What follows belongs to an exercise in optimizing a design on an open flow for small area and a short achievable clock period; a production flow would make more cautious choices.
At most, simulation tests tie the RTL to the original design; equivalence was not proved.
Not every run is shown, and edits may drop behaviour that the tests do not exercise.
For run 1, only the layout was checked, not whether the RTL still works.

--- flow/design.v: outline only ---
// module trash_compactor_part1: 1670 lines
module trash_compactor_part1 (
    input clk,
    input rst,
    input [31:0] data_in,
    input op,
    input valid_in,
    output ready,
    output reg finished,
    output reg [63:0] result
);
  // ...
==> flow/run.sh <==
#!/bin/bash
# synth_recipe.tcl (not shown) runs the flow's synth.tcl, then flattens the netlist and writes it again
# the make line also repeats each setting of config.mk as NAME=value (left out here)
make -C /OpenROAD-flow-scripts/flow DESIGN_CONFIG=/design/flow/config.mk WORK_HOME=/design/flow/orfs CLKGATE_MAP_FILE= SYNTH_SCRIPT=/design/flow/synth_recipe.tcl finish
==> flow/config.mk <==
export PLATFORM = sky130hd
export DESIGN_NAME = trash_compactor_part1
export DESIGN_NICKNAME = trash_compactor_part1
export VERILOG_FILES = /design/flow/design.v
export SDC_FILE = /design/flow/constraint.sdc
export NUM_CORES = 4
export LEC_CHECK = 0
export CAP_MARGIN = 20
export CORE_MARGIN = 2
export CORE_UTILIZATION = 40
export PLACE_DENSITY = 0.6
export SLEW_MARGIN = 20
==> flow/constraint.sdc <==
create_clock -name core_clock -period 10.0 [get_ports {clk}]
set_input_delay 2.0000 -clock core_clock [delete_from_list [all_inputs] [get_ports {clk}]]
set_output_delay 2.0000 -clock core_clock [all_outputs]
set_load 0.01 [all_outputs]
run_1/placement.png
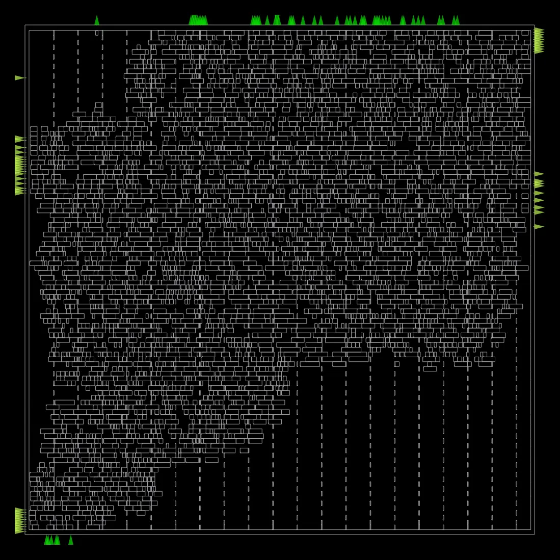
number of standard-cell rows in the floorplan: 104
number of flip-flops and latches: 356
fraction of area in registers: 20.5%

run_1/io_placement.png
Scale bar: 100 um. Pins as bars across the die edge, other pins in gray.
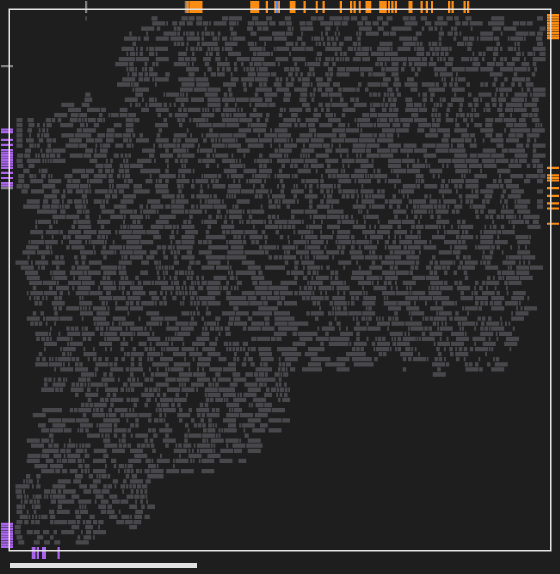
orange -> result  # pins 64, direction output, edge 45 north, 19 east
blue -> rst  # pins 1, direction input, edge north
purple -> data_in  # pins 32, direction input, edge 26 west, 6 south
all pins by edge = 49 north, 28 west, 19 east, 6 south
Chip Width: 289 um
die outline height: 289 um

run_1/sizes.png
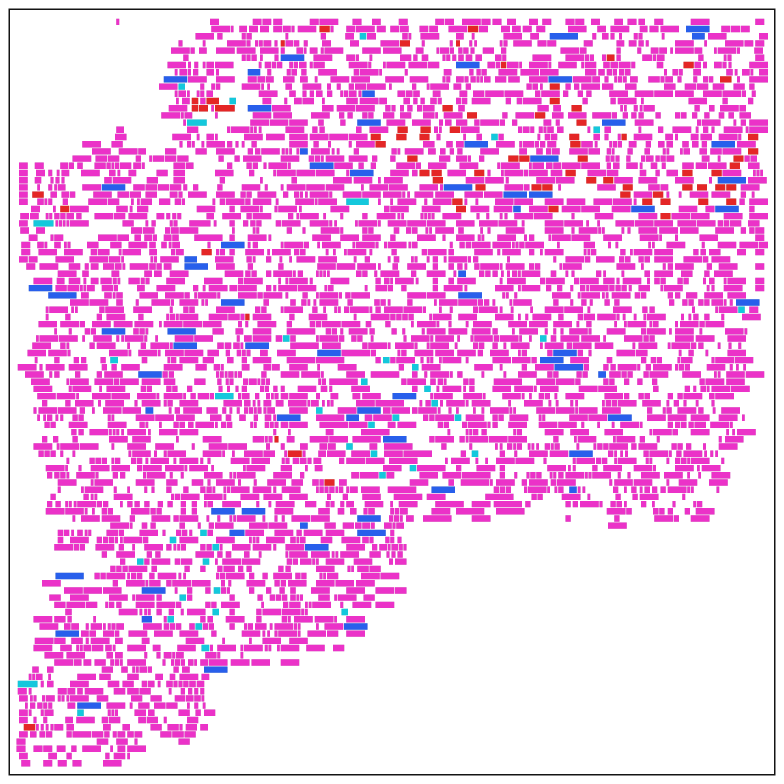
cyan -> _3 and _4 cells  # cells 41
red -> _2 cells  # cells 74
blue -> _6 and larger  # cells 69
magenta -> _0 and _1 cells  # cells 3,163
number of buffers outside the clock class in the layout: 128
area grow syn2layout: 11.4%
slack of the critical path: 5.16 ns

run_1/placement_by_type.png
Scale bar: 100 um.
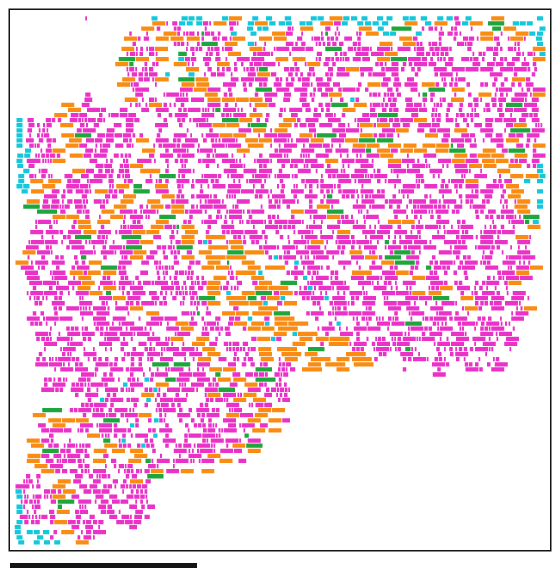
orange -> flops  # cells 356, share of their area 21%
cyan -> other buffers and delay cells  # cells 128, share of their area 3.5%
magenta -> combinational and other logic  # cells 2,779, share of their area 70%
green -> clock drivers and dummy loads  # cells 84, share of their area 4.8%
final standard cell utilization of the core: 44.9%
placeable core area: 80,400 um^2

==> results_tabular.tex, run 1 <==
\begin{tabular}{lr}
\hline
Metric & Value \\
\hline
\multicolumn{2}{l}{\textbf{Setup path}} \\
\quad Instance count on the critical path & 10 \\
\quad Critical Setup Path Class & reg -> reg \\
\quad Cell-by-cell trace of the critical path & nor2\_1 > nor2b\_1 > fa\_1 > inv\_1 > fa\_1 > fa\_1 > fa\_1 > fa\_1 > inv\_1 > fa\_1 \\
\quad Critical path's top delay family & adder cells \\
\multicolumn{2}{l}{\textbf{Clocking}} \\
\quad Hold-fix buffers, CTS & 0 \\
\quad Htree depth & 2 \\
\quad Count of buffers added by post-CTS timing repair for setup & 0 \\
\multicolumn{2}{l}{\textbf{Final layout}} \\
\quad Post-layout nets & around 4.1k \\
\quad Logic inverters & a little under 600 \\
\quad Sequential Area & 7410 um\^{}2 \\
\multicolumn{2}{l}{\textbf{Status}} \\
\quad Result of the run & no timing/DRC/antenna violations \\
\multicolumn{2}{l}{\textbf{Global route}} \\
\quad Routing usage on met1 & between 20\% and 30\% \\
\quad Global-route wire length before repair & 126,000 um \\
\quad Global routing met2 resource utilization & 34.1\% \\
\quad Met3 demand-to-capacity share in global routing & 2.65\% \\
\multicolumn{2}{l}{\textbf{Route}} \\
\quad Detailed-route DRC error count & 0 \\
\quad Via total after detailed routing & 21.3k \\
\quad Met3 Wirelength & approximately 3300 um \\
\multicolumn{2}{l}{\textbf{Flow run}} \\
\quad Number of maximum-capacitance constraint violations & 0 \\
\multicolumn{2}{l}{\textbf{Placed design}} \\
\quad Final estimated routing congestion in global placement & 0.856 \\
\hline
\end{tabular}
run_1/detail.png
Scale bar: 10 um. Region (129, 129) to (159, 159) um. Cells in gray, sequential cells in the stronger gray; small squares are vias.
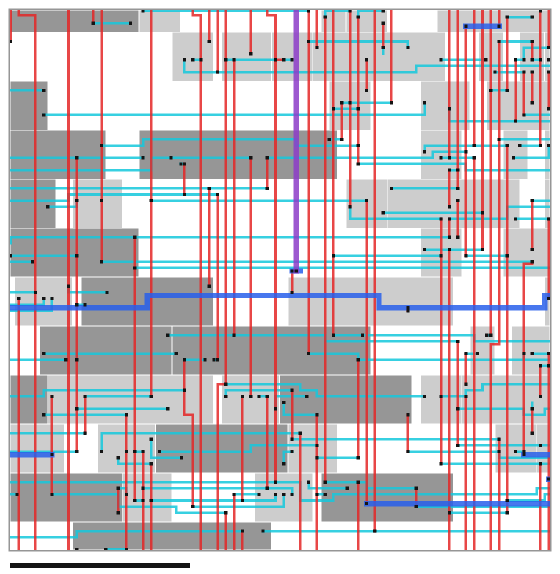

## Run 2: large edit since run 1, in outline
flow/design.v: 1670 -> 1271 lines; modules unchanged: 0
  trash_compactor_part1: edited, 1670 -> 1271 lines
run_2/detail.png
Scale bar: 10 um. Region (128, 128) to (158, 158) um. Cells in gray, sequential cells in the stronger gray; small squares are vias.
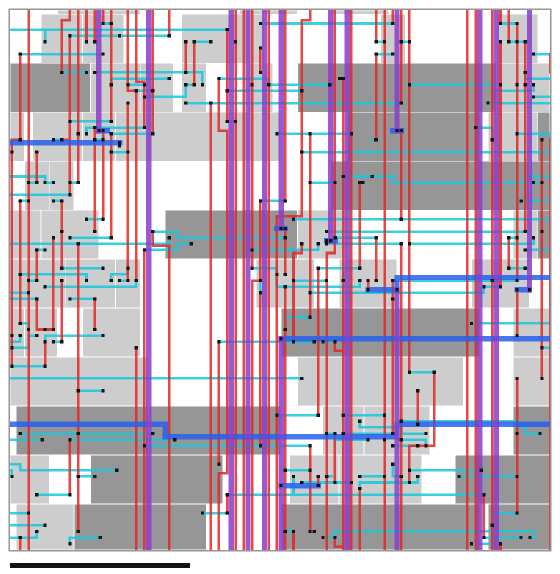
purple -> metal 4
red -> metal 2
cyan -> metal 1
blue -> metal 3
most frequent = dfxtp_1 (8), nor2_1 (7), xnor2_1 (5)
cells with their middle in the window = 53
sequential cells in the window = 12

run_2/congestion.png
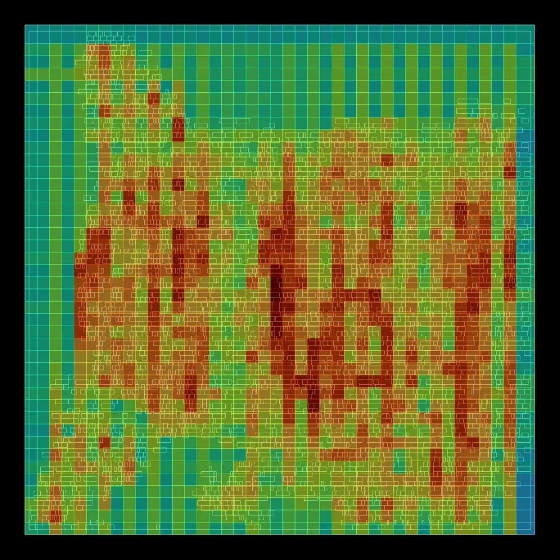
final standard cell utilization of the core: 44.3%
met3 demand-to-capacity share in global routing: 2.69%

run_2/sizes.png
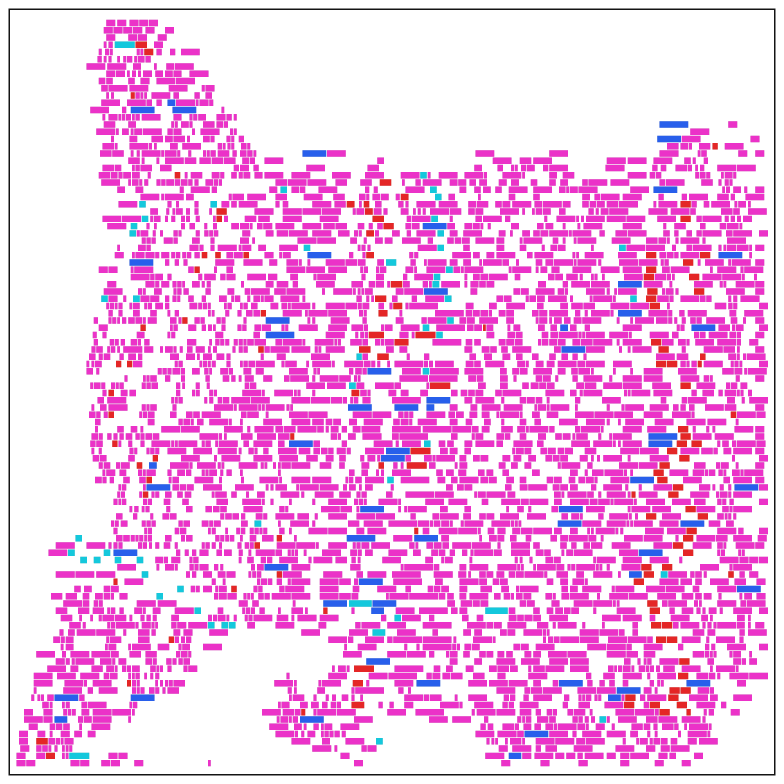
blue -> _6 and larger  # cells 60
cyan -> _3 and _4 cells  # cells 54
magenta -> _0 and _1 cells  # cells 3,158
red -> _2 cells  # cells 125
final non-filler cell area: 35,000 um^2
slack of the critical path: 5.34 ns
area grow syn2layout: 9.70%

==> run 2 against run 1 <==
  * Still clean
  * Sequential cell count rose by 21
  * Hold slack got worse by 0.0021 ns
  * Worst setup slack improved by 0.19 ns
  * First-iteration DRC count grew 100%
  * Routed wire length up 7.7%
  * Critical path depth shrank 1
==> results_tabular.tex, run 2 <==
\begin{tabular}{lr}
\hline
Metric & Value \\
\hline
\multicolumn{2}{l}{\textbf{Status}} \\
\quad Result of the run & no timing/DRC/antenna violations \\
\multicolumn{2}{l}{\textbf{Route}} \\
\quad Antenna viol nets, final & 0 \\
\quad Detailed-route DRC error count & 0 \\
\quad Met3 Wirelength & between 4000 and 5000 um \\
\quad Met1 routed wirelength after detailed routing & roughly 36,000 um \\
\quad Via total after detailed routing & about 24k \\
\multicolumn{2}{l}{\textbf{Synth}} \\
\quad Area of the mapped netlist & between 30,000 and 40,000 um\^{}2 \\
\quad Area contributors post-synth & sky130\_fd\_sc\_hd\_\_dfxtp\_1 (22\%), sky130\_fd\_sc\_hd\_\_fa\_1 (21\%), sky130\_fd\_sc\_hd\_\_ha\_1 (6.7\%) \\
\quad Most common cell in the synthesized netlist & sky130\_fd\_sc\_hd\_\_inv\_1 \\
\multicolumn{2}{l}{\textbf{Floorplan}} \\
\quad Placeable core area & a little under 80,000 um\^{}2 \\
\quad Chip Width & roughly 290 um \\
\quad Number of standard-cell rows in the floorplan & 103 \\
\quad Die outline height & between 200 and 300 um \\
\quad \# Taps & approximately 1.1k \\
\multicolumn{2}{l}{\textbf{Clocking}} \\
\quad Htree depth & 2 \\
\quad Count of buffers added by post-CTS timing repair for setup & 0 \\
\quad Hold-fix buffers, CTS & 0 \\
\quad TritonCTS clock tree & done \\
\quad Sinks on Clock Net & approximately 380 \\
\quad PostCTS Resize Cnt & 0 \\
\quad Buffer depth of the longest clock path & 3 \\
\multicolumn{2}{l}{\textbf{Final layout}} \\
\quad Area-dominant cell class after layout & multi-input combinational cells \\
\quad Number of buffers outside the clock class in the layout & approximately 140 \\
\quad Logic inverters & around 380 \\
\quad Count of filler cells inserted in the layout & 7,635 \\
\quad Number of flip-flops and latches & between 300 and 400 \\
\quad Sequential Area & 7840 um\^{}2 \\
\quad Fraction of area in registers & approximately 22\% \\
\quad Post-layout nets & roughly 3.9k \\
\quad Area of the multi-input gates & $\sim$22,000 um\^{}2 \\
\multicolumn{2}{l}{\textbf{Min path}} \\
\quad Cell depth of the worst min-delay path & 0 \\
\multicolumn{2}{l}{\textbf{Global route}} \\
\quad Global routing met2 resource utilization & about a third \\
\quad Global-route wire length before repair & 133,000 um \\
\quad Routing usage on met1 & between 20\% and 30\% \\
\multicolumn{2}{l}{\textbf{Setup path}} \\
\quad Critical Setup Path Class & reg -> reg \\
\quad Critical path's top delay family & adder cells \\
\quad Depth of the worst register-to-register path & 9 \\
\quad Cell-by-cell trace of the critical path & clkinv\_1 > a21o\_1 > a22o\_1 > fa\_1 > inv\_1 > fa\_1 > fa\_1 > inv\_1 > fa\_1 \\
\quad Delay of the slowest critical-path stage & 0.79 ns \\
\quad Instance count on the critical path & 9 \\
\multicolumn{2}{l}{\textbf{Flow run}} \\
\quad Number of maximum-capacitance constraint violations & 0 \\
\multicolumn{2}{l}{\textbf{STA}} \\
\quad Normalized max-slew margin & between 20\% and 30\% \\
\quad Skew final & 0.0273 ns \\
\multicolumn{2}{l}{\textbf{Placed design}} \\
\quad Final estimated routing congestion in global placement & 0.907 \\
\hline
\end{tabular}
run_2/placement_by_type.png
Scale bar: 100 um.
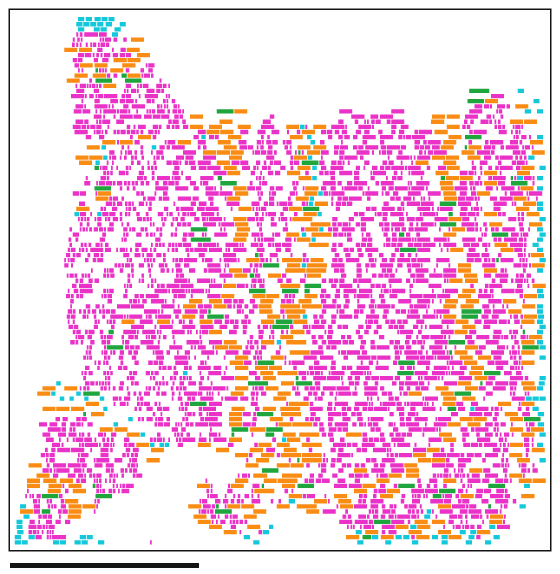

## Run 3: what changed since run 2
==> flow/flow/run.sh (new file) <==
#!/bin/bash
# Layout: the standard flow with the standard synthesis; the later steps
# repair setup timing towards a slack of 5.8 ns (a shorter achieved period).
set -euo pipefail
bash standard.sh synth > synth.log 2>&1
bash standard.sh SETUP_SLACK_MARGIN=5.8 finish > layout.log 2>&1
==> flow/standard.sh (new file) <==
#!/bin/bash
# synth_recipe.tcl (not shown) runs the flow's synth.tcl, then flattens the netlist and writes it again
# the make line also repeats each setting of config.mk as NAME=value (left out here)
make -C /OpenROAD-flow-scripts/flow DESIGN_CONFIG=/design/flow/config.mk WORK_HOME=/design/flow/orfs CLKGATE_MAP_FILE= SYNTH_SCRIPT=/design/flow/synth_recipe.tcl "${@:-finish}"
removed: flow/run.sh
run_3/placement_by_type.png
Scale bar: 100 um.
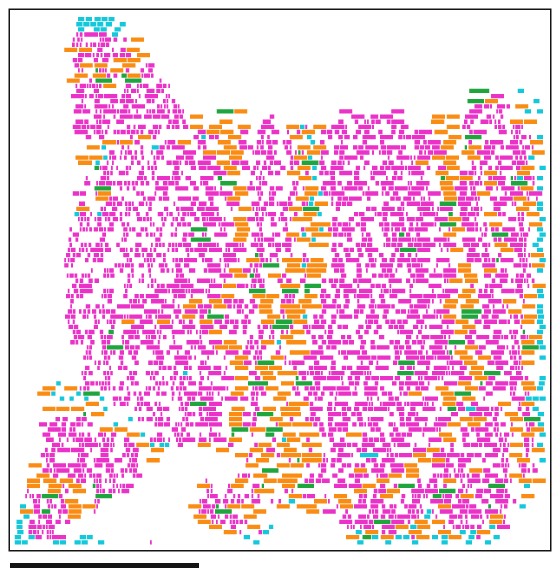
cyan -> other buffers and delay cells  # cells 143, share of their area 4.0%
green -> clock drivers and dummy loads  # cells 83, share of their area 4.5%
magenta -> combinational and other logic  # cells 2,795, share of their area 68%
orange -> flops  # cells 377, share of their area 23%
fraction of area in registers: 22.4%
final non-filler cell area: 35,100 um^2
placeable core area: 79,000 um^2
final standard cell utilization of the core: 44.4%
number of standard-cell rows in the floorplan: 103

run_3/placement.png
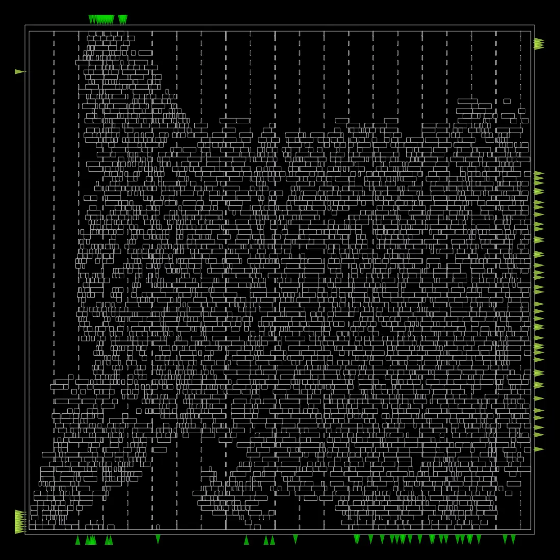
number of flip-flops and latches: 377
post-route non-filler standard cell count: 4,448
# Taps: 1,050
count of filler cells inserted in the layout: 7,620

run_3/detail.png
Scale bar: 10 um. Region (128, 128) to (158, 158) um. Cells in gray, sequential cells in the stronger gray; small squares are vias.
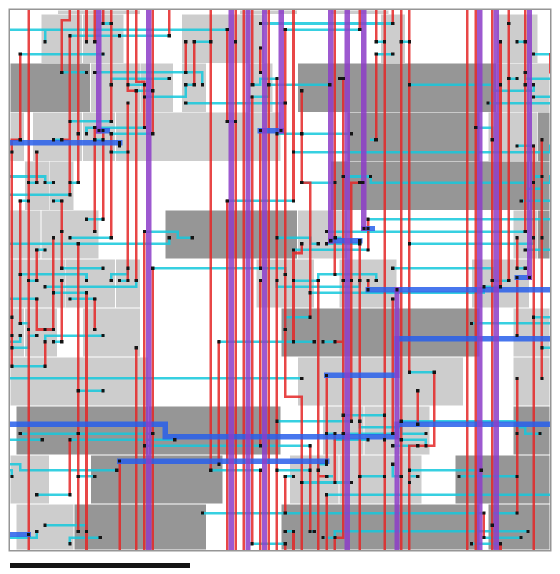
blue -> metal 3
cyan -> metal 1
purple -> metal 4
red -> metal 2
cells with their middle in the window = 53
sequential cells in the window = 12
most frequent = dfxtp_1 (8), nor2_1 (7), xnor2_1 (5)

==> run 3 against run 2 <==
  * Highest routed layer unchanged
  * Core utilization rose by 0.082 points
  * Synthesized area unchanged
  * Critical path depth increased by 3
  * Critical endpoint is now r2_0[15]$_DFF_P_
  * Critical path type unchanged
  * Still clean
  * Final cell count hardly changed
  * Worst setup slack better by 0.61 ns
  * Design area increased by 0.19%
  * Clock skew grew 0.0026 ns
  * Sequential share of layout area barely moved
  * Hold slack barely moved
  * Largest cell class unchanged
==> results_tabular.tex, run 3 <==
\begin{tabular}{lr}
\hline
Metric & Value \\
\hline
\multicolumn{2}{l}{\textbf{Placed design}} \\
\quad Final estimated routing congestion in global placement & 0.907 \\
\quad Post-Place Worst Slack & approximately 5.4 ns \\
\multicolumn{2}{l}{\textbf{Clocking}} \\
\quad Count of buffers added by post-CTS timing repair for setup & 0 \\
\quad Sinks on Clock Net & $\sim$380 \\
\quad PostCTS Resize Cnt & 6 \\
\quad Hold-fix buffers, CTS & 0 \\
\quad Htree depth & 2 \\
\multicolumn{2}{l}{\textbf{Final layout}} \\
\quad Share of post-route cells with drive strength above 1 & 7.42\% \\
\quad Area of the multi-input gates & about 22,000 um\^{}2 \\
\quad Number of buffers outside the clock class in the layout & roughly 140 \\
\quad Area grow syn2layout & 9.91\% \\
\quad Area-dominant cell class after layout & multi-input combinational cells \\
\quad Logic inverters & between 300 and 400 \\
\quad Sequential Area & 7840 um\^{}2 \\
\quad Post-layout nets & about 4k \\
\multicolumn{2}{l}{\textbf{Route}} \\
\quad Met1 routed wirelength after detailed routing & 35,800 um \\
\quad Detailed-route DRC error count & 0 \\
\quad Detail Route met2 WL & about 40,000 um \\
\quad Met3 Wirelength & between 4000 and 5000 um \\
\quad Antenna viol nets, final & 0 \\
\quad Via total after detailed routing & 23.6k \\
\multicolumn{2}{l}{\textbf{Setup path}} \\
\quad Critical path's top delay family & adder cells \\
\quad Depth of the worst register-to-register path & 12 \\
\quad Instance count on the critical path & 12 \\
\quad Delay of the slowest critical-path stage & roughly 0.52 ns \\
\quad Critical Setup Path Class & reg -> reg \\
\quad Cell-by-cell trace of the critical path & buf\_4 > xor2\_1 > nor2b\_2 > a222oi\_1 > or2\_2 > fa\_1 > inv\_1 > fa\_1 > inv\_1 > fa\_1 > inv\_1 > fa\_1 \\
\multicolumn{2}{l}{\textbf{Global route}} \\
\quad Global-route wire length before repair & 133,000 um \\
\quad Met3 demand-to-capacity share in global routing & about 2.7\% \\
\quad Global router's overall resource usage & about a fifth \\
\quad Routing usage on met1 & 26.6\% \\
\quad Global routing met2 resource utilization & roughly a third \\
\multicolumn{2}{l}{\textbf{Floorplan}} \\
\quad Count of boundary I/O pins & approximately 100 \\
\quad Die outline height & about 290 um \\
\multicolumn{2}{l}{\textbf{Status}} \\
\quad Result of the run & no timing/DRC/antenna violations \\
\multicolumn{2}{l}{\textbf{STA}} \\
\quad Slack of the critical path & 5.95 ns \\
\quad Normalized max-slew margin & a little under a quarter \\
\multicolumn{2}{l}{\textbf{Min path}} \\
\quad Cell depth of the worst min-delay path & 0 \\
\multicolumn{2}{l}{\textbf{Synth}} \\
\quad Synthesis-stage register bit count & $\sim$380 \\
\multicolumn{2}{l}{\textbf{Flow run}} \\
\quad Number of maximum-capacitance constraint violations & 0 \\
\hline
\end{tabular}
run_3/io_placement.png
Scale bar: 100 um. Pins as bars across the die edge, other pins in gray.
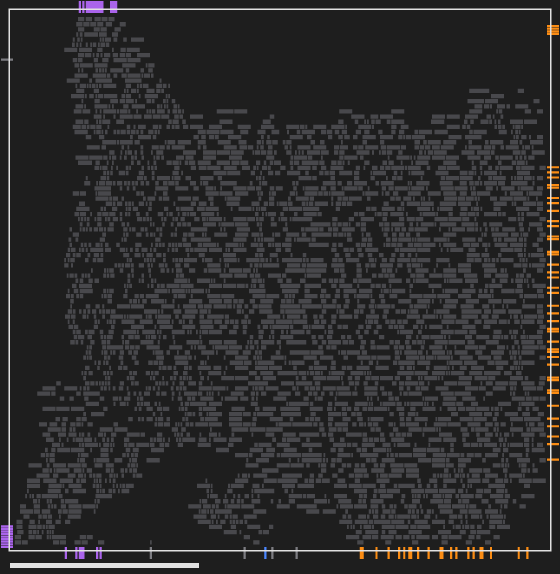

## Run 4: what changed since run 3
==> flow/flow/run.sh (replaced) <==
#!/bin/bash
# Layout: the standard flow with the standard synthesis; the later steps
# repair setup timing towards a slack of 6.3 ns (a shorter achieved period).
set -euo pipefail
bash standard.sh synth > synth.log 2>&1
bash standard.sh SETUP_SLACK_MARGIN=6.3 finish > layout.log 2>&1
run_4/io_placement.png
Scale bar: 100 um. Pins as bars across the die edge, other pins in gray.
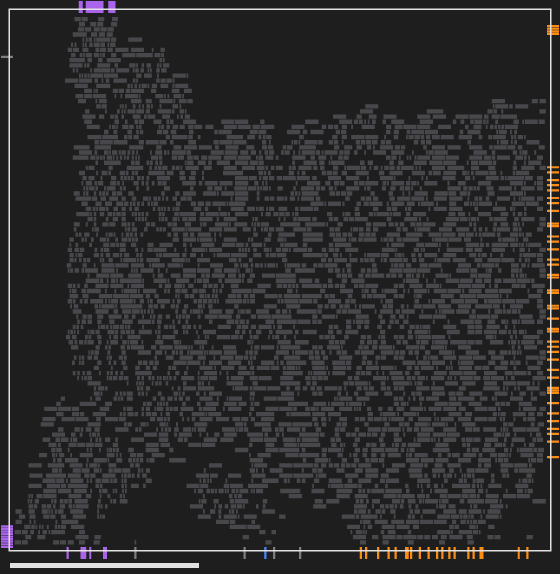
blue -> rst  # pins 1, direction input, edge south
orange -> result  # pins 64, direction output, edge 44 east, 20 south
purple -> data_in  # pins 32, direction input, edge 16 north, 9 west, 7 south
die outline height: 286 um
Chip Width: 286 um
number of input and output port buffers inserted: 100

run_4/sizes.png
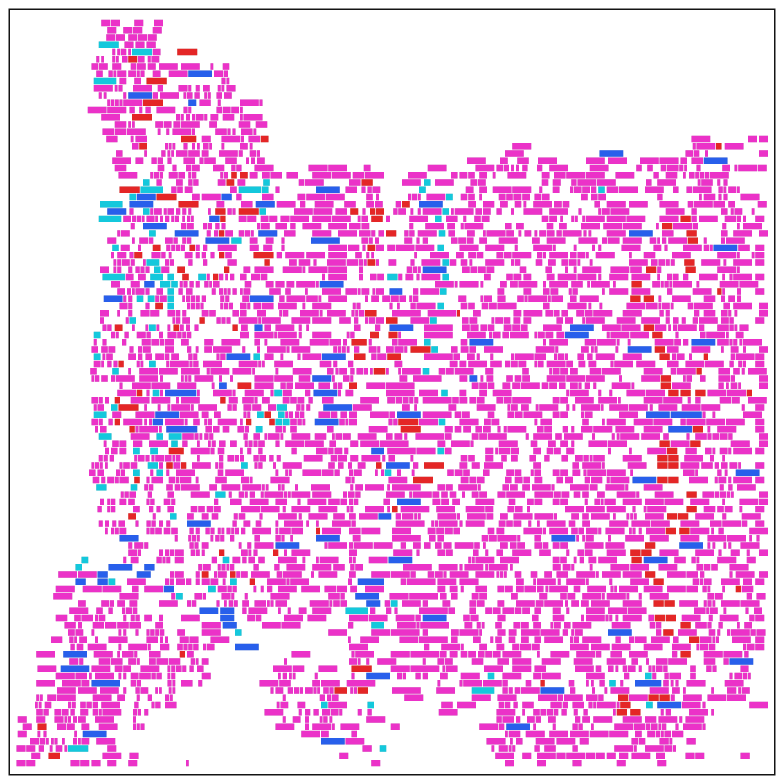
blue -> _6 and larger  # cells 91
cyan -> _3 and _4 cells  # cells 101
magenta -> _0 and _1 cells  # cells 3,107
red -> _2 cells  # cells 149
final non-filler cell area: 36,000 um^2
slack of the critical path: 6.34 ns
number of buffers outside the clock class in the layout: 191

==> run 4 against run 3 <==
  * Die area unchanged
  * First-iteration DRC count is 1.0% lower
  * Synthesized cell count unchanged
  * Count of clock-buffer cells in the layout is 5 higher
  * Worst setup slack gained 0.39 ns
  * Still clean
  * Register-to-register slack improved by 0.39 ns
  * Hold slack better by 0.0024 ns
  * Routed wire length up 4.6%
==> results_tabular.tex, run 4 <==
\begin{tabular}{lr}
\hline
Metric & Value \\
\hline
\multicolumn{2}{l}{\textbf{Status}} \\
\quad Result of the run & no timing/DRC/antenna violations \\
\multicolumn{2}{l}{\textbf{Setup path}} \\
\quad Depth of the worst register-to-register path & 12 \\
\quad Cell-by-cell trace of the critical path & buf\_12 > or2\_4 > o21ai\_0 > o21ai\_0 > a21o\_1 > fa\_1 > inv\_1 > fa\_1 > inv\_1 > fa\_1 > inv\_1 > fa\_1 \\
\quad Delay of the slowest critical-path stage & $\sim$0.55 ns \\
\quad Instance count on the critical path & 12 \\
\quad Critical path's top delay family & adder cells \\
\quad Critical Setup Path Class & reg -> reg \\
\multicolumn{2}{l}{\textbf{Final layout}} \\
\quad Post-layout nets & 3,960 \\
\quad Number of flip-flops and latches & 377 \\
\quad Final standard cell utilization of the core & between 40\% and 50\% \\
\quad Count of filler cells inserted in the layout & 7,538 \\
\quad Logic inverters & approximately 380 \\
\quad Area grow syn2layout & 12.8\% \\
\quad Post-route non-filler standard cell count & 4,500 \\
\quad Fraction of area in registers & between 20\% and 30\% \\
\quad Area of the multi-input gates & $\sim$22,000 um\^{}2 \\
\quad Sequential Area & approximately 7900 um\^{}2 \\
\multicolumn{2}{l}{\textbf{Synth}} \\
\quad Area of the mapped netlist & 31,900 um\^{}2 \\
\quad Most common cell in the synthesized netlist & sky130\_fd\_sc\_hd\_\_inv\_1 \\
\quad Area contributors post-synth & sky130\_fd\_sc\_hd\_\_dfxtp\_1 (22\%), sky130\_fd\_sc\_hd\_\_fa\_1 (21\%), sky130\_fd\_sc\_hd\_\_ha\_1 (6.7\%) \\
\quad Synthesis-stage register bit count & 377 \\
\multicolumn{2}{l}{\textbf{Global route}} \\
\quad Routing usage on met1 & 27.0\% \\
\quad Global-route wire length before repair & between 100,000 and 150,000 um \\
\quad Global router's overall resource usage & 21.0\% \\
\quad Met3 demand-to-capacity share in global routing & 2.89\% \\
\quad Global routing met2 resource utilization & between 30\% and 40\% \\
\multicolumn{2}{l}{\textbf{Floorplan}} \\
\quad Number of standard-cell rows in the floorplan & between 100 and 150 \\
\quad Placeable core area & 79,000 um\^{}2 \\
\multicolumn{2}{l}{\textbf{Clocking}} \\
\quad Sinks on Clock Net & 377 \\
\quad Buffer depth of the longest clock path & 3 \\
\quad TritonCTS clock tree & done \\
\quad Htree depth & 2 \\
\quad PostCTS Resize Cnt & 62 \\
\multicolumn{2}{l}{\textbf{Placed design}} \\
\quad Post-Place Worst Slack & between 5 and 6 ns \\
\quad Final estimated routing congestion in global placement & about 0.91 \\
\multicolumn{2}{l}{\textbf{Route}} \\
\quad Met1 routed wirelength after detailed routing & roughly 37,000 um \\
\quad Met3 Wirelength & between 5000 and 6000 um \\
\quad Detail Route met2 WL & $\sim$42,000 um \\
\quad Detailed-route DRC error count & 0 \\
\quad Antenna viol nets, final & 0 \\
\multicolumn{2}{l}{\textbf{STA}} \\
\quad Skew final & 0.0209 ns \\
\multicolumn{2}{l}{\textbf{Flow run}} \\
\quad Number of maximum-capacitance constraint violations & 0 \\
\hline
\end{tabular}
run_4/detail.png
Scale bar: 10 um. Region (128, 128) to (158, 158) um. Cells in gray, sequential cells in the stronger gray; small squares are vias.
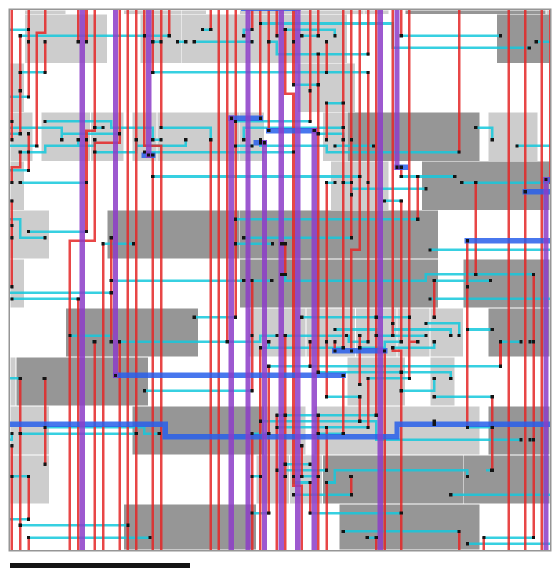
blue -> metal 3
cyan -> metal 1
red -> metal 2
purple -> metal 4
cells with their middle in the window = 42
sequential cells in the window = 13
most frequent = dfxtp_1 (8), nor2_1 (4)

run_4/placement_by_type.png
Scale bar: 100 um.
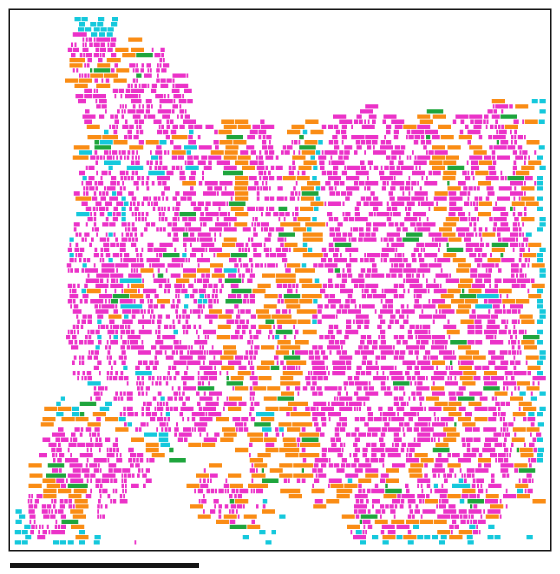

==> run 5: too many edits to list; what changed since run 4 <==
flow/design.v: 1271 -> 1220 lines; modules unchanged: 0
  trash_compactor_part1: edited, 1271 -> 1220 lines
==> flow/flow/run.sh (replaced) <==
#!/bin/bash
# Layout: the standard flow with the standard synthesis; the later steps
# repair setup timing towards a slack of 6.7 ns (a shorter achieved period).
set -euo pipefail
bash standard.sh synth > synth.log 2>&1
bash standard.sh SETUP_SLACK_MARGIN=6.7 finish > layout.log 2>&1
run_5/placement_by_type.png
Scale bar: 100 um.
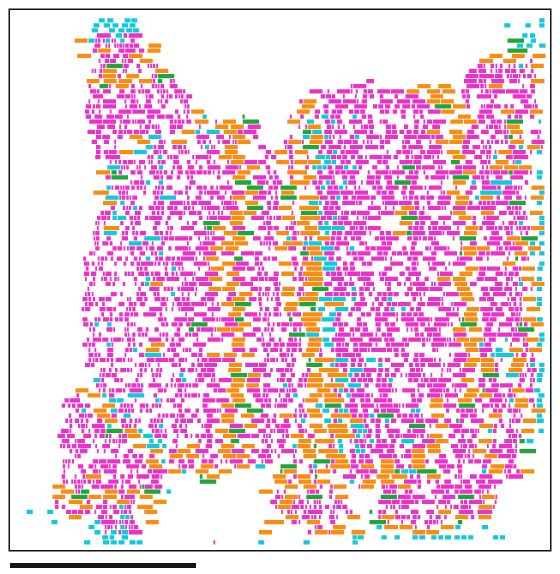
green -> clock drivers and dummy loads  # cells 88, share of their area 4.4%
orange -> flops  # cells 402, share of their area 23%
cyan -> other buffers and delay cells  # cells 276, share of their area 7.8%
magenta -> combinational and other logic  # cells 2,833, share of their area 65%
fraction of area in registers: 22.2%
final non-filler cell area: 37,900 um^2
placeable core area: 80,700 um^2

run_5/sizes.png
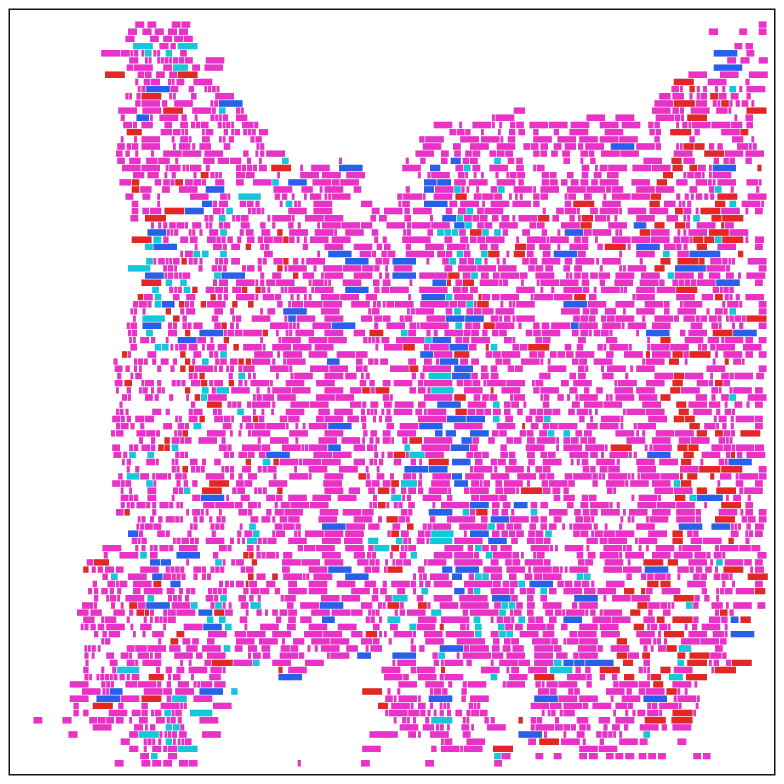
cyan -> _3 and _4 cells  # cells 165
blue -> _6 and larger  # cells 126
red -> _2 cells  # cells 259
magenta -> _0 and _1 cells  # cells 3,049
slack of the critical path: 6.75 ns
number of buffers outside the clock class in the layout: 276
area grow syn2layout: 16.1%

run_5/detail.png
Scale bar: 10 um. Region (130, 130) to (160, 160) um. Cells in gray, sequential cells in the stronger gray; small squares are vias.
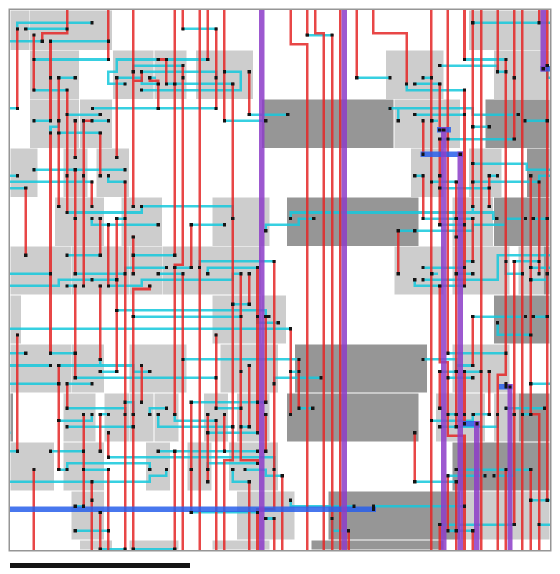
red -> metal 2
purple -> metal 4
blue -> metal 3
cyan -> metal 1
sequential cells in the window = 5
cells with their middle in the window = 54
most frequent = a21oi_1 (7), xnor2_1 (6)

==> run 5 against run 4 <==
  * Sequential cell count increased by 25
  * Sequential share of layout area increased by 0.29 points
  * Critical path type is now reg -> out
==> results_tabular.tex, run 5 <==
\begin{tabular}{lr}
\hline
Metric & Value \\
\hline
\multicolumn{2}{l}{\textbf{Min path}} \\
\quad Cell depth of the worst min-delay path & 0 \\
\multicolumn{2}{l}{\textbf{Global route}} \\
\quad Met3 demand-to-capacity share in global routing & $\sim$3.1\% \\
\quad Global router's overall resource usage & between 20\% and 30\% \\
\quad Routing usage on met1 & 26.0\% \\
\quad Number of global-route vias before repair & 25.0k \\
\quad Global routing met2 resource utilization & between 30\% and 40\% \\
\quad Global-route wire length before repair & between 100,000 and 150,000 um \\
\multicolumn{2}{l}{\textbf{Final layout}} \\
\quad Share of post-route cells with drive strength above 1 & approximately 15\% \\
\quad Sequential Area & approximately 8400 um\^{}2 \\
\quad Area-dominant cell class after layout & multi-input combinational cells \\
\quad Number of flip-flops and latches & around 400 \\
\quad Logic inverters & $\sim$360 \\
\quad Post-route non-filler standard cell count & roughly 4.7k \\
\quad Final standard cell utilization of the core & a little under half \\
\quad Post-layout nets & about 4k \\
\multicolumn{2}{l}{\textbf{Route}} \\
\quad Detailed-route DRC error count & 0 \\
\quad Via total after detailed routing & around 25k \\
\quad Met3 Wirelength & about 5700 um \\
\quad Detail Route met2 WL & between 40,000 and 50,000 um \\
\quad Met1 routed wirelength after detailed routing & between 30,000 and 40,000 um \\
\quad Antenna viol nets, final & 0 \\
\multicolumn{2}{l}{\textbf{Setup path}} \\
\quad Critical path's top delay family & flip-flops \\
\quad Critical Setup Path Class & reg -> out \\
\quad Cell-by-cell trace of the critical path & dlygate4sd2\_1 \\
\quad Instance count on the critical path & 1 \\
\quad Depth of the worst register-to-register path & 9 \\
\multicolumn{2}{l}{\textbf{Floorplan}} \\
\quad Chip Width & slightly below 300 um \\
\quad Die outline height & 290 um \\
\quad Count of boundary I/O pins & 102 \\
\quad Number of standard-cell rows in the floorplan & 104 \\
\quad \# Taps & between 1k and 1.5k \\
\multicolumn{2}{l}{\textbf{STA}} \\
\quad Normalized max-slew margin & a little under two fifths \\
\quad Skew final & about 0.022 ns \\
\quad Unrepaired setup endpoints after global routing & yes \\
\multicolumn{2}{l}{\textbf{Clocking}} \\
\quad Count of buffers added by post-CTS timing repair for setup & 70 \\
\quad Clk pin slew, worst setup/hold paths & approximately 0.06 ns \\
\quad Buffer depth of the longest clock path & 3 \\
\quad Htree depth & 2 \\
\quad TritonCTS clock tree & done \\
\quad PostCTS Resize Cnt & between 150 and 200 \\
\quad Hold-fix buffers, CTS & 0 \\
\quad Sinks on Clock Net & between 400 and 500 \\
\multicolumn{2}{l}{\textbf{Flow run}} \\
\quad Number of maximum-capacitance constraint violations & 0 \\
\multicolumn{2}{l}{\textbf{Synth}} \\
\quad Synthesis-stage register bit count & approximately 400 \\
\quad Synth top cells by count & sky130\_fd\_sc\_hd\_\_dfxtp\_1 (374), sky130\_fd\_sc\_hd\_\_inv\_1 (353), sky130\_fd\_sc\_hd\_\_fa\_1 (342), sky130\_fd\_sc\_hd\_\_nor2\_1 (225), sky130\_fd\_sc\_hd\_\_clkbuf\_1 (216) \\
\quad Area of the mapped netlist & 32,700 um\^{}2 \\
\quad Area contributors post-synth & sky130\_fd\_sc\_hd\_\_dfxtp\_1 (23\%), sky130\_fd\_sc\_hd\_\_fa\_1 (21\%), sky130\_fd\_sc\_hd\_\_ha\_1 (6.5\%) \\
\quad Most common cell in the synthesized netlist & sky130\_fd\_sc\_hd\_\_dfxtp\_1 \\
\multicolumn{2}{l}{\textbf{Status}} \\
\quad Result of the run & no timing/DRC/antenna violations \\
\multicolumn{2}{l}{\textbf{Placed design}} \\
\quad Number of input and output port buffers inserted & 100 \\
\quad Post-Place Worst Slack & a little under 6 ns \\
\quad Final estimated routing congestion in global placement & $\sim$0.90 \\
\hline
\end{tabular}
run_5/congestion.png
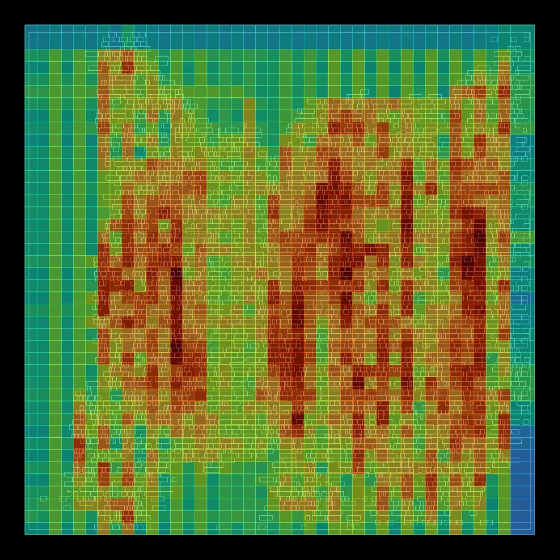

## Run 6: what changed since run 5
==> flow/flow/run.sh (replaced) <==
#!/bin/bash
# Layout: the standard flow with the standard synthesis; the later steps
# repair setup timing towards a slack of 7.0 ns (a shorter achieved period),
# and the port buffers start as buf_2 (resized later where timing needs it).
set -euo pipefail
bash standard.sh synth > synth.log 2>&1
bash standard.sh SETUP_SLACK_MARGIN=7.0 "BUFFER_PORTS_ARGS=-buffer_cell sky130_fd_sc_hd__buf_2" finish > layout.log 2>&1
--- a/flow/config.mk
+++ b/flow/config.mk
@@ -8,5 +8,7 @@
 export CAP_MARGIN = 20
 export CORE_MARGIN = 2
 export CORE_UTILIZATION = 40
+export CTS_CLUSTER_DIAMETER = 100
+export CTS_CLUSTER_SIZE = 24
 export PLACE_DENSITY = 0.6
 export SLEW_MARGIN = 20
run_6/congestion.png
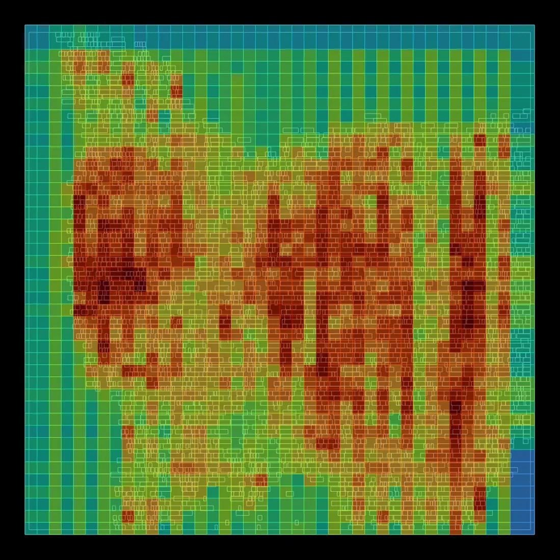
busiest metal layer after global routing: met2
global router's overall resource usage: 22.5%
met3 demand-to-capacity share in global routing: 2.84%
average wire per cell in the routed design: 20.8 um

run_6/detail.png
Scale bar: 10 um. Region (130, 130) to (160, 160) um. Cells in gray, sequential cells in the stronger gray; small squares are vias.
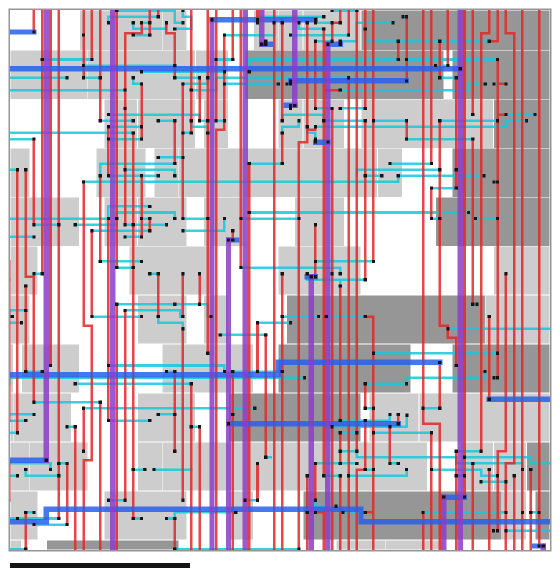
blue -> metal 3
purple -> metal 4
red -> metal 2
cyan -> metal 1
sequential cells in the window = 7
cells with their middle in the window = 53
most frequent = nand2_1 (5), edfxtp_1 (5)

==> run 6 against run 5 <==
  * Final cell count grew 3.4%
  * Synthesized area did not move
  * Maximum frequency fell by 0.28%
  * Non-clock buffer count is 207 higher
  * Sequential share of layout area shrank 1.4 points
  * Via count increased by 5.4%
  * Routed wire length increased by 12%
  * Register-to-register slack lost 0.02 ns
==> results_tabular.tex, run 6 <==
\begin{tabular}{lr}
\hline
Metric & Value \\
\hline
\multicolumn{2}{l}{\textbf{Clocking}} \\
\quad TritonCTS clock tree & done \\
\quad Count of buffers added by post-CTS timing repair for setup & between 200 and 250 \\
\quad Clk pin slew, worst setup/hold paths & roughly 0.10 ns \\
\quad Htree depth & 1 \\
\quad Hold-fix buffers, CTS & 0 \\
\quad PostCTS Resize Cnt & 497 \\
\quad Sinks on Clock Net & approximately 400 \\
\multicolumn{2}{l}{\textbf{Final layout}} \\
\quad Final standard cell utilization of the core & $\sim$51\% \\
\quad Share of post-route cells with drive strength above 1 & 31.1\% \\
\quad Number of buffers outside the clock class in the layout & roughly 480 \\
\quad Number of flip-flops and latches & about 400 \\
\quad Area grow syn2layout & 25.9\% \\
\quad Sequential Area & approximately 8600 um\^{}2 \\
\quad Fraction of area in registers & a little over a fifth \\
\quad Area-dominant cell class after layout & multi-input combinational cells \\
\quad Area of the multi-input gates & $\sim$24,000 um\^{}2 \\
\quad Final non-filler cell area & about 41,000 um\^{}2 \\
\quad Logic inverters & about 360 \\
\quad Post-layout nets & 4,291 \\
\multicolumn{2}{l}{\textbf{STA}} \\
\quad Endpoints failing hold & 0 \\
\quad Slack of the critical path & just under 7 ns \\
\quad Share of the cycle needed by the critical path after routing & around a third \\
\quad Unrepaired setup endpoints after global routing & yes \\
\multicolumn{2}{l}{\textbf{Floorplan}} \\
\quad Die outline height & 290 um \\
\quad Number of standard-cell rows in the floorplan & 104 \\
\quad Chip Width & roughly 290 um \\
\quad \# Taps & roughly 1.1k \\
\quad Placeable core area & 80,700 um\^{}2 \\
\multicolumn{2}{l}{\textbf{Synth}} \\
\quad Synth top cells by count & sky130\_fd\_sc\_hd\_\_dfxtp\_1 (374), sky130\_fd\_sc\_hd\_\_inv\_1 (353), sky130\_fd\_sc\_hd\_\_fa\_1 (342), sky130\_fd\_sc\_hd\_\_nor2\_1 (225), sky130\_fd\_sc\_hd\_\_clkbuf\_1 (216) \\
\quad Area contributors post-synth & sky130\_fd\_sc\_hd\_\_dfxtp\_1 (23\%), sky130\_fd\_sc\_hd\_\_fa\_1 (21\%), sky130\_fd\_sc\_hd\_\_ha\_1 (6.5\%) \\
\quad Area of the mapped netlist & approximately 33,000 um\^{}2 \\
\multicolumn{2}{l}{\textbf{Route}} \\
\quad Antenna viol nets, final & 0 \\
\quad Ratio of routed vias to standard cells & between 5 and 6 \\
\quad Met3 Wirelength & approximately 6400 um \\
\quad Detailed-route DRC error count & 0 \\
\quad Detail Route met2 WL & approximately 50,000 um \\
\quad Via total after detailed routing & around 27k \\
\multicolumn{2}{l}{\textbf{Placed design}} \\
\quad Number of input and output port buffers inserted & 100 \\
\quad Post-Place Worst Slack & roughly 6.0 ns \\
\quad Final estimated routing congestion in global placement & approximately 0.89 \\
\multicolumn{2}{l}{\textbf{Setup path}} \\
\quad Depth of the worst register-to-register path & 10 \\
\quad Critical Setup Path Class & reg -> reg \\
\quad Delay of the slowest critical-path stage & between 0.5 and 0.6 ns \\
\quad Critical path's top delay family & adder cells \\
\quad Cell-by-cell trace of the critical path & buf\_6 > clkinvlp\_4 > o21ai\_0 > o21ai\_0 > a221oi\_2 > or2\_2 > fa\_2 > fa\_2 > inv\_2 > fa\_2 \\
\multicolumn{2}{l}{\textbf{Flow run}} \\
\quad Number of maximum-capacitance constraint violations & 0 \\
\multicolumn{2}{l}{\textbf{Global route}} \\
\quad Global-route wire length before repair & approximately 150,000 um \\
\quad Global routing met2 resource utilization & between 30\% and 40\% \\
\quad Number of global-route vias before repair & roughly 26k \\
\quad Routing usage on met1 & 28.0\% \\
\multicolumn{2}{l}{\textbf{Min path}} \\
\quad Cell depth of the worst min-delay path & 0 \\
\multicolumn{2}{l}{\textbf{Status}} \\
\quad Result of the run & no timing/DRC/antenna violations \\
\hline
\end{tabular}
run_6/placement.png
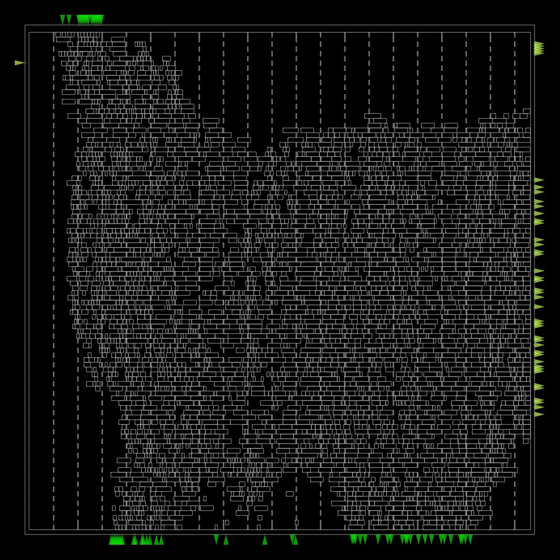
count of filler cells inserted in the layout: 7,073
post-route non-filler standard cell count: 4,817

run_6/placement_by_type.png
Scale bar: 100 um.
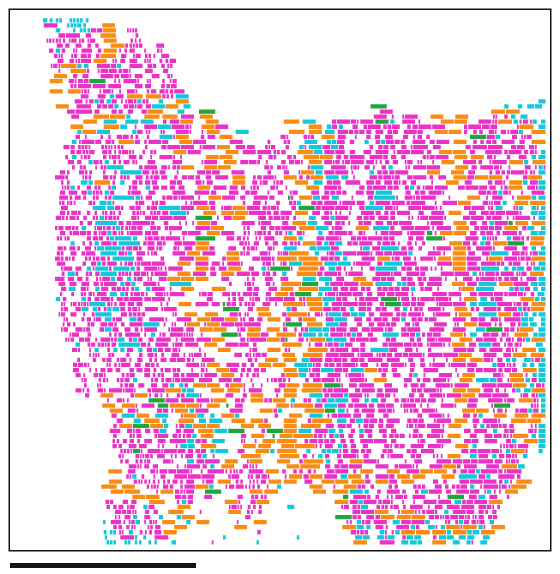

## Run 7: what changed since run 6
--- a/flow/config.mk
+++ b/flow/config.mk
@@ -7,8 +7,8 @@
 export LEC_CHECK = 0
 export CAP_MARGIN = 20
 export CORE_MARGIN = 2
-export CORE_UTILIZATION = 40
+export CORE_UTILIZATION = 55
 export CTS_CLUSTER_DIAMETER = 100
 export CTS_CLUSTER_SIZE = 24
-export PLACE_DENSITY = 0.6
+export PLACE_DENSITY = 0.7
 export SLEW_MARGIN = 20
run_7/placement_by_type.png
Scale bar: 50 um.
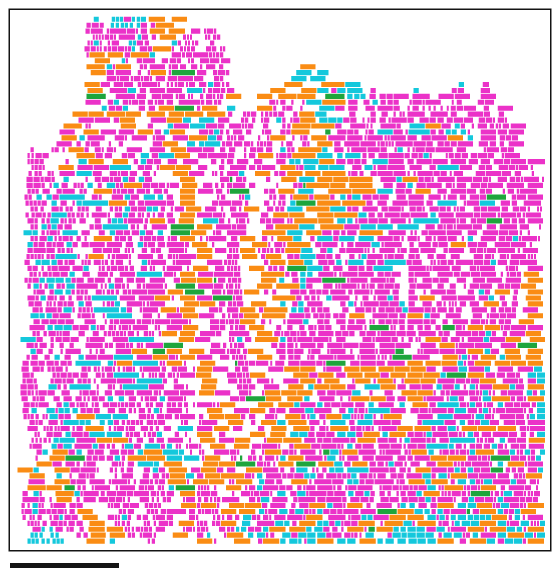
green -> clock drivers and dummy loads  # cells 43, share of their area 2.1%
orange -> flops  # cells 402, share of their area 21%
magenta -> combinational and other logic  # cells 2,836, share of their area 63%
cyan -> other buffers and delay cells  # cells 505, share of their area 14%
fraction of area in registers: 20.8%
final standard cell utilization of the core: 70.0%
final non-filler cell area: 41,200 um^2
number of standard-cell rows in the floorplan: 89
placeable core area: 58,900 um^2

run_7/placement.png
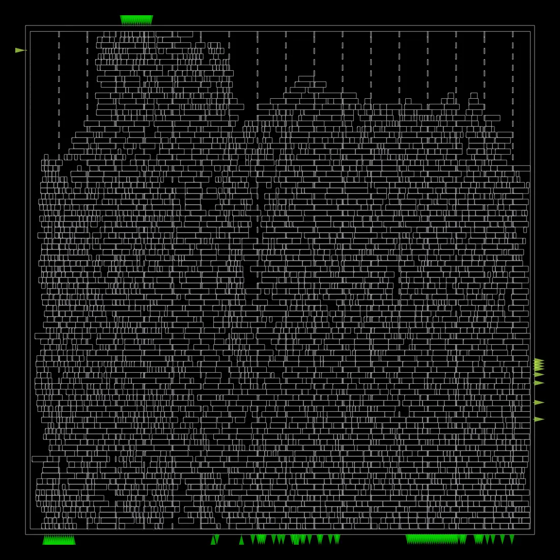
post-route non-filler standard cell count: 4,564
# Taps: 773
count of filler cells inserted in the layout: 4,126
number of flip-flops and latches: 402

==> run 7 against run 6 <==
  * Final cell count down 5.3%
  * Via count rose by 7.7%
  * Still clean on timing, DRC and antenna
  * Maximum frequency fell by 2.7%
==> results_tabular.tex, run 7 <==
\begin{tabular}{lr}
\hline
Metric & Value \\
\hline
\multicolumn{2}{l}{\textbf{Route}} \\
\quad Detail Route met2 WL & 51,900 um \\
\quad Met1 routed wirelength after detailed routing & 38,900 um \\
\quad Detailed-route DRC error count & 0 \\
\quad Ratio of routed vias to standard cells & approximately 6.3 \\
\quad Via total after detailed routing & 28.6k \\
\multicolumn{2}{l}{\textbf{Setup path}} \\
\quad Critical path's top delay family & adder cells \\
\quad Instance count on the critical path & 15 \\
\quad Depth of the worst register-to-register path & 15 \\
\quad Delay of the slowest critical-path stage & 0.49 ns \\
\quad Cell-by-cell trace of the critical path & buf\_6 > buf\_16 > mux2\_4 > fa\_1 > inv\_2 > fa\_2 > inv\_2 > fa\_2 > a21o\_1 > a21oi\_2 > o21ai\_2 > a21oi\_2 > o21bai\_1 > a21oi\_1 > nor2\_1 \\
\quad Critical Setup Path Class & reg -> reg \\
\multicolumn{2}{l}{\textbf{Clocking}} \\
\quad Hold-fix buffers, CTS & 0 \\
\quad Sinks on Clock Net & about 400 \\
\quad Clk pin slew, worst setup/hold paths & $\sim$0.1 ns \\
\quad Htree depth & 1 \\
\quad TritonCTS clock tree & done \\
\quad Count of buffers added by post-CTS timing repair for setup & 250 \\
\quad PostCTS Resize Cnt & about 560 \\
\quad Buffer depth of the longest clock path & 3 \\
\multicolumn{2}{l}{\textbf{Floorplan}} \\
\quad Chip Width & around 250 um \\
\quad Starting density of the core & 55.5\% \\
\quad Count of boundary I/O pins & 102 \\
\quad Die outline height & between 200 and 250 um \\
\multicolumn{2}{l}{\textbf{Final layout}} \\
\quad Sequential Area & between 8000 and 9000 um\^{}2 \\
\quad Post-layout nets & approximately 4.3k \\
\quad Share of post-route cells with drive strength above 1 & between 30\% and 40\% \\
\quad Logic inverters & roughly 360 \\
\quad Number of buffers outside the clock class in the layout & between 500 and 600 \\
\quad Area-dominant cell class after layout & multi-input combinational cells \\
\multicolumn{2}{l}{\textbf{Global route}} \\
\quad Number of global-route vias before repair & approximately 28k \\
\quad Busiest metal layer after global routing & met2 \\
\quad Global-route wire length before repair & 161,000 um \\
\multicolumn{2}{l}{\textbf{STA}} \\
\quad Endpoints failing hold & 0 \\
\quad Tightest hold margin & approximately 0.31 ns \\
\quad Skew final & 0.0389 ns \\
\quad Unrepaired setup endpoints after global routing & yes \\
\quad Slack of the critical path & $\sim$6.7 ns \\
\quad Share of the cycle needed by the critical path after routing & approximately a third \\
\multicolumn{2}{l}{\textbf{Synth}} \\
\quad Synthesis-stage register bit count & between 400 and 500 \\
\quad Combinational family with the most area after synthesis & adder cells \\
\quad Area of the mapped netlist & 32,700 um\^{}2 \\
\multicolumn{2}{l}{\textbf{Placed design}} \\
\quad Final estimated routing congestion in global placement & about 1 \\
\quad Post-Place Worst Slack & around 6 ns \\
\multicolumn{2}{l}{\textbf{Flow run}} \\
\quad Number of maximum-capacitance constraint violations & 0 \\
\multicolumn{2}{l}{\textbf{Min path}} \\
\quad Cell depth of the worst min-delay path & 0 \\
\multicolumn{2}{l}{\textbf{Status}} \\
\quad Result of the run & no timing/DRC/antenna violations \\
\hline
\end{tabular}
run_7/congestion.png
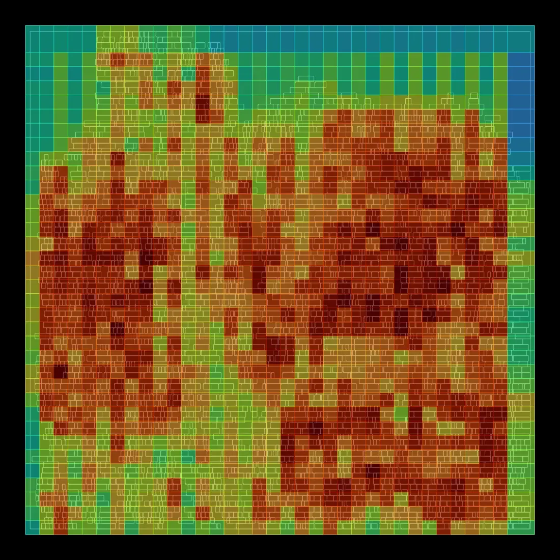
routing usage on met1: 40.0%
global routing met2 resource utilization: 57.2%
met3 demand-to-capacity share in global routing: 5.79%
global router's overall resource usage: 34.0%
average wire per cell in the routed design: 24.3 um

run_7/sizes.png
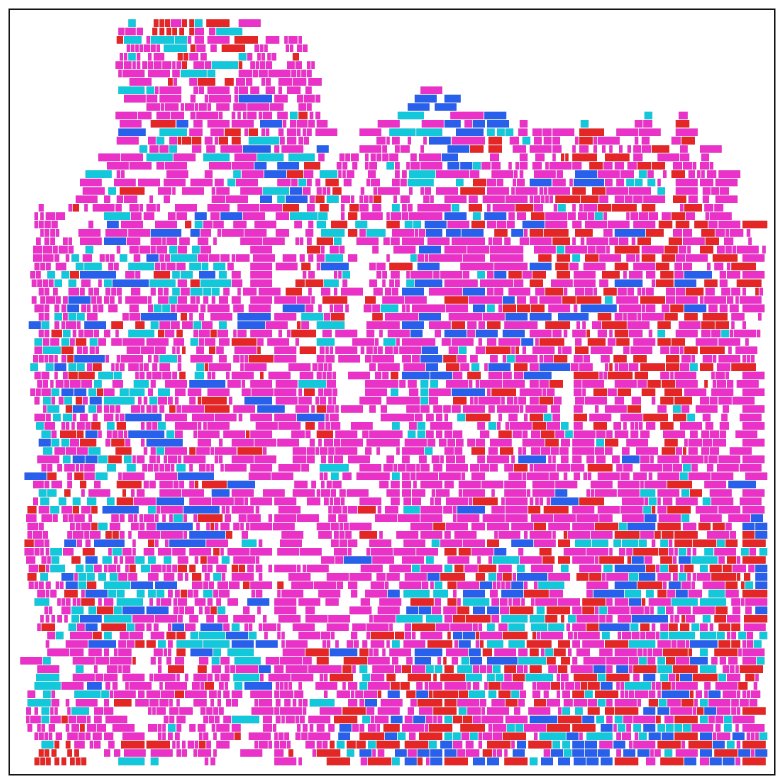

## Run 8: what changed since run 7
==> flow/flow/run.sh (replaced) <==
#!/bin/bash
# Layout: the standard flow with the standard synthesis; the later steps
# repair setup timing towards a slack of 6.5 ns (a shorter achieved period),
# and the port buffers start as buf_2 (resized later where timing needs it).
set -euo pipefail
bash standard.sh synth > synth.log 2>&1
bash standard.sh SETUP_SLACK_MARGIN=6.5 "BUFFER_PORTS_ARGS=-buffer_cell sky130_fd_sc_hd__buf_2" finish > layout.log 2>&1
--- a/flow/config.mk
+++ b/flow/config.mk
@@ -7,8 +7,8 @@
 export LEC_CHECK = 0
 export CAP_MARGIN = 20
 export CORE_MARGIN = 2
-export CORE_UTILIZATION = 55
+export CORE_UTILIZATION = 40
 export CTS_CLUSTER_DIAMETER = 100
 export CTS_CLUSTER_SIZE = 24
-export PLACE_DENSITY = 0.7
+export PLACE_DENSITY = 0.6
 export SLEW_MARGIN = 20
run_8/sizes.png
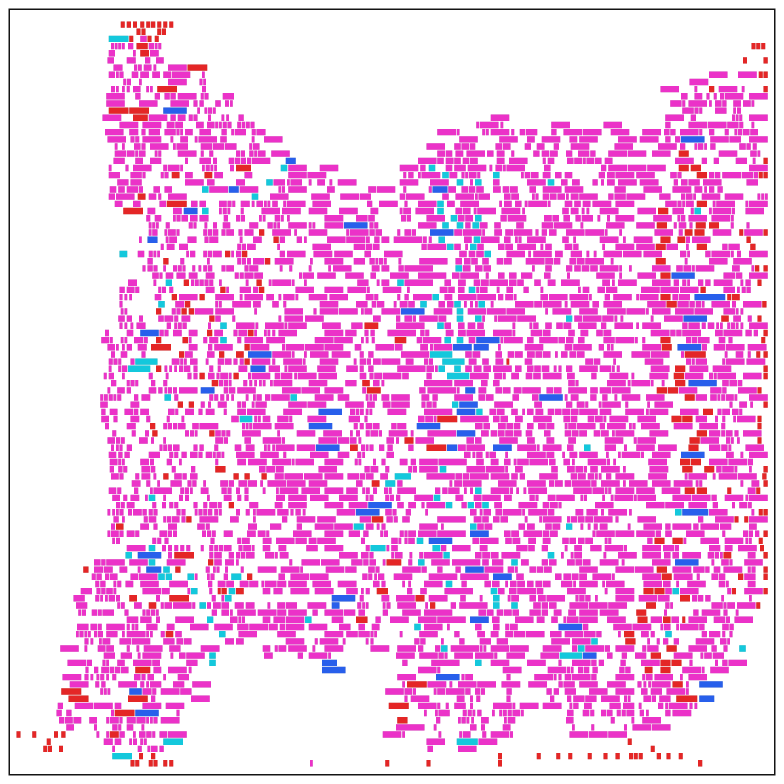
cyan -> _3 and _4 cells  # cells 111
blue -> _6 and larger  # cells 56
magenta -> _0 and _1 cells  # cells 3,057
red -> _2 cells  # cells 263
number of buffers outside the clock class in the layout: 213
slack of the critical path: 6.60 ns

run_8/placement_by_type.png
Scale bar: 100 um.
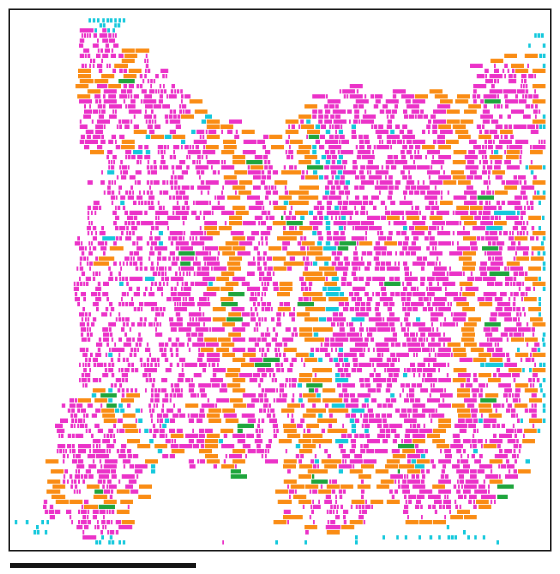
cyan -> other buffers and delay cells  # cells 213, share of their area 4.6%
magenta -> combinational and other logic  # cells 2,833, share of their area 68%
green -> clock drivers and dummy loads  # cells 39, share of their area 2.4%
orange -> flops  # cells 402, share of their area 25%
number of standard-cell rows in the floorplan: 104
placeable core area: 80,700 um^2

==> run 8 against run 7 <==
  * Count of clock-buffer cells in the layout down 2
  * Largest cell class unchanged
  * First-iteration DRC count down 38%
  * Global-route usage decreased by 14 points
  * Final cell count fell by 0.37%
==> results_tabular.tex, run 8 <==
\begin{tabular}{lr}
\hline
Metric & Value \\
\hline
\multicolumn{2}{l}{\textbf{Status}} \\
\quad Result of the run & no timing/DRC/antenna violations \\
\multicolumn{2}{l}{\textbf{Synth}} \\
\quad Synthesis-stage register bit count & between 400 and 500 \\
\quad Area of the mapped netlist & around 33,000 um\^{}2 \\
\quad Synth top cells by count & sky130\_fd\_sc\_hd\_\_dfxtp\_1 (374), sky130\_fd\_sc\_hd\_\_inv\_1 (353), sky130\_fd\_sc\_hd\_\_fa\_1 (342), sky130\_fd\_sc\_hd\_\_nor2\_1 (225), sky130\_fd\_sc\_hd\_\_clkbuf\_1 (216) \\
\multicolumn{2}{l}{\textbf{Min path}} \\
\quad Cell depth of the worst min-delay path & 0 \\
\multicolumn{2}{l}{\textbf{Final layout}} \\
\quad Final non-filler cell area & roughly 35,000 um\^{}2 \\
\quad Area grow syn2layout & 8.62\% \\
\quad Post-route non-filler standard cell count & roughly 4.5k \\
\quad Sequential Area & 8370 um\^{}2 \\
\quad Final standard cell utilization of the core & between 40\% and 50\% \\
\quad Post-layout nets & 4,021 \\
\multicolumn{2}{l}{\textbf{Setup path}} \\
\quad Cell-by-cell trace of the critical path & a22oi\_1 > xor2\_1 > fa\_1 > fa\_1 > fa\_1 > inv\_1 > fa\_1 \\
\quad Depth of the worst register-to-register path & 7 \\
\quad Instance count on the critical path & 7 \\
\quad Critical path's top delay family & adder cells \\
\quad Delay of the slowest critical-path stage & just over 0.8 ns \\
\multicolumn{2}{l}{\textbf{Global route}} \\
\quad Busiest metal layer after global routing & met2 \\
\quad Global routing met2 resource utilization & a little over a third \\
\quad Global router's overall resource usage & around a fifth \\
\quad Number of global-route vias before repair & 24.0k \\
\quad Routing usage on met1 & a little over a quarter \\
\multicolumn{2}{l}{\textbf{STA}} \\
\quad Normalized max-slew margin & 34.0\% \\
\quad Skew final & between 0.03 and 0.04 ns \\
\quad Share of the cycle needed by the critical path after routing & 34.0\% \\
\quad Unrepaired setup endpoints after global routing & yes \\
\multicolumn{2}{l}{\textbf{Route}} \\
\quad Detailed-route DRC error count & 0 \\
\quad Detail Route met2 WL & 42,300 um \\
\quad Antenna viol nets, final & 0 \\
\multicolumn{2}{l}{\textbf{Flow run}} \\
\quad Number of maximum-capacitance constraint violations & 0 \\
\multicolumn{2}{l}{\textbf{Placed design}} \\
\quad Post-Place Worst Slack & $\sim$5.8 ns \\
\quad Number of input and output port buffers inserted & 100 \\
\multicolumn{2}{l}{\textbf{Clocking}} \\
\quad TritonCTS clock tree & done \\
\quad Count of buffers added by post-CTS timing repair for setup & 7 \\
\hline
\end{tabular}
run_8/io_placement.png
Scale bar: 100 um. Pins as bars across the die edge, other pins in gray.
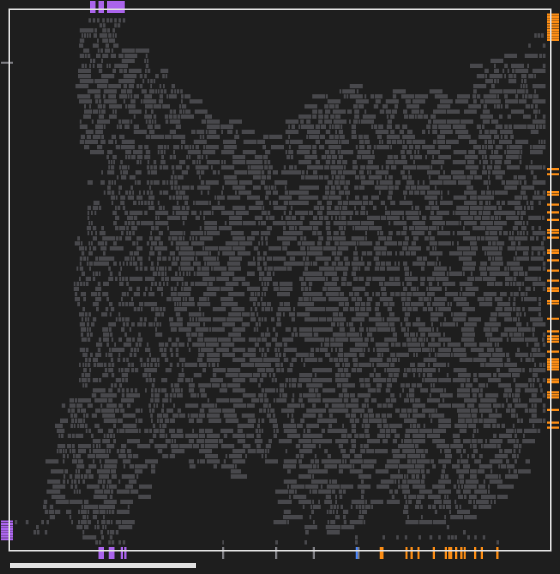
blue -> rst  # pins 1, direction input, edge south
purple -> data_in  # pins 32, direction input, edge 16 north, 8 south, 8 west
orange -> result  # pins 64, direction output, edge 49 east, 15 south
die outline height: 290 um
Chip Width: 290 um

run_8/detail.png
Scale bar: 10 um. Region (130, 130) to (160, 160) um. Cells in gray, sequential cells in the stronger gray; small squares are vias.
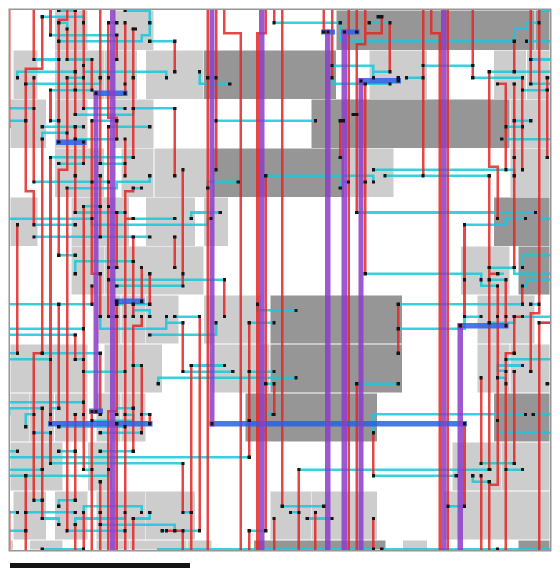

## Run 9: what changed since run 8
==> flow/flow/run.sh (replaced) <==
#!/bin/bash
# Layout: the standard flow with the standard synthesis; the later steps
# repair setup timing towards a slack of 6.7 ns (a shorter achieved period),
# and the port buffers start as buf_2 (resized later where timing needs it).
set -euo pipefail
bash standard.sh synth > synth.log 2>&1
bash standard.sh SETUP_SLACK_MARGIN=6.7 "BUFFER_PORTS_ARGS=-buffer_cell sky130_fd_sc_hd__buf_2" finish > layout.log 2>&1
run_9/detail.png
Scale bar: 10 um. Region (130, 130) to (160, 160) um. Cells in gray, sequential cells in the stronger gray; small squares are vias.
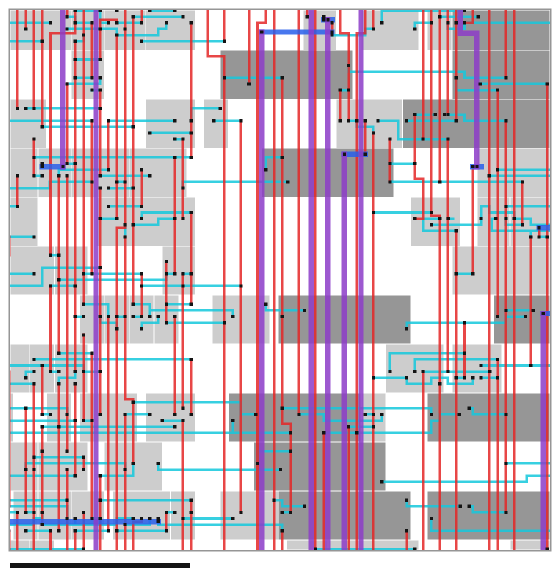
red -> metal 2
blue -> metal 3
cyan -> metal 1
purple -> metal 4
most frequent = dfxtp_1 (8), a21oi_1 (6)
cells with their middle in the window = 57
sequential cells in the window = 11

run_9/placement.png
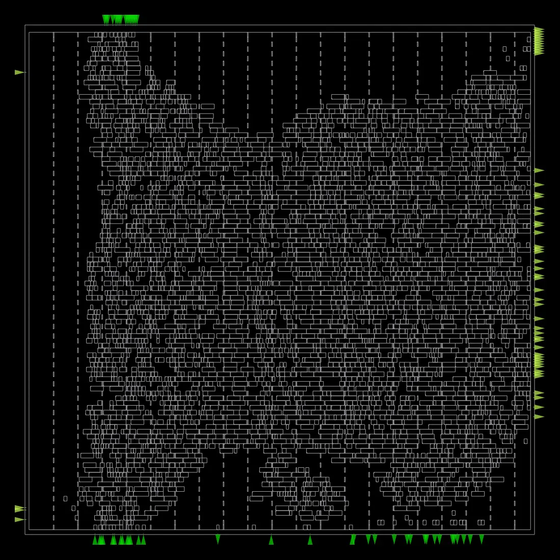
count of filler cells inserted in the layout: 7,681
fraction of area in registers: 23.0%

==> run 9 against run 8 <==
  * Count of clock-buffer cells in the layout is 1 lower
  * Critical path type unchanged
  * Core utilization increased by 1.4 points
  * Global-route usage up 0.35 points
==> results_tabular.tex, run 9 <==
\begin{tabular}{lr}
\hline
Metric & Value \\
\hline
\multicolumn{2}{l}{\textbf{STA}} \\
\quad Endpoints failing hold & 0 \\
\quad Tightest hold margin & $\sim$0.33 ns \\
\quad Normalized max-slew margin & 33.7\% \\
\multicolumn{2}{l}{\textbf{Final layout}} \\
\quad Post-route non-filler standard cell count & roughly 4.6k \\
\quad Logic inverters & 357 \\
\quad Area-dominant cell class after layout & multi-input combinational cells \\
\quad Area of the multi-input gates & 22,300 um\^{}2 \\
\quad Share of post-route cells with drive strength above 1 & around 16\% \\
\quad Number of flip-flops and latches & $\sim$400 \\
\quad Post-layout nets & a little over 4k \\
\quad Final standard cell utilization of the core & 45.4\% \\
\multicolumn{2}{l}{\textbf{Synth}} \\
\quad Area of the mapped netlist & roughly 33,000 um\^{}2 \\
\quad Synth top cells by count & sky130\_fd\_sc\_hd\_\_dfxtp\_1 (374), sky130\_fd\_sc\_hd\_\_inv\_1 (353), sky130\_fd\_sc\_hd\_\_fa\_1 (342), sky130\_fd\_sc\_hd\_\_nor2\_1 (225), sky130\_fd\_sc\_hd\_\_clkbuf\_1 (216) \\
\quad Area contributors post-synth & sky130\_fd\_sc\_hd\_\_dfxtp\_1 (23\%), sky130\_fd\_sc\_hd\_\_fa\_1 (21\%), sky130\_fd\_sc\_hd\_\_ha\_1 (6.5\%) \\
\quad Synthesis-stage register bit count & roughly 400 \\
\quad Most common cell in the synthesized netlist & sky130\_fd\_sc\_hd\_\_dfxtp\_1 \\
\multicolumn{2}{l}{\textbf{Floorplan}} \\
\quad Starting density of the core & 40.5\% \\
\quad Number of standard-cell rows in the floorplan & 104 \\
\quad Placeable core area & 80,700 um\^{}2 \\
\multicolumn{2}{l}{\textbf{Global route}} \\
\quad Number of global-route vias before repair & roughly 24k \\
\quad Global router's overall resource usage & slightly above 20\% \\
\quad Met3 demand-to-capacity share in global routing & $\sim$2.3\% \\
\quad Busiest metal layer after global routing & met2 \\
\quad Global routing met2 resource utilization & 36.0\% \\
\multicolumn{2}{l}{\textbf{Placed design}} \\
\quad Final estimated routing congestion in global placement & a little under 0.9 \\
\quad Number of input and output port buffers inserted & 100 \\
\multicolumn{2}{l}{\textbf{Min path}} \\
\quad Cell depth of the worst min-delay path & 0 \\
\multicolumn{2}{l}{\textbf{Clocking}} \\
\quad Hold-fix buffers, CTS & 0 \\
\quad Sinks on Clock Net & 402 \\
\quad Htree depth & 1 \\
\multicolumn{2}{l}{\textbf{Setup path}} \\
\quad Critical Setup Path Class & reg -> reg \\
\quad Instance count on the critical path & 8 \\
\quad Depth of the worst register-to-register path & 8 \\
\quad Delay of the slowest critical-path stage & around 0.55 ns \\
\multicolumn{2}{l}{\textbf{Status}} \\
\quad Result of the run & no timing/DRC/antenna violations \\
\multicolumn{2}{l}{\textbf{Route}} \\
\quad Met1 routed wirelength after detailed routing & about 37,000 um \\
\quad Antenna viol nets, final & 0 \\
\quad Via total after detailed routing & about 25k \\
\quad Detail Route met2 WL & 43,400 um \\
\quad Met3 Wirelength & between 5000 and 6000 um \\
\hline
\end{tabular}
run_9/io_placement.png
Scale bar: 100 um. Pins as bars across the die edge, other pins in gray.
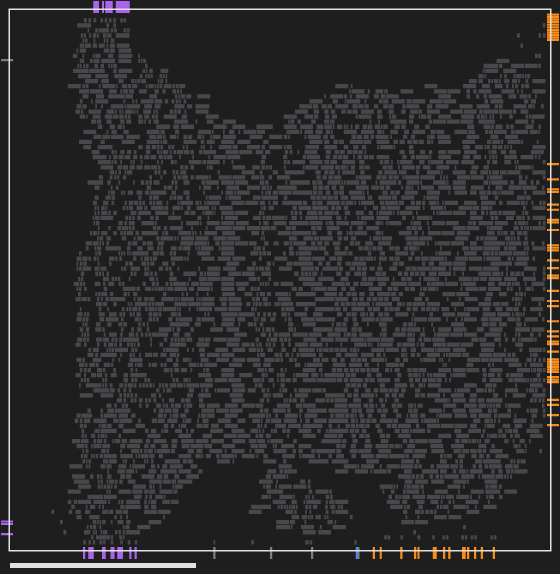
blue -> rst  # pins 1, direction input, edge south
orange -> result  # pins 64, direction output, edge 49 east, 15 south
purple -> data_in  # pins 32, direction input, edge 16 north, 13 south, 3 west

run_9/placement_by_type.png
Scale bar: 100 um.
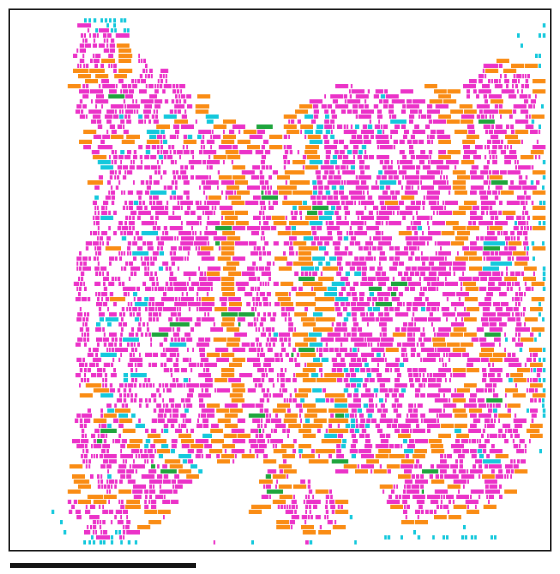

## Run 10: what changed since run 9
==> flow/flow/run.sh (replaced) <==
#!/bin/bash
# Layout: the standard flow with the standard synthesis; the later steps
# repair setup timing towards a slack of 6.7 ns (a shorter achieved period),
# the port buffers start as buf_2 (resized later where timing needs it), and
# the clock tree is built without dummy balancing loads.
set -euo pipefail
bash standard.sh synth > synth.log 2>&1
bash standard.sh SETUP_SLACK_MARGIN=6.7 "BUFFER_PORTS_ARGS=-buffer_cell sky130_fd_sc_hd__buf_2" \
  "CTS_ARGS=-sink_clustering_enable -repair_clock_nets -sink_clustering_size 24 -sink_clustering_max_diameter 100 -dont_use_dummy_load" \
  finish > layout.log 2>&1
--- a/flow/config.mk
+++ b/flow/config.mk
@@ -8,7 +8,5 @@
 export CAP_MARGIN = 20
 export CORE_MARGIN = 2
 export CORE_UTILIZATION = 40
-export CTS_CLUSTER_DIAMETER = 100
-export CTS_CLUSTER_SIZE = 24
 export PLACE_DENSITY = 0.6
 export SLEW_MARGIN = 20
run_10/placement_by_type.png
Scale bar: 100 um.
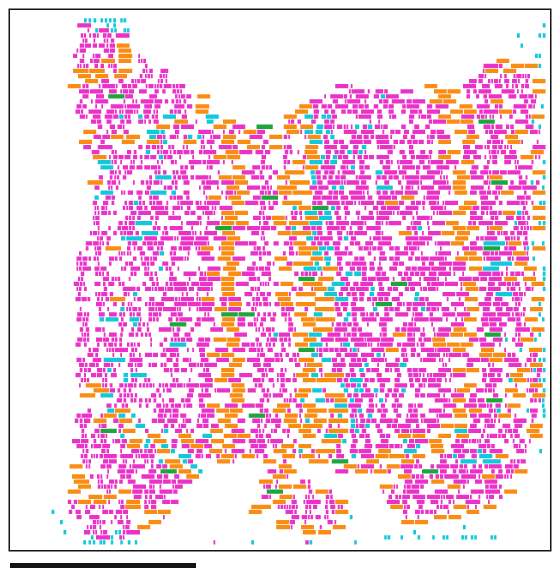
green -> clock drivers  # cells 23, share of their area 1.6%
cyan -> other buffers and delay cells  # cells 271, share of their area 7.2%
orange -> flops  # cells 402, share of their area 24%
magenta -> combinational and other logic  # cells 2,832, share of their area 67%
final non-filler cell area: 36,600 um^2
final standard cell utilization of the core: 45.4%

run_10/congestion.png
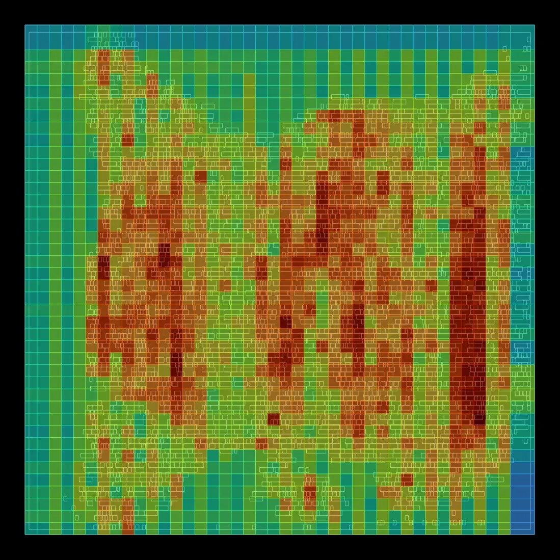
routing usage on met1: 26.5%
average wire per cell in the routed design: 19.7 um
global router's overall resource usage: 20.7%
met3 demand-to-capacity share in global routing: 2.40%

run_10/detail.png
Scale bar: 10 um. Region (130, 130) to (160, 160) um. Cells in gray, sequential cells in the stronger gray; small squares are vias.
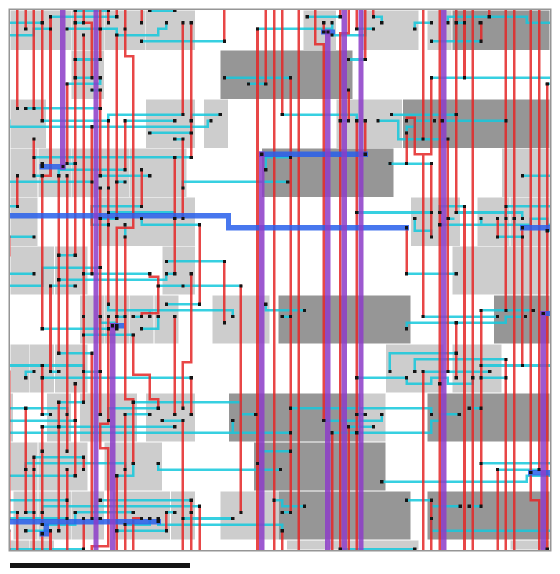
cyan -> metal 1
blue -> metal 3
purple -> metal 4
red -> metal 2
cells with their middle in the window = 55
sequential cells in the window = 10
most frequent = dfxtp_1 (7), a21oi_1 (6)

==> run 10 against run 9 <==
  * Synthesized cell count is the same
  * Maximum frequency decreased by 0.68%
  * Synthesized area did not move
  * Global-route usage fell by 0.055 points
  * Still clean
  * Critical path depth up 2
==> results_tabular.tex, run 10 <==
\begin{tabular}{lr}
\hline
Metric & Value \\
\hline
\multicolumn{2}{l}{\textbf{Status}} \\
\quad Result of the run & no timing/DRC/antenna violations \\
\multicolumn{2}{l}{\textbf{Final layout}} \\
\quad Post-layout nets & 4,077 \\
\quad Share of post-route cells with drive strength above 1 & around 16\% \\
\quad Count of filler cells inserted in the layout & roughly 7.7k \\
\quad Area of the multi-input gates & between 20,000 and 25,000 um\^{}2 \\
\quad Number of buffers outside the clock class in the layout & around 270 \\
\quad Number of flip-flops and latches & between 400 and 500 \\
\multicolumn{2}{l}{\textbf{Global route}} \\
\quad Global-route wire length before repair & about 140,000 um \\
\multicolumn{2}{l}{\textbf{Route}} \\
\quad Ratio of routed vias to standard cells & between 5 and 6 \\
\quad Detailed-route DRC error count & 0 \\
\quad Met1 routed wirelength after detailed routing & between 30,000 and 40,000 um \\
\multicolumn{2}{l}{\textbf{Synth}} \\
\quad Area of the mapped netlist & $\sim$33,000 um\^{}2 \\
\quad Synthesis-stage register bit count & 402 \\
\quad Combinational family with the most area after synthesis & adder cells \\
\multicolumn{2}{l}{\textbf{Floorplan}} \\
\quad Starting density of the core & 40.5\% \\
\quad Die outline height & a little under 300 um \\
\quad Count of boundary I/O pins & roughly 100 \\
\quad \# Taps & $\sim$1.1k \\
\multicolumn{2}{l}{\textbf{Clocking}} \\
\quad Buffer depth of the longest clock path & 3 \\
\quad TritonCTS clock tree & done \\
\multicolumn{2}{l}{\textbf{Setup path}} \\
\quad Cell-by-cell trace of the critical path & buf\_12 > clkinvlp\_4 > o21ai\_0 > o221ai\_1 > a222oi\_1 > or2\_4 > fa\_1 > inv\_1 > fa\_1 > fa\_1 \\
\quad Delay of the slowest critical-path stage & roughly 0.54 ns \\
\quad Critical path's top delay family & adder cells \\
\quad Critical Setup Path Class & reg -> reg \\
\multicolumn{2}{l}{\textbf{STA}} \\
\quad Skew final & roughly 0.045 ns \\
\quad Normalized max-slew margin & between 30\% and 40\% \\
\quad Tightest hold margin & about 0.33 ns \\
\hline
\end{tabular}
run_10/sizes.png
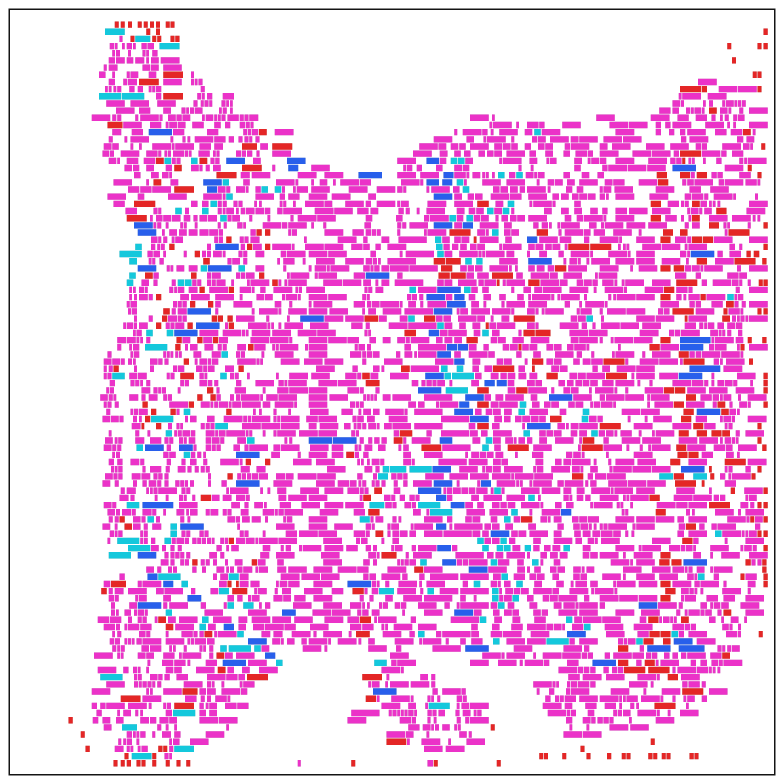

## Run 11: what changed since run 10
--- a/flow/config.mk
+++ b/flow/config.mk
@@ -7,6 +7,6 @@
 export LEC_CHECK = 0
 export CAP_MARGIN = 20
 export CORE_MARGIN = 2
-export CORE_UTILIZATION = 40
+export CORE_UTILIZATION = 50
 export PLACE_DENSITY = 0.6
 export SLEW_MARGIN = 20
run_11/sizes.png
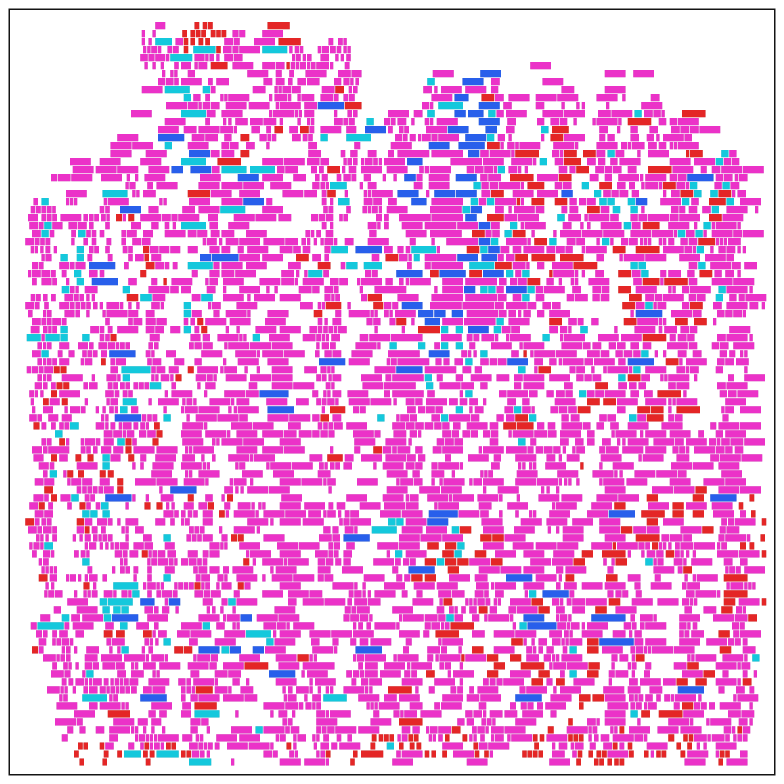
magenta -> _0 and _1 cells  # cells 2,926
blue -> _6 and larger  # cells 91
cyan -> _3 and _4 cells  # cells 197
red -> _2 cells  # cells 358
number of buffers outside the clock class in the layout: 311
area grow syn2layout: 12.8%

run_11/detail.png
Scale bar: 10 um. Region (115, 115) to (145, 145) um. Cells in gray, sequential cells in the stronger gray; small squares are vias.
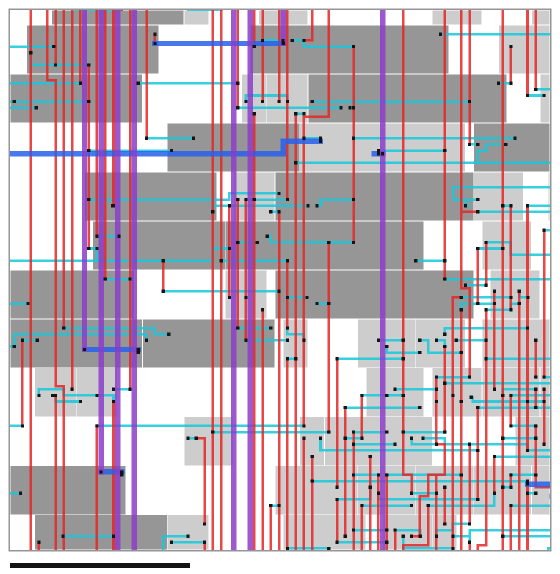
cyan -> metal 1
red -> metal 2
blue -> metal 3
purple -> metal 4
sequential cells in the window = 15
cells with their middle in the window = 45
most frequent = dfxtp_1 (10), xnor2_1 (7)

run_11/congestion.png
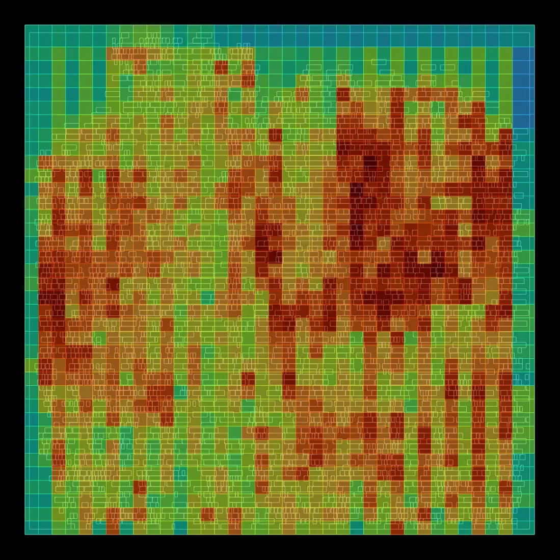
global routing met2 resource utilization: 47.7%
routing usage on met1: 35.6%
met3 demand-to-capacity share in global routing: 2.82%
global router's overall resource usage: 28.3%
average wire per cell in the routed design: 22.4 um

==> run 11 against run 10 <==
  * Clock skew rose by 0.022 ns
  * Still clean
  * Sequential cell count unchanged
  * Die area is 20% lower
  * Largest cell class unchanged
  * Highest routed layer unchanged
  * Hold slack worse by 0.019 ns
  * Design area grew 0.59%
==> results_tabular.tex, run 11 <==
\begin{tabular}{lr}
\hline
Metric & Value \\
\hline
\multicolumn{2}{l}{\textbf{Floorplan}} \\
\quad \# Taps & between 800 and 900 \\
\quad Number of standard-cell rows in the floorplan & 93 \\
\quad Chip Width & 260 um \\
\quad Placeable core area & roughly 64,000 um\^{}2 \\
\quad Starting density of the core & between 50\% and 60\% \\
\multicolumn{2}{l}{\textbf{Clocking}} \\
\quad Buffer depth of the longest clock path & 3 \\
\quad PostCTS Resize Cnt & roughly 110 \\
\quad Hold-fix buffers, CTS & 0 \\
\quad Sinks on Clock Net & roughly 400 \\
\quad TritonCTS clock tree & done \\
\multicolumn{2}{l}{\textbf{Route}} \\
\quad Antenna viol nets, final & 0 \\
\quad Via total after detailed routing & 26.3k \\
\quad Detail Route met2 WL & approximately 48,000 um \\
\quad Met1 routed wirelength after detailed routing & around 39,000 um \\
\multicolumn{2}{l}{\textbf{STA}} \\
\quad Endpoints failing hold & 0 \\
\quad Slack of the critical path & roughly 6.7 ns \\
\quad Normalized max-slew margin & a little over two fifths \\
\quad Tightest hold margin & between 0.3 and 0.4 ns \\
\multicolumn{2}{l}{\textbf{Status}} \\
\quad Result of the run & no timing/DRC/antenna violations \\
\multicolumn{2}{l}{\textbf{Setup path}} \\
\quad Critical path's top delay family & adder cells \\
\quad Cell-by-cell trace of the critical path & buf\_4 > a22oi\_1 > xnor2\_1 > fa\_1 > fa\_1 > inv\_1 > fa\_1 > inv\_1 > fa\_1 \\
\quad Instance count on the critical path & 9 \\
\multicolumn{2}{l}{\textbf{Placed design}} \\
\quad Number of input and output port buffers inserted & 100 \\
\quad Final estimated routing congestion in global placement & 0.913 \\
\multicolumn{2}{l}{\textbf{Final layout}} \\
\quad Number of flip-flops and latches & 402 \\
\quad Final standard cell utilization of the core & approximately 57\% \\
\quad Sequential Area & about 8400 um\^{}2 \\
\quad Share of post-route cells with drive strength above 1 & a little under a fifth \\
\quad Post-layout nets & 4,121 \\
\quad Count of filler cells inserted in the layout & between 5k and 6k \\
\quad Fraction of area in registers & between 20\% and 30\% \\
\quad Area of the multi-input gates & 22,600 um\^{}2 \\
\quad Final non-filler cell area & 36,800 um\^{}2 \\
\quad Post-route non-filler standard cell count & roughly 4.4k \\
\multicolumn{2}{l}{\textbf{Synth}} \\
\quad Area contributors post-synth & sky130\_fd\_sc\_hd\_\_dfxtp\_1 (23\%), sky130\_fd\_sc\_hd\_\_fa\_1 (21\%), sky130\_fd\_sc\_hd\_\_ha\_1 (6.5\%) \\
\quad Combinational family with the most area after synthesis & adder cells \\
\quad Synthesis-stage register bit count & 402 \\
\multicolumn{2}{l}{\textbf{Global route}} \\
\quad Busiest metal layer after global routing & met2 \\
\hline
\end{tabular}
run_11/placement.png
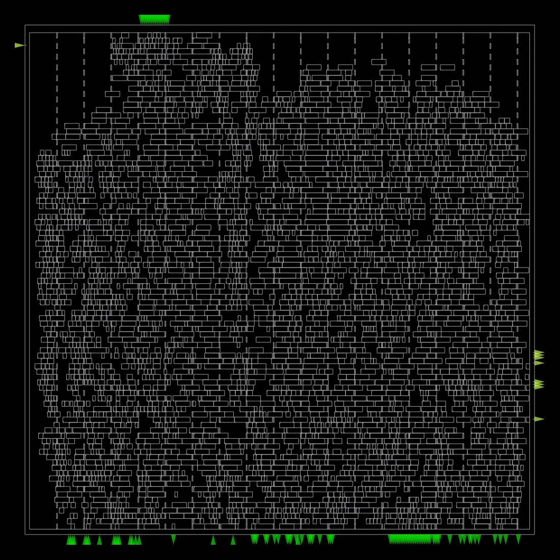

## Run 12: what changed since run 11
==> flow/flow/run.sh (replaced) <==
#!/bin/bash
# Layout: the standard flow with the standard synthesis; the later steps
# repair setup timing towards a slack of 6.8 ns (a shorter achieved period),
# the port buffers start as buf_2 (resized later where timing needs it), and
# the clock tree is built without dummy balancing loads.
set -euo pipefail
bash standard.sh synth > synth.log 2>&1
bash standard.sh SETUP_SLACK_MARGIN=6.8 "BUFFER_PORTS_ARGS=-buffer_cell sky130_fd_sc_hd__buf_2" \
  "CTS_ARGS=-sink_clustering_enable -repair_clock_nets -sink_clustering_size 24 -sink_clustering_max_diameter 100 -dont_use_dummy_load" \
  finish > layout.log 2>&1
--- a/flow/config.mk
+++ b/flow/config.mk
@@ -7,6 +7,6 @@
 export LEC_CHECK = 0
 export CAP_MARGIN = 20
 export CORE_MARGIN = 2
-export CORE_UTILIZATION = 50
+export CORE_UTILIZATION = 40
 export PLACE_DENSITY = 0.6
 export SLEW_MARGIN = 20
run_12/placement.png
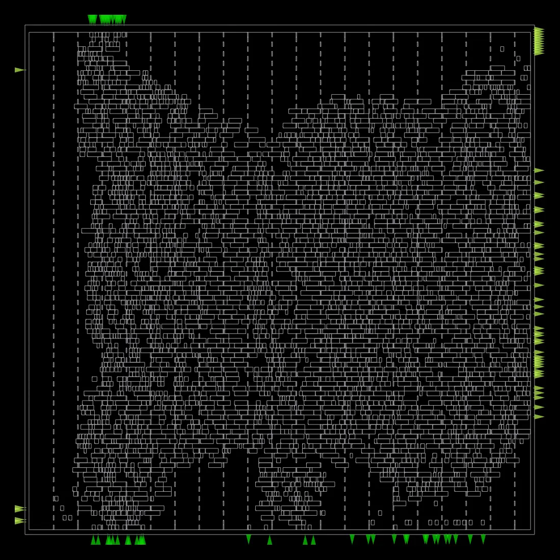
count of filler cells inserted in the layout: 7,539
post-route non-filler standard cell count: 4,642
final standard cell utilization of the core: 46.8%
# Taps: 1,060
fraction of area in registers: 22.4%

run_12/io_placement.png
Scale bar: 100 um. Pins as bars across the die edge, other pins in gray.
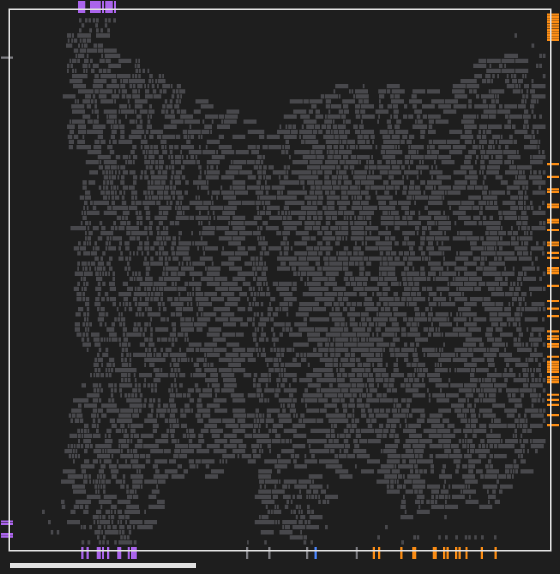
blue -> rst  # pins 1, direction input, edge south
purple -> data_in  # pins 32, direction input, edge 16 north, 12 south, 4 west
orange -> result  # pins 64, direction output, edge 50 east, 14 south
all pins by edge = 50 east, 31 south, 16 north, 5 west

==> run 12 against run 11 <==
  * Design area increased by 2.5%
  * Global-route usage decreased by 7.3 points
  * Worst setup slack better by 0.051 ns
  * Die area is 25% higher
  * Sequential cell count is the same
  * Hold slack better by 0.0044 ns
  * First-iteration DRC count down 17%
  * Routed wire length fell by 6.8%
  * Maximum frequency is 1.6% higher
==> results_tabular.tex, run 12 <==
\begin{tabular}{lr}
\hline
Metric & Value \\
\hline
\multicolumn{2}{l}{\textbf{Status}} \\
\quad Result of the run & no timing/DRC/antenna violations \\
\multicolumn{2}{l}{\textbf{Final layout}} \\
\quad Area of the multi-input gates & roughly 23,000 um\^{}2 \\
\quad Area-dominant cell class after layout & multi-input combinational cells \\
\multicolumn{2}{l}{\textbf{Setup path}} \\
\quad Depth of the worst register-to-register path & 10 \\
\quad Instance count on the critical path & 10 \\
\quad Cell-by-cell trace of the critical path & buf\_12 > a22oi\_1 > xnor2\_1 > fa\_1 > inv\_1 > fa\_1 > inv\_1 > fa\_1 > inv\_1 > fa\_1 \\
\multicolumn{2}{l}{\textbf{Synth}} \\
\quad Synthesis-stage register bit count & 402 \\
\quad Synth top cells by count & sky130\_fd\_sc\_hd\_\_dfxtp\_1 (374), sky130\_fd\_sc\_hd\_\_inv\_1 (353), sky130\_fd\_sc\_hd\_\_fa\_1 (342), sky130\_fd\_sc\_hd\_\_nor2\_1 (225), sky130\_fd\_sc\_hd\_\_clkbuf\_1 (216) \\
\quad Most common cell in the synthesized netlist & sky130\_fd\_sc\_hd\_\_dfxtp\_1 \\
\quad Combinational family with the most area after synthesis & adder cells \\
\quad Area contributors post-synth & sky130\_fd\_sc\_hd\_\_dfxtp\_1 (23\%), sky130\_fd\_sc\_hd\_\_fa\_1 (21\%), sky130\_fd\_sc\_hd\_\_ha\_1 (6.5\%) \\
\multicolumn{2}{l}{\textbf{Clocking}} \\
\quad PostCTS Resize Cnt & between 150 and 200 \\
\quad Count of buffers added by post-CTS timing repair for setup & 92 \\
\multicolumn{2}{l}{\textbf{Route}} \\
\quad Ratio of routed vias to standard cells & roughly 5.5 \\
\quad Detail Route met2 WL & between 40,000 and 50,000 um \\
\quad Met3 Wirelength & between 5000 and 6000 um \\
\quad Detailed-route DRC error count & 0 \\
\multicolumn{2}{l}{\textbf{Placed design}} \\
\quad Post-Place Worst Slack & 5.93 ns \\
\quad Number of input and output port buffers inserted & 100 \\
\multicolumn{2}{l}{\textbf{Flow run}} \\
\quad Number of maximum-capacitance constraint violations & 0 \\
\multicolumn{2}{l}{\textbf{Floorplan}} \\
\quad Die outline height & 290 um \\
\quad Number of standard-cell rows in the floorplan & between 100 and 150 \\
\multicolumn{2}{l}{\textbf{Global route}} \\
\quad Global router's overall resource usage & a little over a fifth \\
\multicolumn{2}{l}{\textbf{Min path}} \\
\quad Cell depth of the worst min-delay path & 0 \\
\multicolumn{2}{l}{\textbf{STA}} \\
\quad Endpoints failing hold & 0 \\
\hline
\end{tabular}
run_12/placement_by_type.png
Scale bar: 100 um.
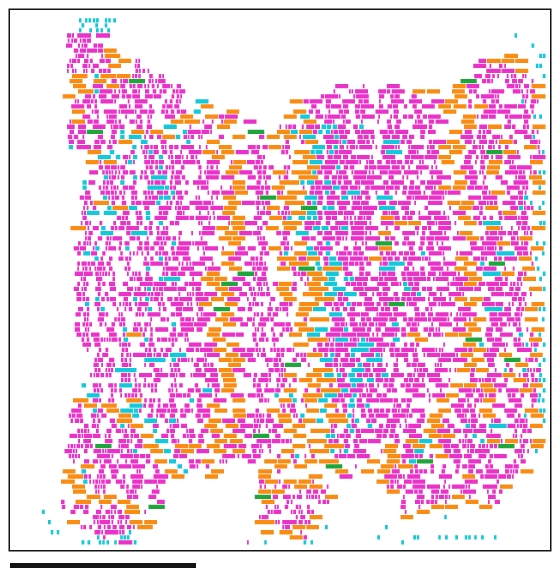
magenta -> combinational and other logic  # cells 2,833, share of their area 66%
green -> clock drivers  # cells 24, share of their area 1.6%
cyan -> other buffers and delay cells  # cells 323, share of their area 8.8%
orange -> flops  # cells 402, share of their area 23%
final non-filler cell area: 37,700 um^2

run_12/sizes.png
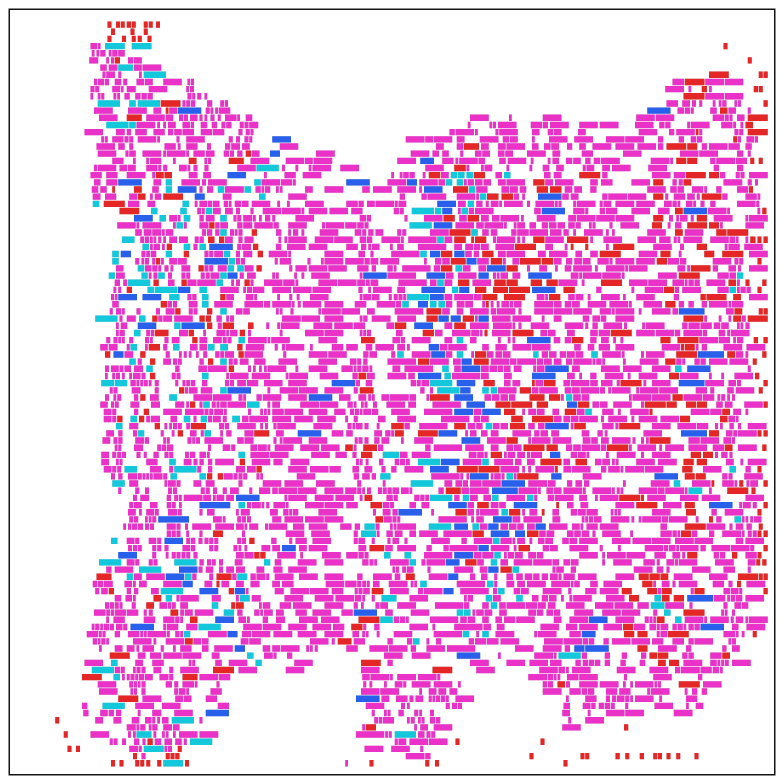

## Run 13: what changed since run 12
==> flow/flow/run.sh (replaced) <==
#!/bin/bash
# Layout: the standard flow with the standard synthesis; the later steps
# repair setup timing towards a slack of 6.6 ns (a shorter achieved period),
# the port buffers start as buf_2 (resized later where timing needs it), and
# the clock tree is built without dummy balancing loads.
set -euo pipefail
bash standard.sh synth > synth.log 2>&1
bash standard.sh SETUP_SLACK_MARGIN=6.6 "BUFFER_PORTS_ARGS=-buffer_cell sky130_fd_sc_hd__buf_2" \
  "CTS_ARGS=-sink_clustering_enable -repair_clock_nets -sink_clustering_size 24 -sink_clustering_max_diameter 100 -dont_use_dummy_load" \
  finish > layout.log 2>&1
run_13/sizes.png
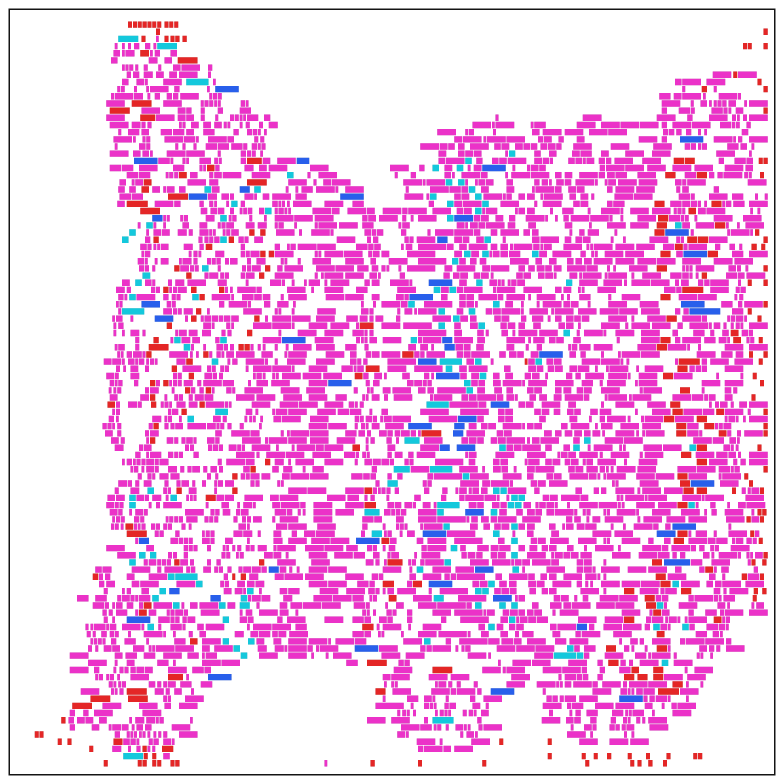
cyan -> _3 and _4 cells  # cells 138
blue -> _6 and larger  # cells 53
magenta -> _0 and _1 cells  # cells 3,039
red -> _2 cells  # cells 268
final non-filler cell area: 35,600 um^2
area grow syn2layout: 8.87%
slack of the critical path: 6.68 ns
number of buffers outside the clock class in the layout: 238

run_13/placement_by_type.png
Scale bar: 100 um.
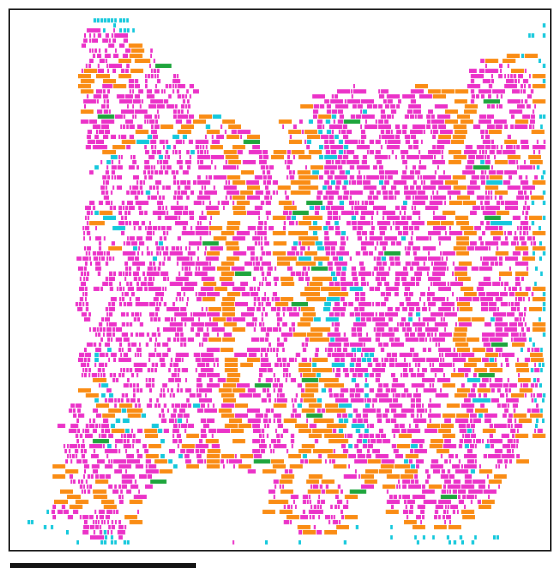
green -> clock drivers  # cells 24, share of their area 1.8%
orange -> flops  # cells 402, share of their area 24%
cyan -> other buffers and delay cells  # cells 238, share of their area 5.3%
magenta -> combinational and other logic  # cells 2,834, share of their area 69%
fraction of area in registers: 23.6%
final standard cell utilization of the core: 44.1%

run_13/placement.png
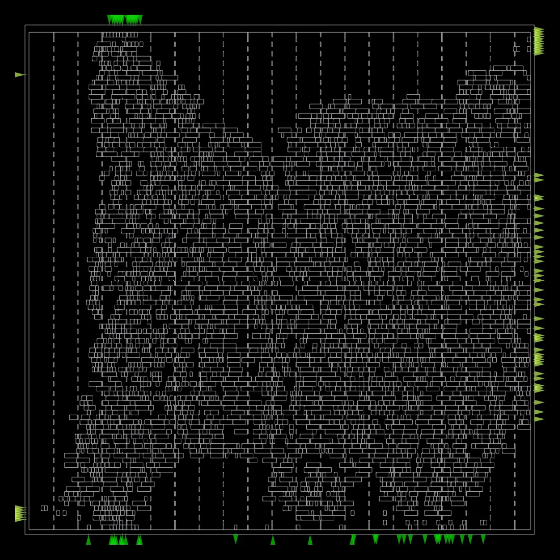
count of filler cells inserted in the layout: 7,816
post-route non-filler standard cell count: 4,558

==> run 13 against run 12 <==
  * Global-route usage fell by 0.61 points
  * Via count is 3.5% lower
==> results_tabular.tex, run 13 <==
\begin{tabular}{lr}
\hline
Metric & Value \\
\hline
\multicolumn{2}{l}{\textbf{Synth}} \\
\quad Synthesis-stage register bit count & approximately 400 \\
\quad Area contributors post-synth & sky130\_fd\_sc\_hd\_\_dfxtp\_1 (23\%), sky130\_fd\_sc\_hd\_\_fa\_1 (21\%), sky130\_fd\_sc\_hd\_\_ha\_1 (6.5\%) \\
\quad Area of the mapped netlist & $\sim$33,000 um\^{}2 \\
\quad Most common cell in the synthesized netlist & sky130\_fd\_sc\_hd\_\_dfxtp\_1 \\
\quad Combinational family with the most area after synthesis & adder cells \\
\multicolumn{2}{l}{\textbf{Setup path}} \\
\quad Instance count on the critical path & 10 \\
\quad Critical path's top delay family & adder cells \\
\quad Depth of the worst register-to-register path & 10 \\
\quad Cell-by-cell trace of the critical path & buf\_4 > a22oi\_1 > xor2\_1 > fa\_1 > inv\_1 > fa\_1 > inv\_1 > fa\_1 > inv\_1 > fa\_1 \\
\multicolumn{2}{l}{\textbf{Route}} \\
\quad Average wire per cell in the routed design & between 15 and 20 um \\
\quad Antenna viol nets, final & 0 \\
\quad Met3 Wirelength & between 4000 and 5000 um \\
\quad Met1 routed wirelength after detailed routing & $\sim$36,000 um \\
\quad Detail Route met2 WL & around 42,000 um \\
\quad Ratio of routed vias to standard cells & between 5 and 6 \\
\multicolumn{2}{l}{\textbf{Global route}} \\
\quad Global router's overall resource usage & about 20\% \\
\quad Busiest metal layer after global routing & met2 \\
\quad Routing usage on met1 & about a quarter \\
\quad Global-route wire length before repair & $\sim$140,000 um \\
\quad Number of global-route vias before repair & about 24k \\
\quad Met3 demand-to-capacity share in global routing & 2.11\% \\
\multicolumn{2}{l}{\textbf{Final layout}} \\
\quad Share of post-route cells with drive strength above 1 & 13.1\% \\
\quad Logic inverters & approximately 360 \\
\quad Sequential Area & around 8400 um\^{}2 \\
\quad Area-dominant cell class after layout & multi-input combinational cells \\
\multicolumn{2}{l}{\textbf{Clocking}} \\
\quad Htree depth & 1 \\
\quad Hold-fix buffers, CTS & 0 \\
\quad Count of buffers added by post-CTS timing repair for setup & between 40 and 50 \\
\quad Sinks on Clock Net & between 400 and 500 \\
\quad PostCTS Resize Cnt & 41 \\
\quad TritonCTS clock tree & done \\
\quad Clk pin slew, worst setup/hold paths & $\sim$0.10 ns \\
\multicolumn{2}{l}{\textbf{STA}} \\
\quad Unrepaired setup endpoints after global routing & yes \\
\quad Share of the cycle needed by the critical path after routing & about 33\% \\
\quad Final setup fails & 0 \\
\quad Normalized max-slew margin & between 30\% and 40\% \\
\quad Skew final & around 0.050 ns \\
\quad Tightest hold margin & between 0.3 and 0.4 ns \\
\multicolumn{2}{l}{\textbf{Floorplan}} \\
\quad Number of standard-cell rows in the floorplan & around 100 \\
\quad Die outline height & about 290 um \\
\quad Placeable core area & between 80,000 and 90,000 um\^{}2 \\
\quad \# Taps & roughly 1.1k \\
\multicolumn{2}{l}{\textbf{Placed design}} \\
\quad Post-Place Worst Slack & roughly 5.8 ns \\
\quad Number of input and output port buffers inserted & 100 \\
\quad Final estimated routing congestion in global placement & 0.880 \\
\multicolumn{2}{l}{\textbf{Min path}} \\
\quad Cell depth of the worst min-delay path & 0 \\
\multicolumn{2}{l}{\textbf{Status}} \\
\quad Result of the run & no timing/DRC/antenna violations \\
\hline
\end{tabular}

[static timing again, ports no longer ideal]
In the flow no input, the clock included, has a driving cell. The finished layouts below were timed again as built, in two steps. Step 1 assumes that a clkbuf_16 drives the clock port and a buf_2 every other input. Step 2 adds t to the input delays and takes it off the output delays; t is the mean of the earliest and latest rising clock arrival at the registers after step 1. Input paths then give back, and output paths get back, about the clock's delay inside the block. Slacks: no drivers / after step 1 / after step 2; pairs: no drivers / after step 1.
run | t, ns | setup slack, ns | slew at the worst register clock pin (ns) | worst slew at a driven data input, ns | cell pins on the clock port's net
run 1 | 0.655 | 5.158 / 5.158 / 5.158 | 0.07 / 0.07 | 0.04 | 1
run 2 | 0.653 | 5.344 / 5.344 / 5.344 | 0.06 / 0.06 | 0.04 | 1
run 3 | 0.651 | 5.951 / 5.951 / 5.722 | 0.06 / 0.06 | 0.04 | 1
run 4 | 0.647 | 6.341 / 6.341 / 5.833 | 0.07 / 0.07 | 0.04 | 1
run 5 | 0.639 | 6.753 / 6.689 / 6.217 | 0.06 / 0.06 | 0.04 | 1
run 6 | 0.649 | 6.744 / 6.744 / 6.636 | 0.10 / 0.10 | 0.03 | 1
run 7 | 0.650 | 6.655 / 6.655 / 6.512 | 0.11 / 0.11 | 0.04 | 1
run 8 | 0.645 | 6.595 / 6.595 / 6.142 | 0.10 / 0.10 | 0.04 | 1
run 9 | 0.647 | 6.750 / 6.750 / 6.285 | 0.10 / 0.10 | 0.04 | 1
run 10 | 0.615 | 6.728 / 6.728 / 6.300 | 0.10 / 0.10 | 0.04 | 1
run 11 | 0.615 | 6.687 / 6.687 / 6.293 | 0.10 / 0.10 | 0.03 | 1
run 12 | 0.631 | 6.738 / 6.738 / 6.323 | 0.10 / 0.10 | 0.04 | 1
run 13 | 0.617 | 6.676 / 6.676 / 6.154 | 0.10 / 0.10 | 0.04 | 1
After both steps setup and hold are still met in every run listed. For run 5, which loses most, drivers alone change the setup slack by -0.064 ns; drivers and shift together by -0.536 ns.
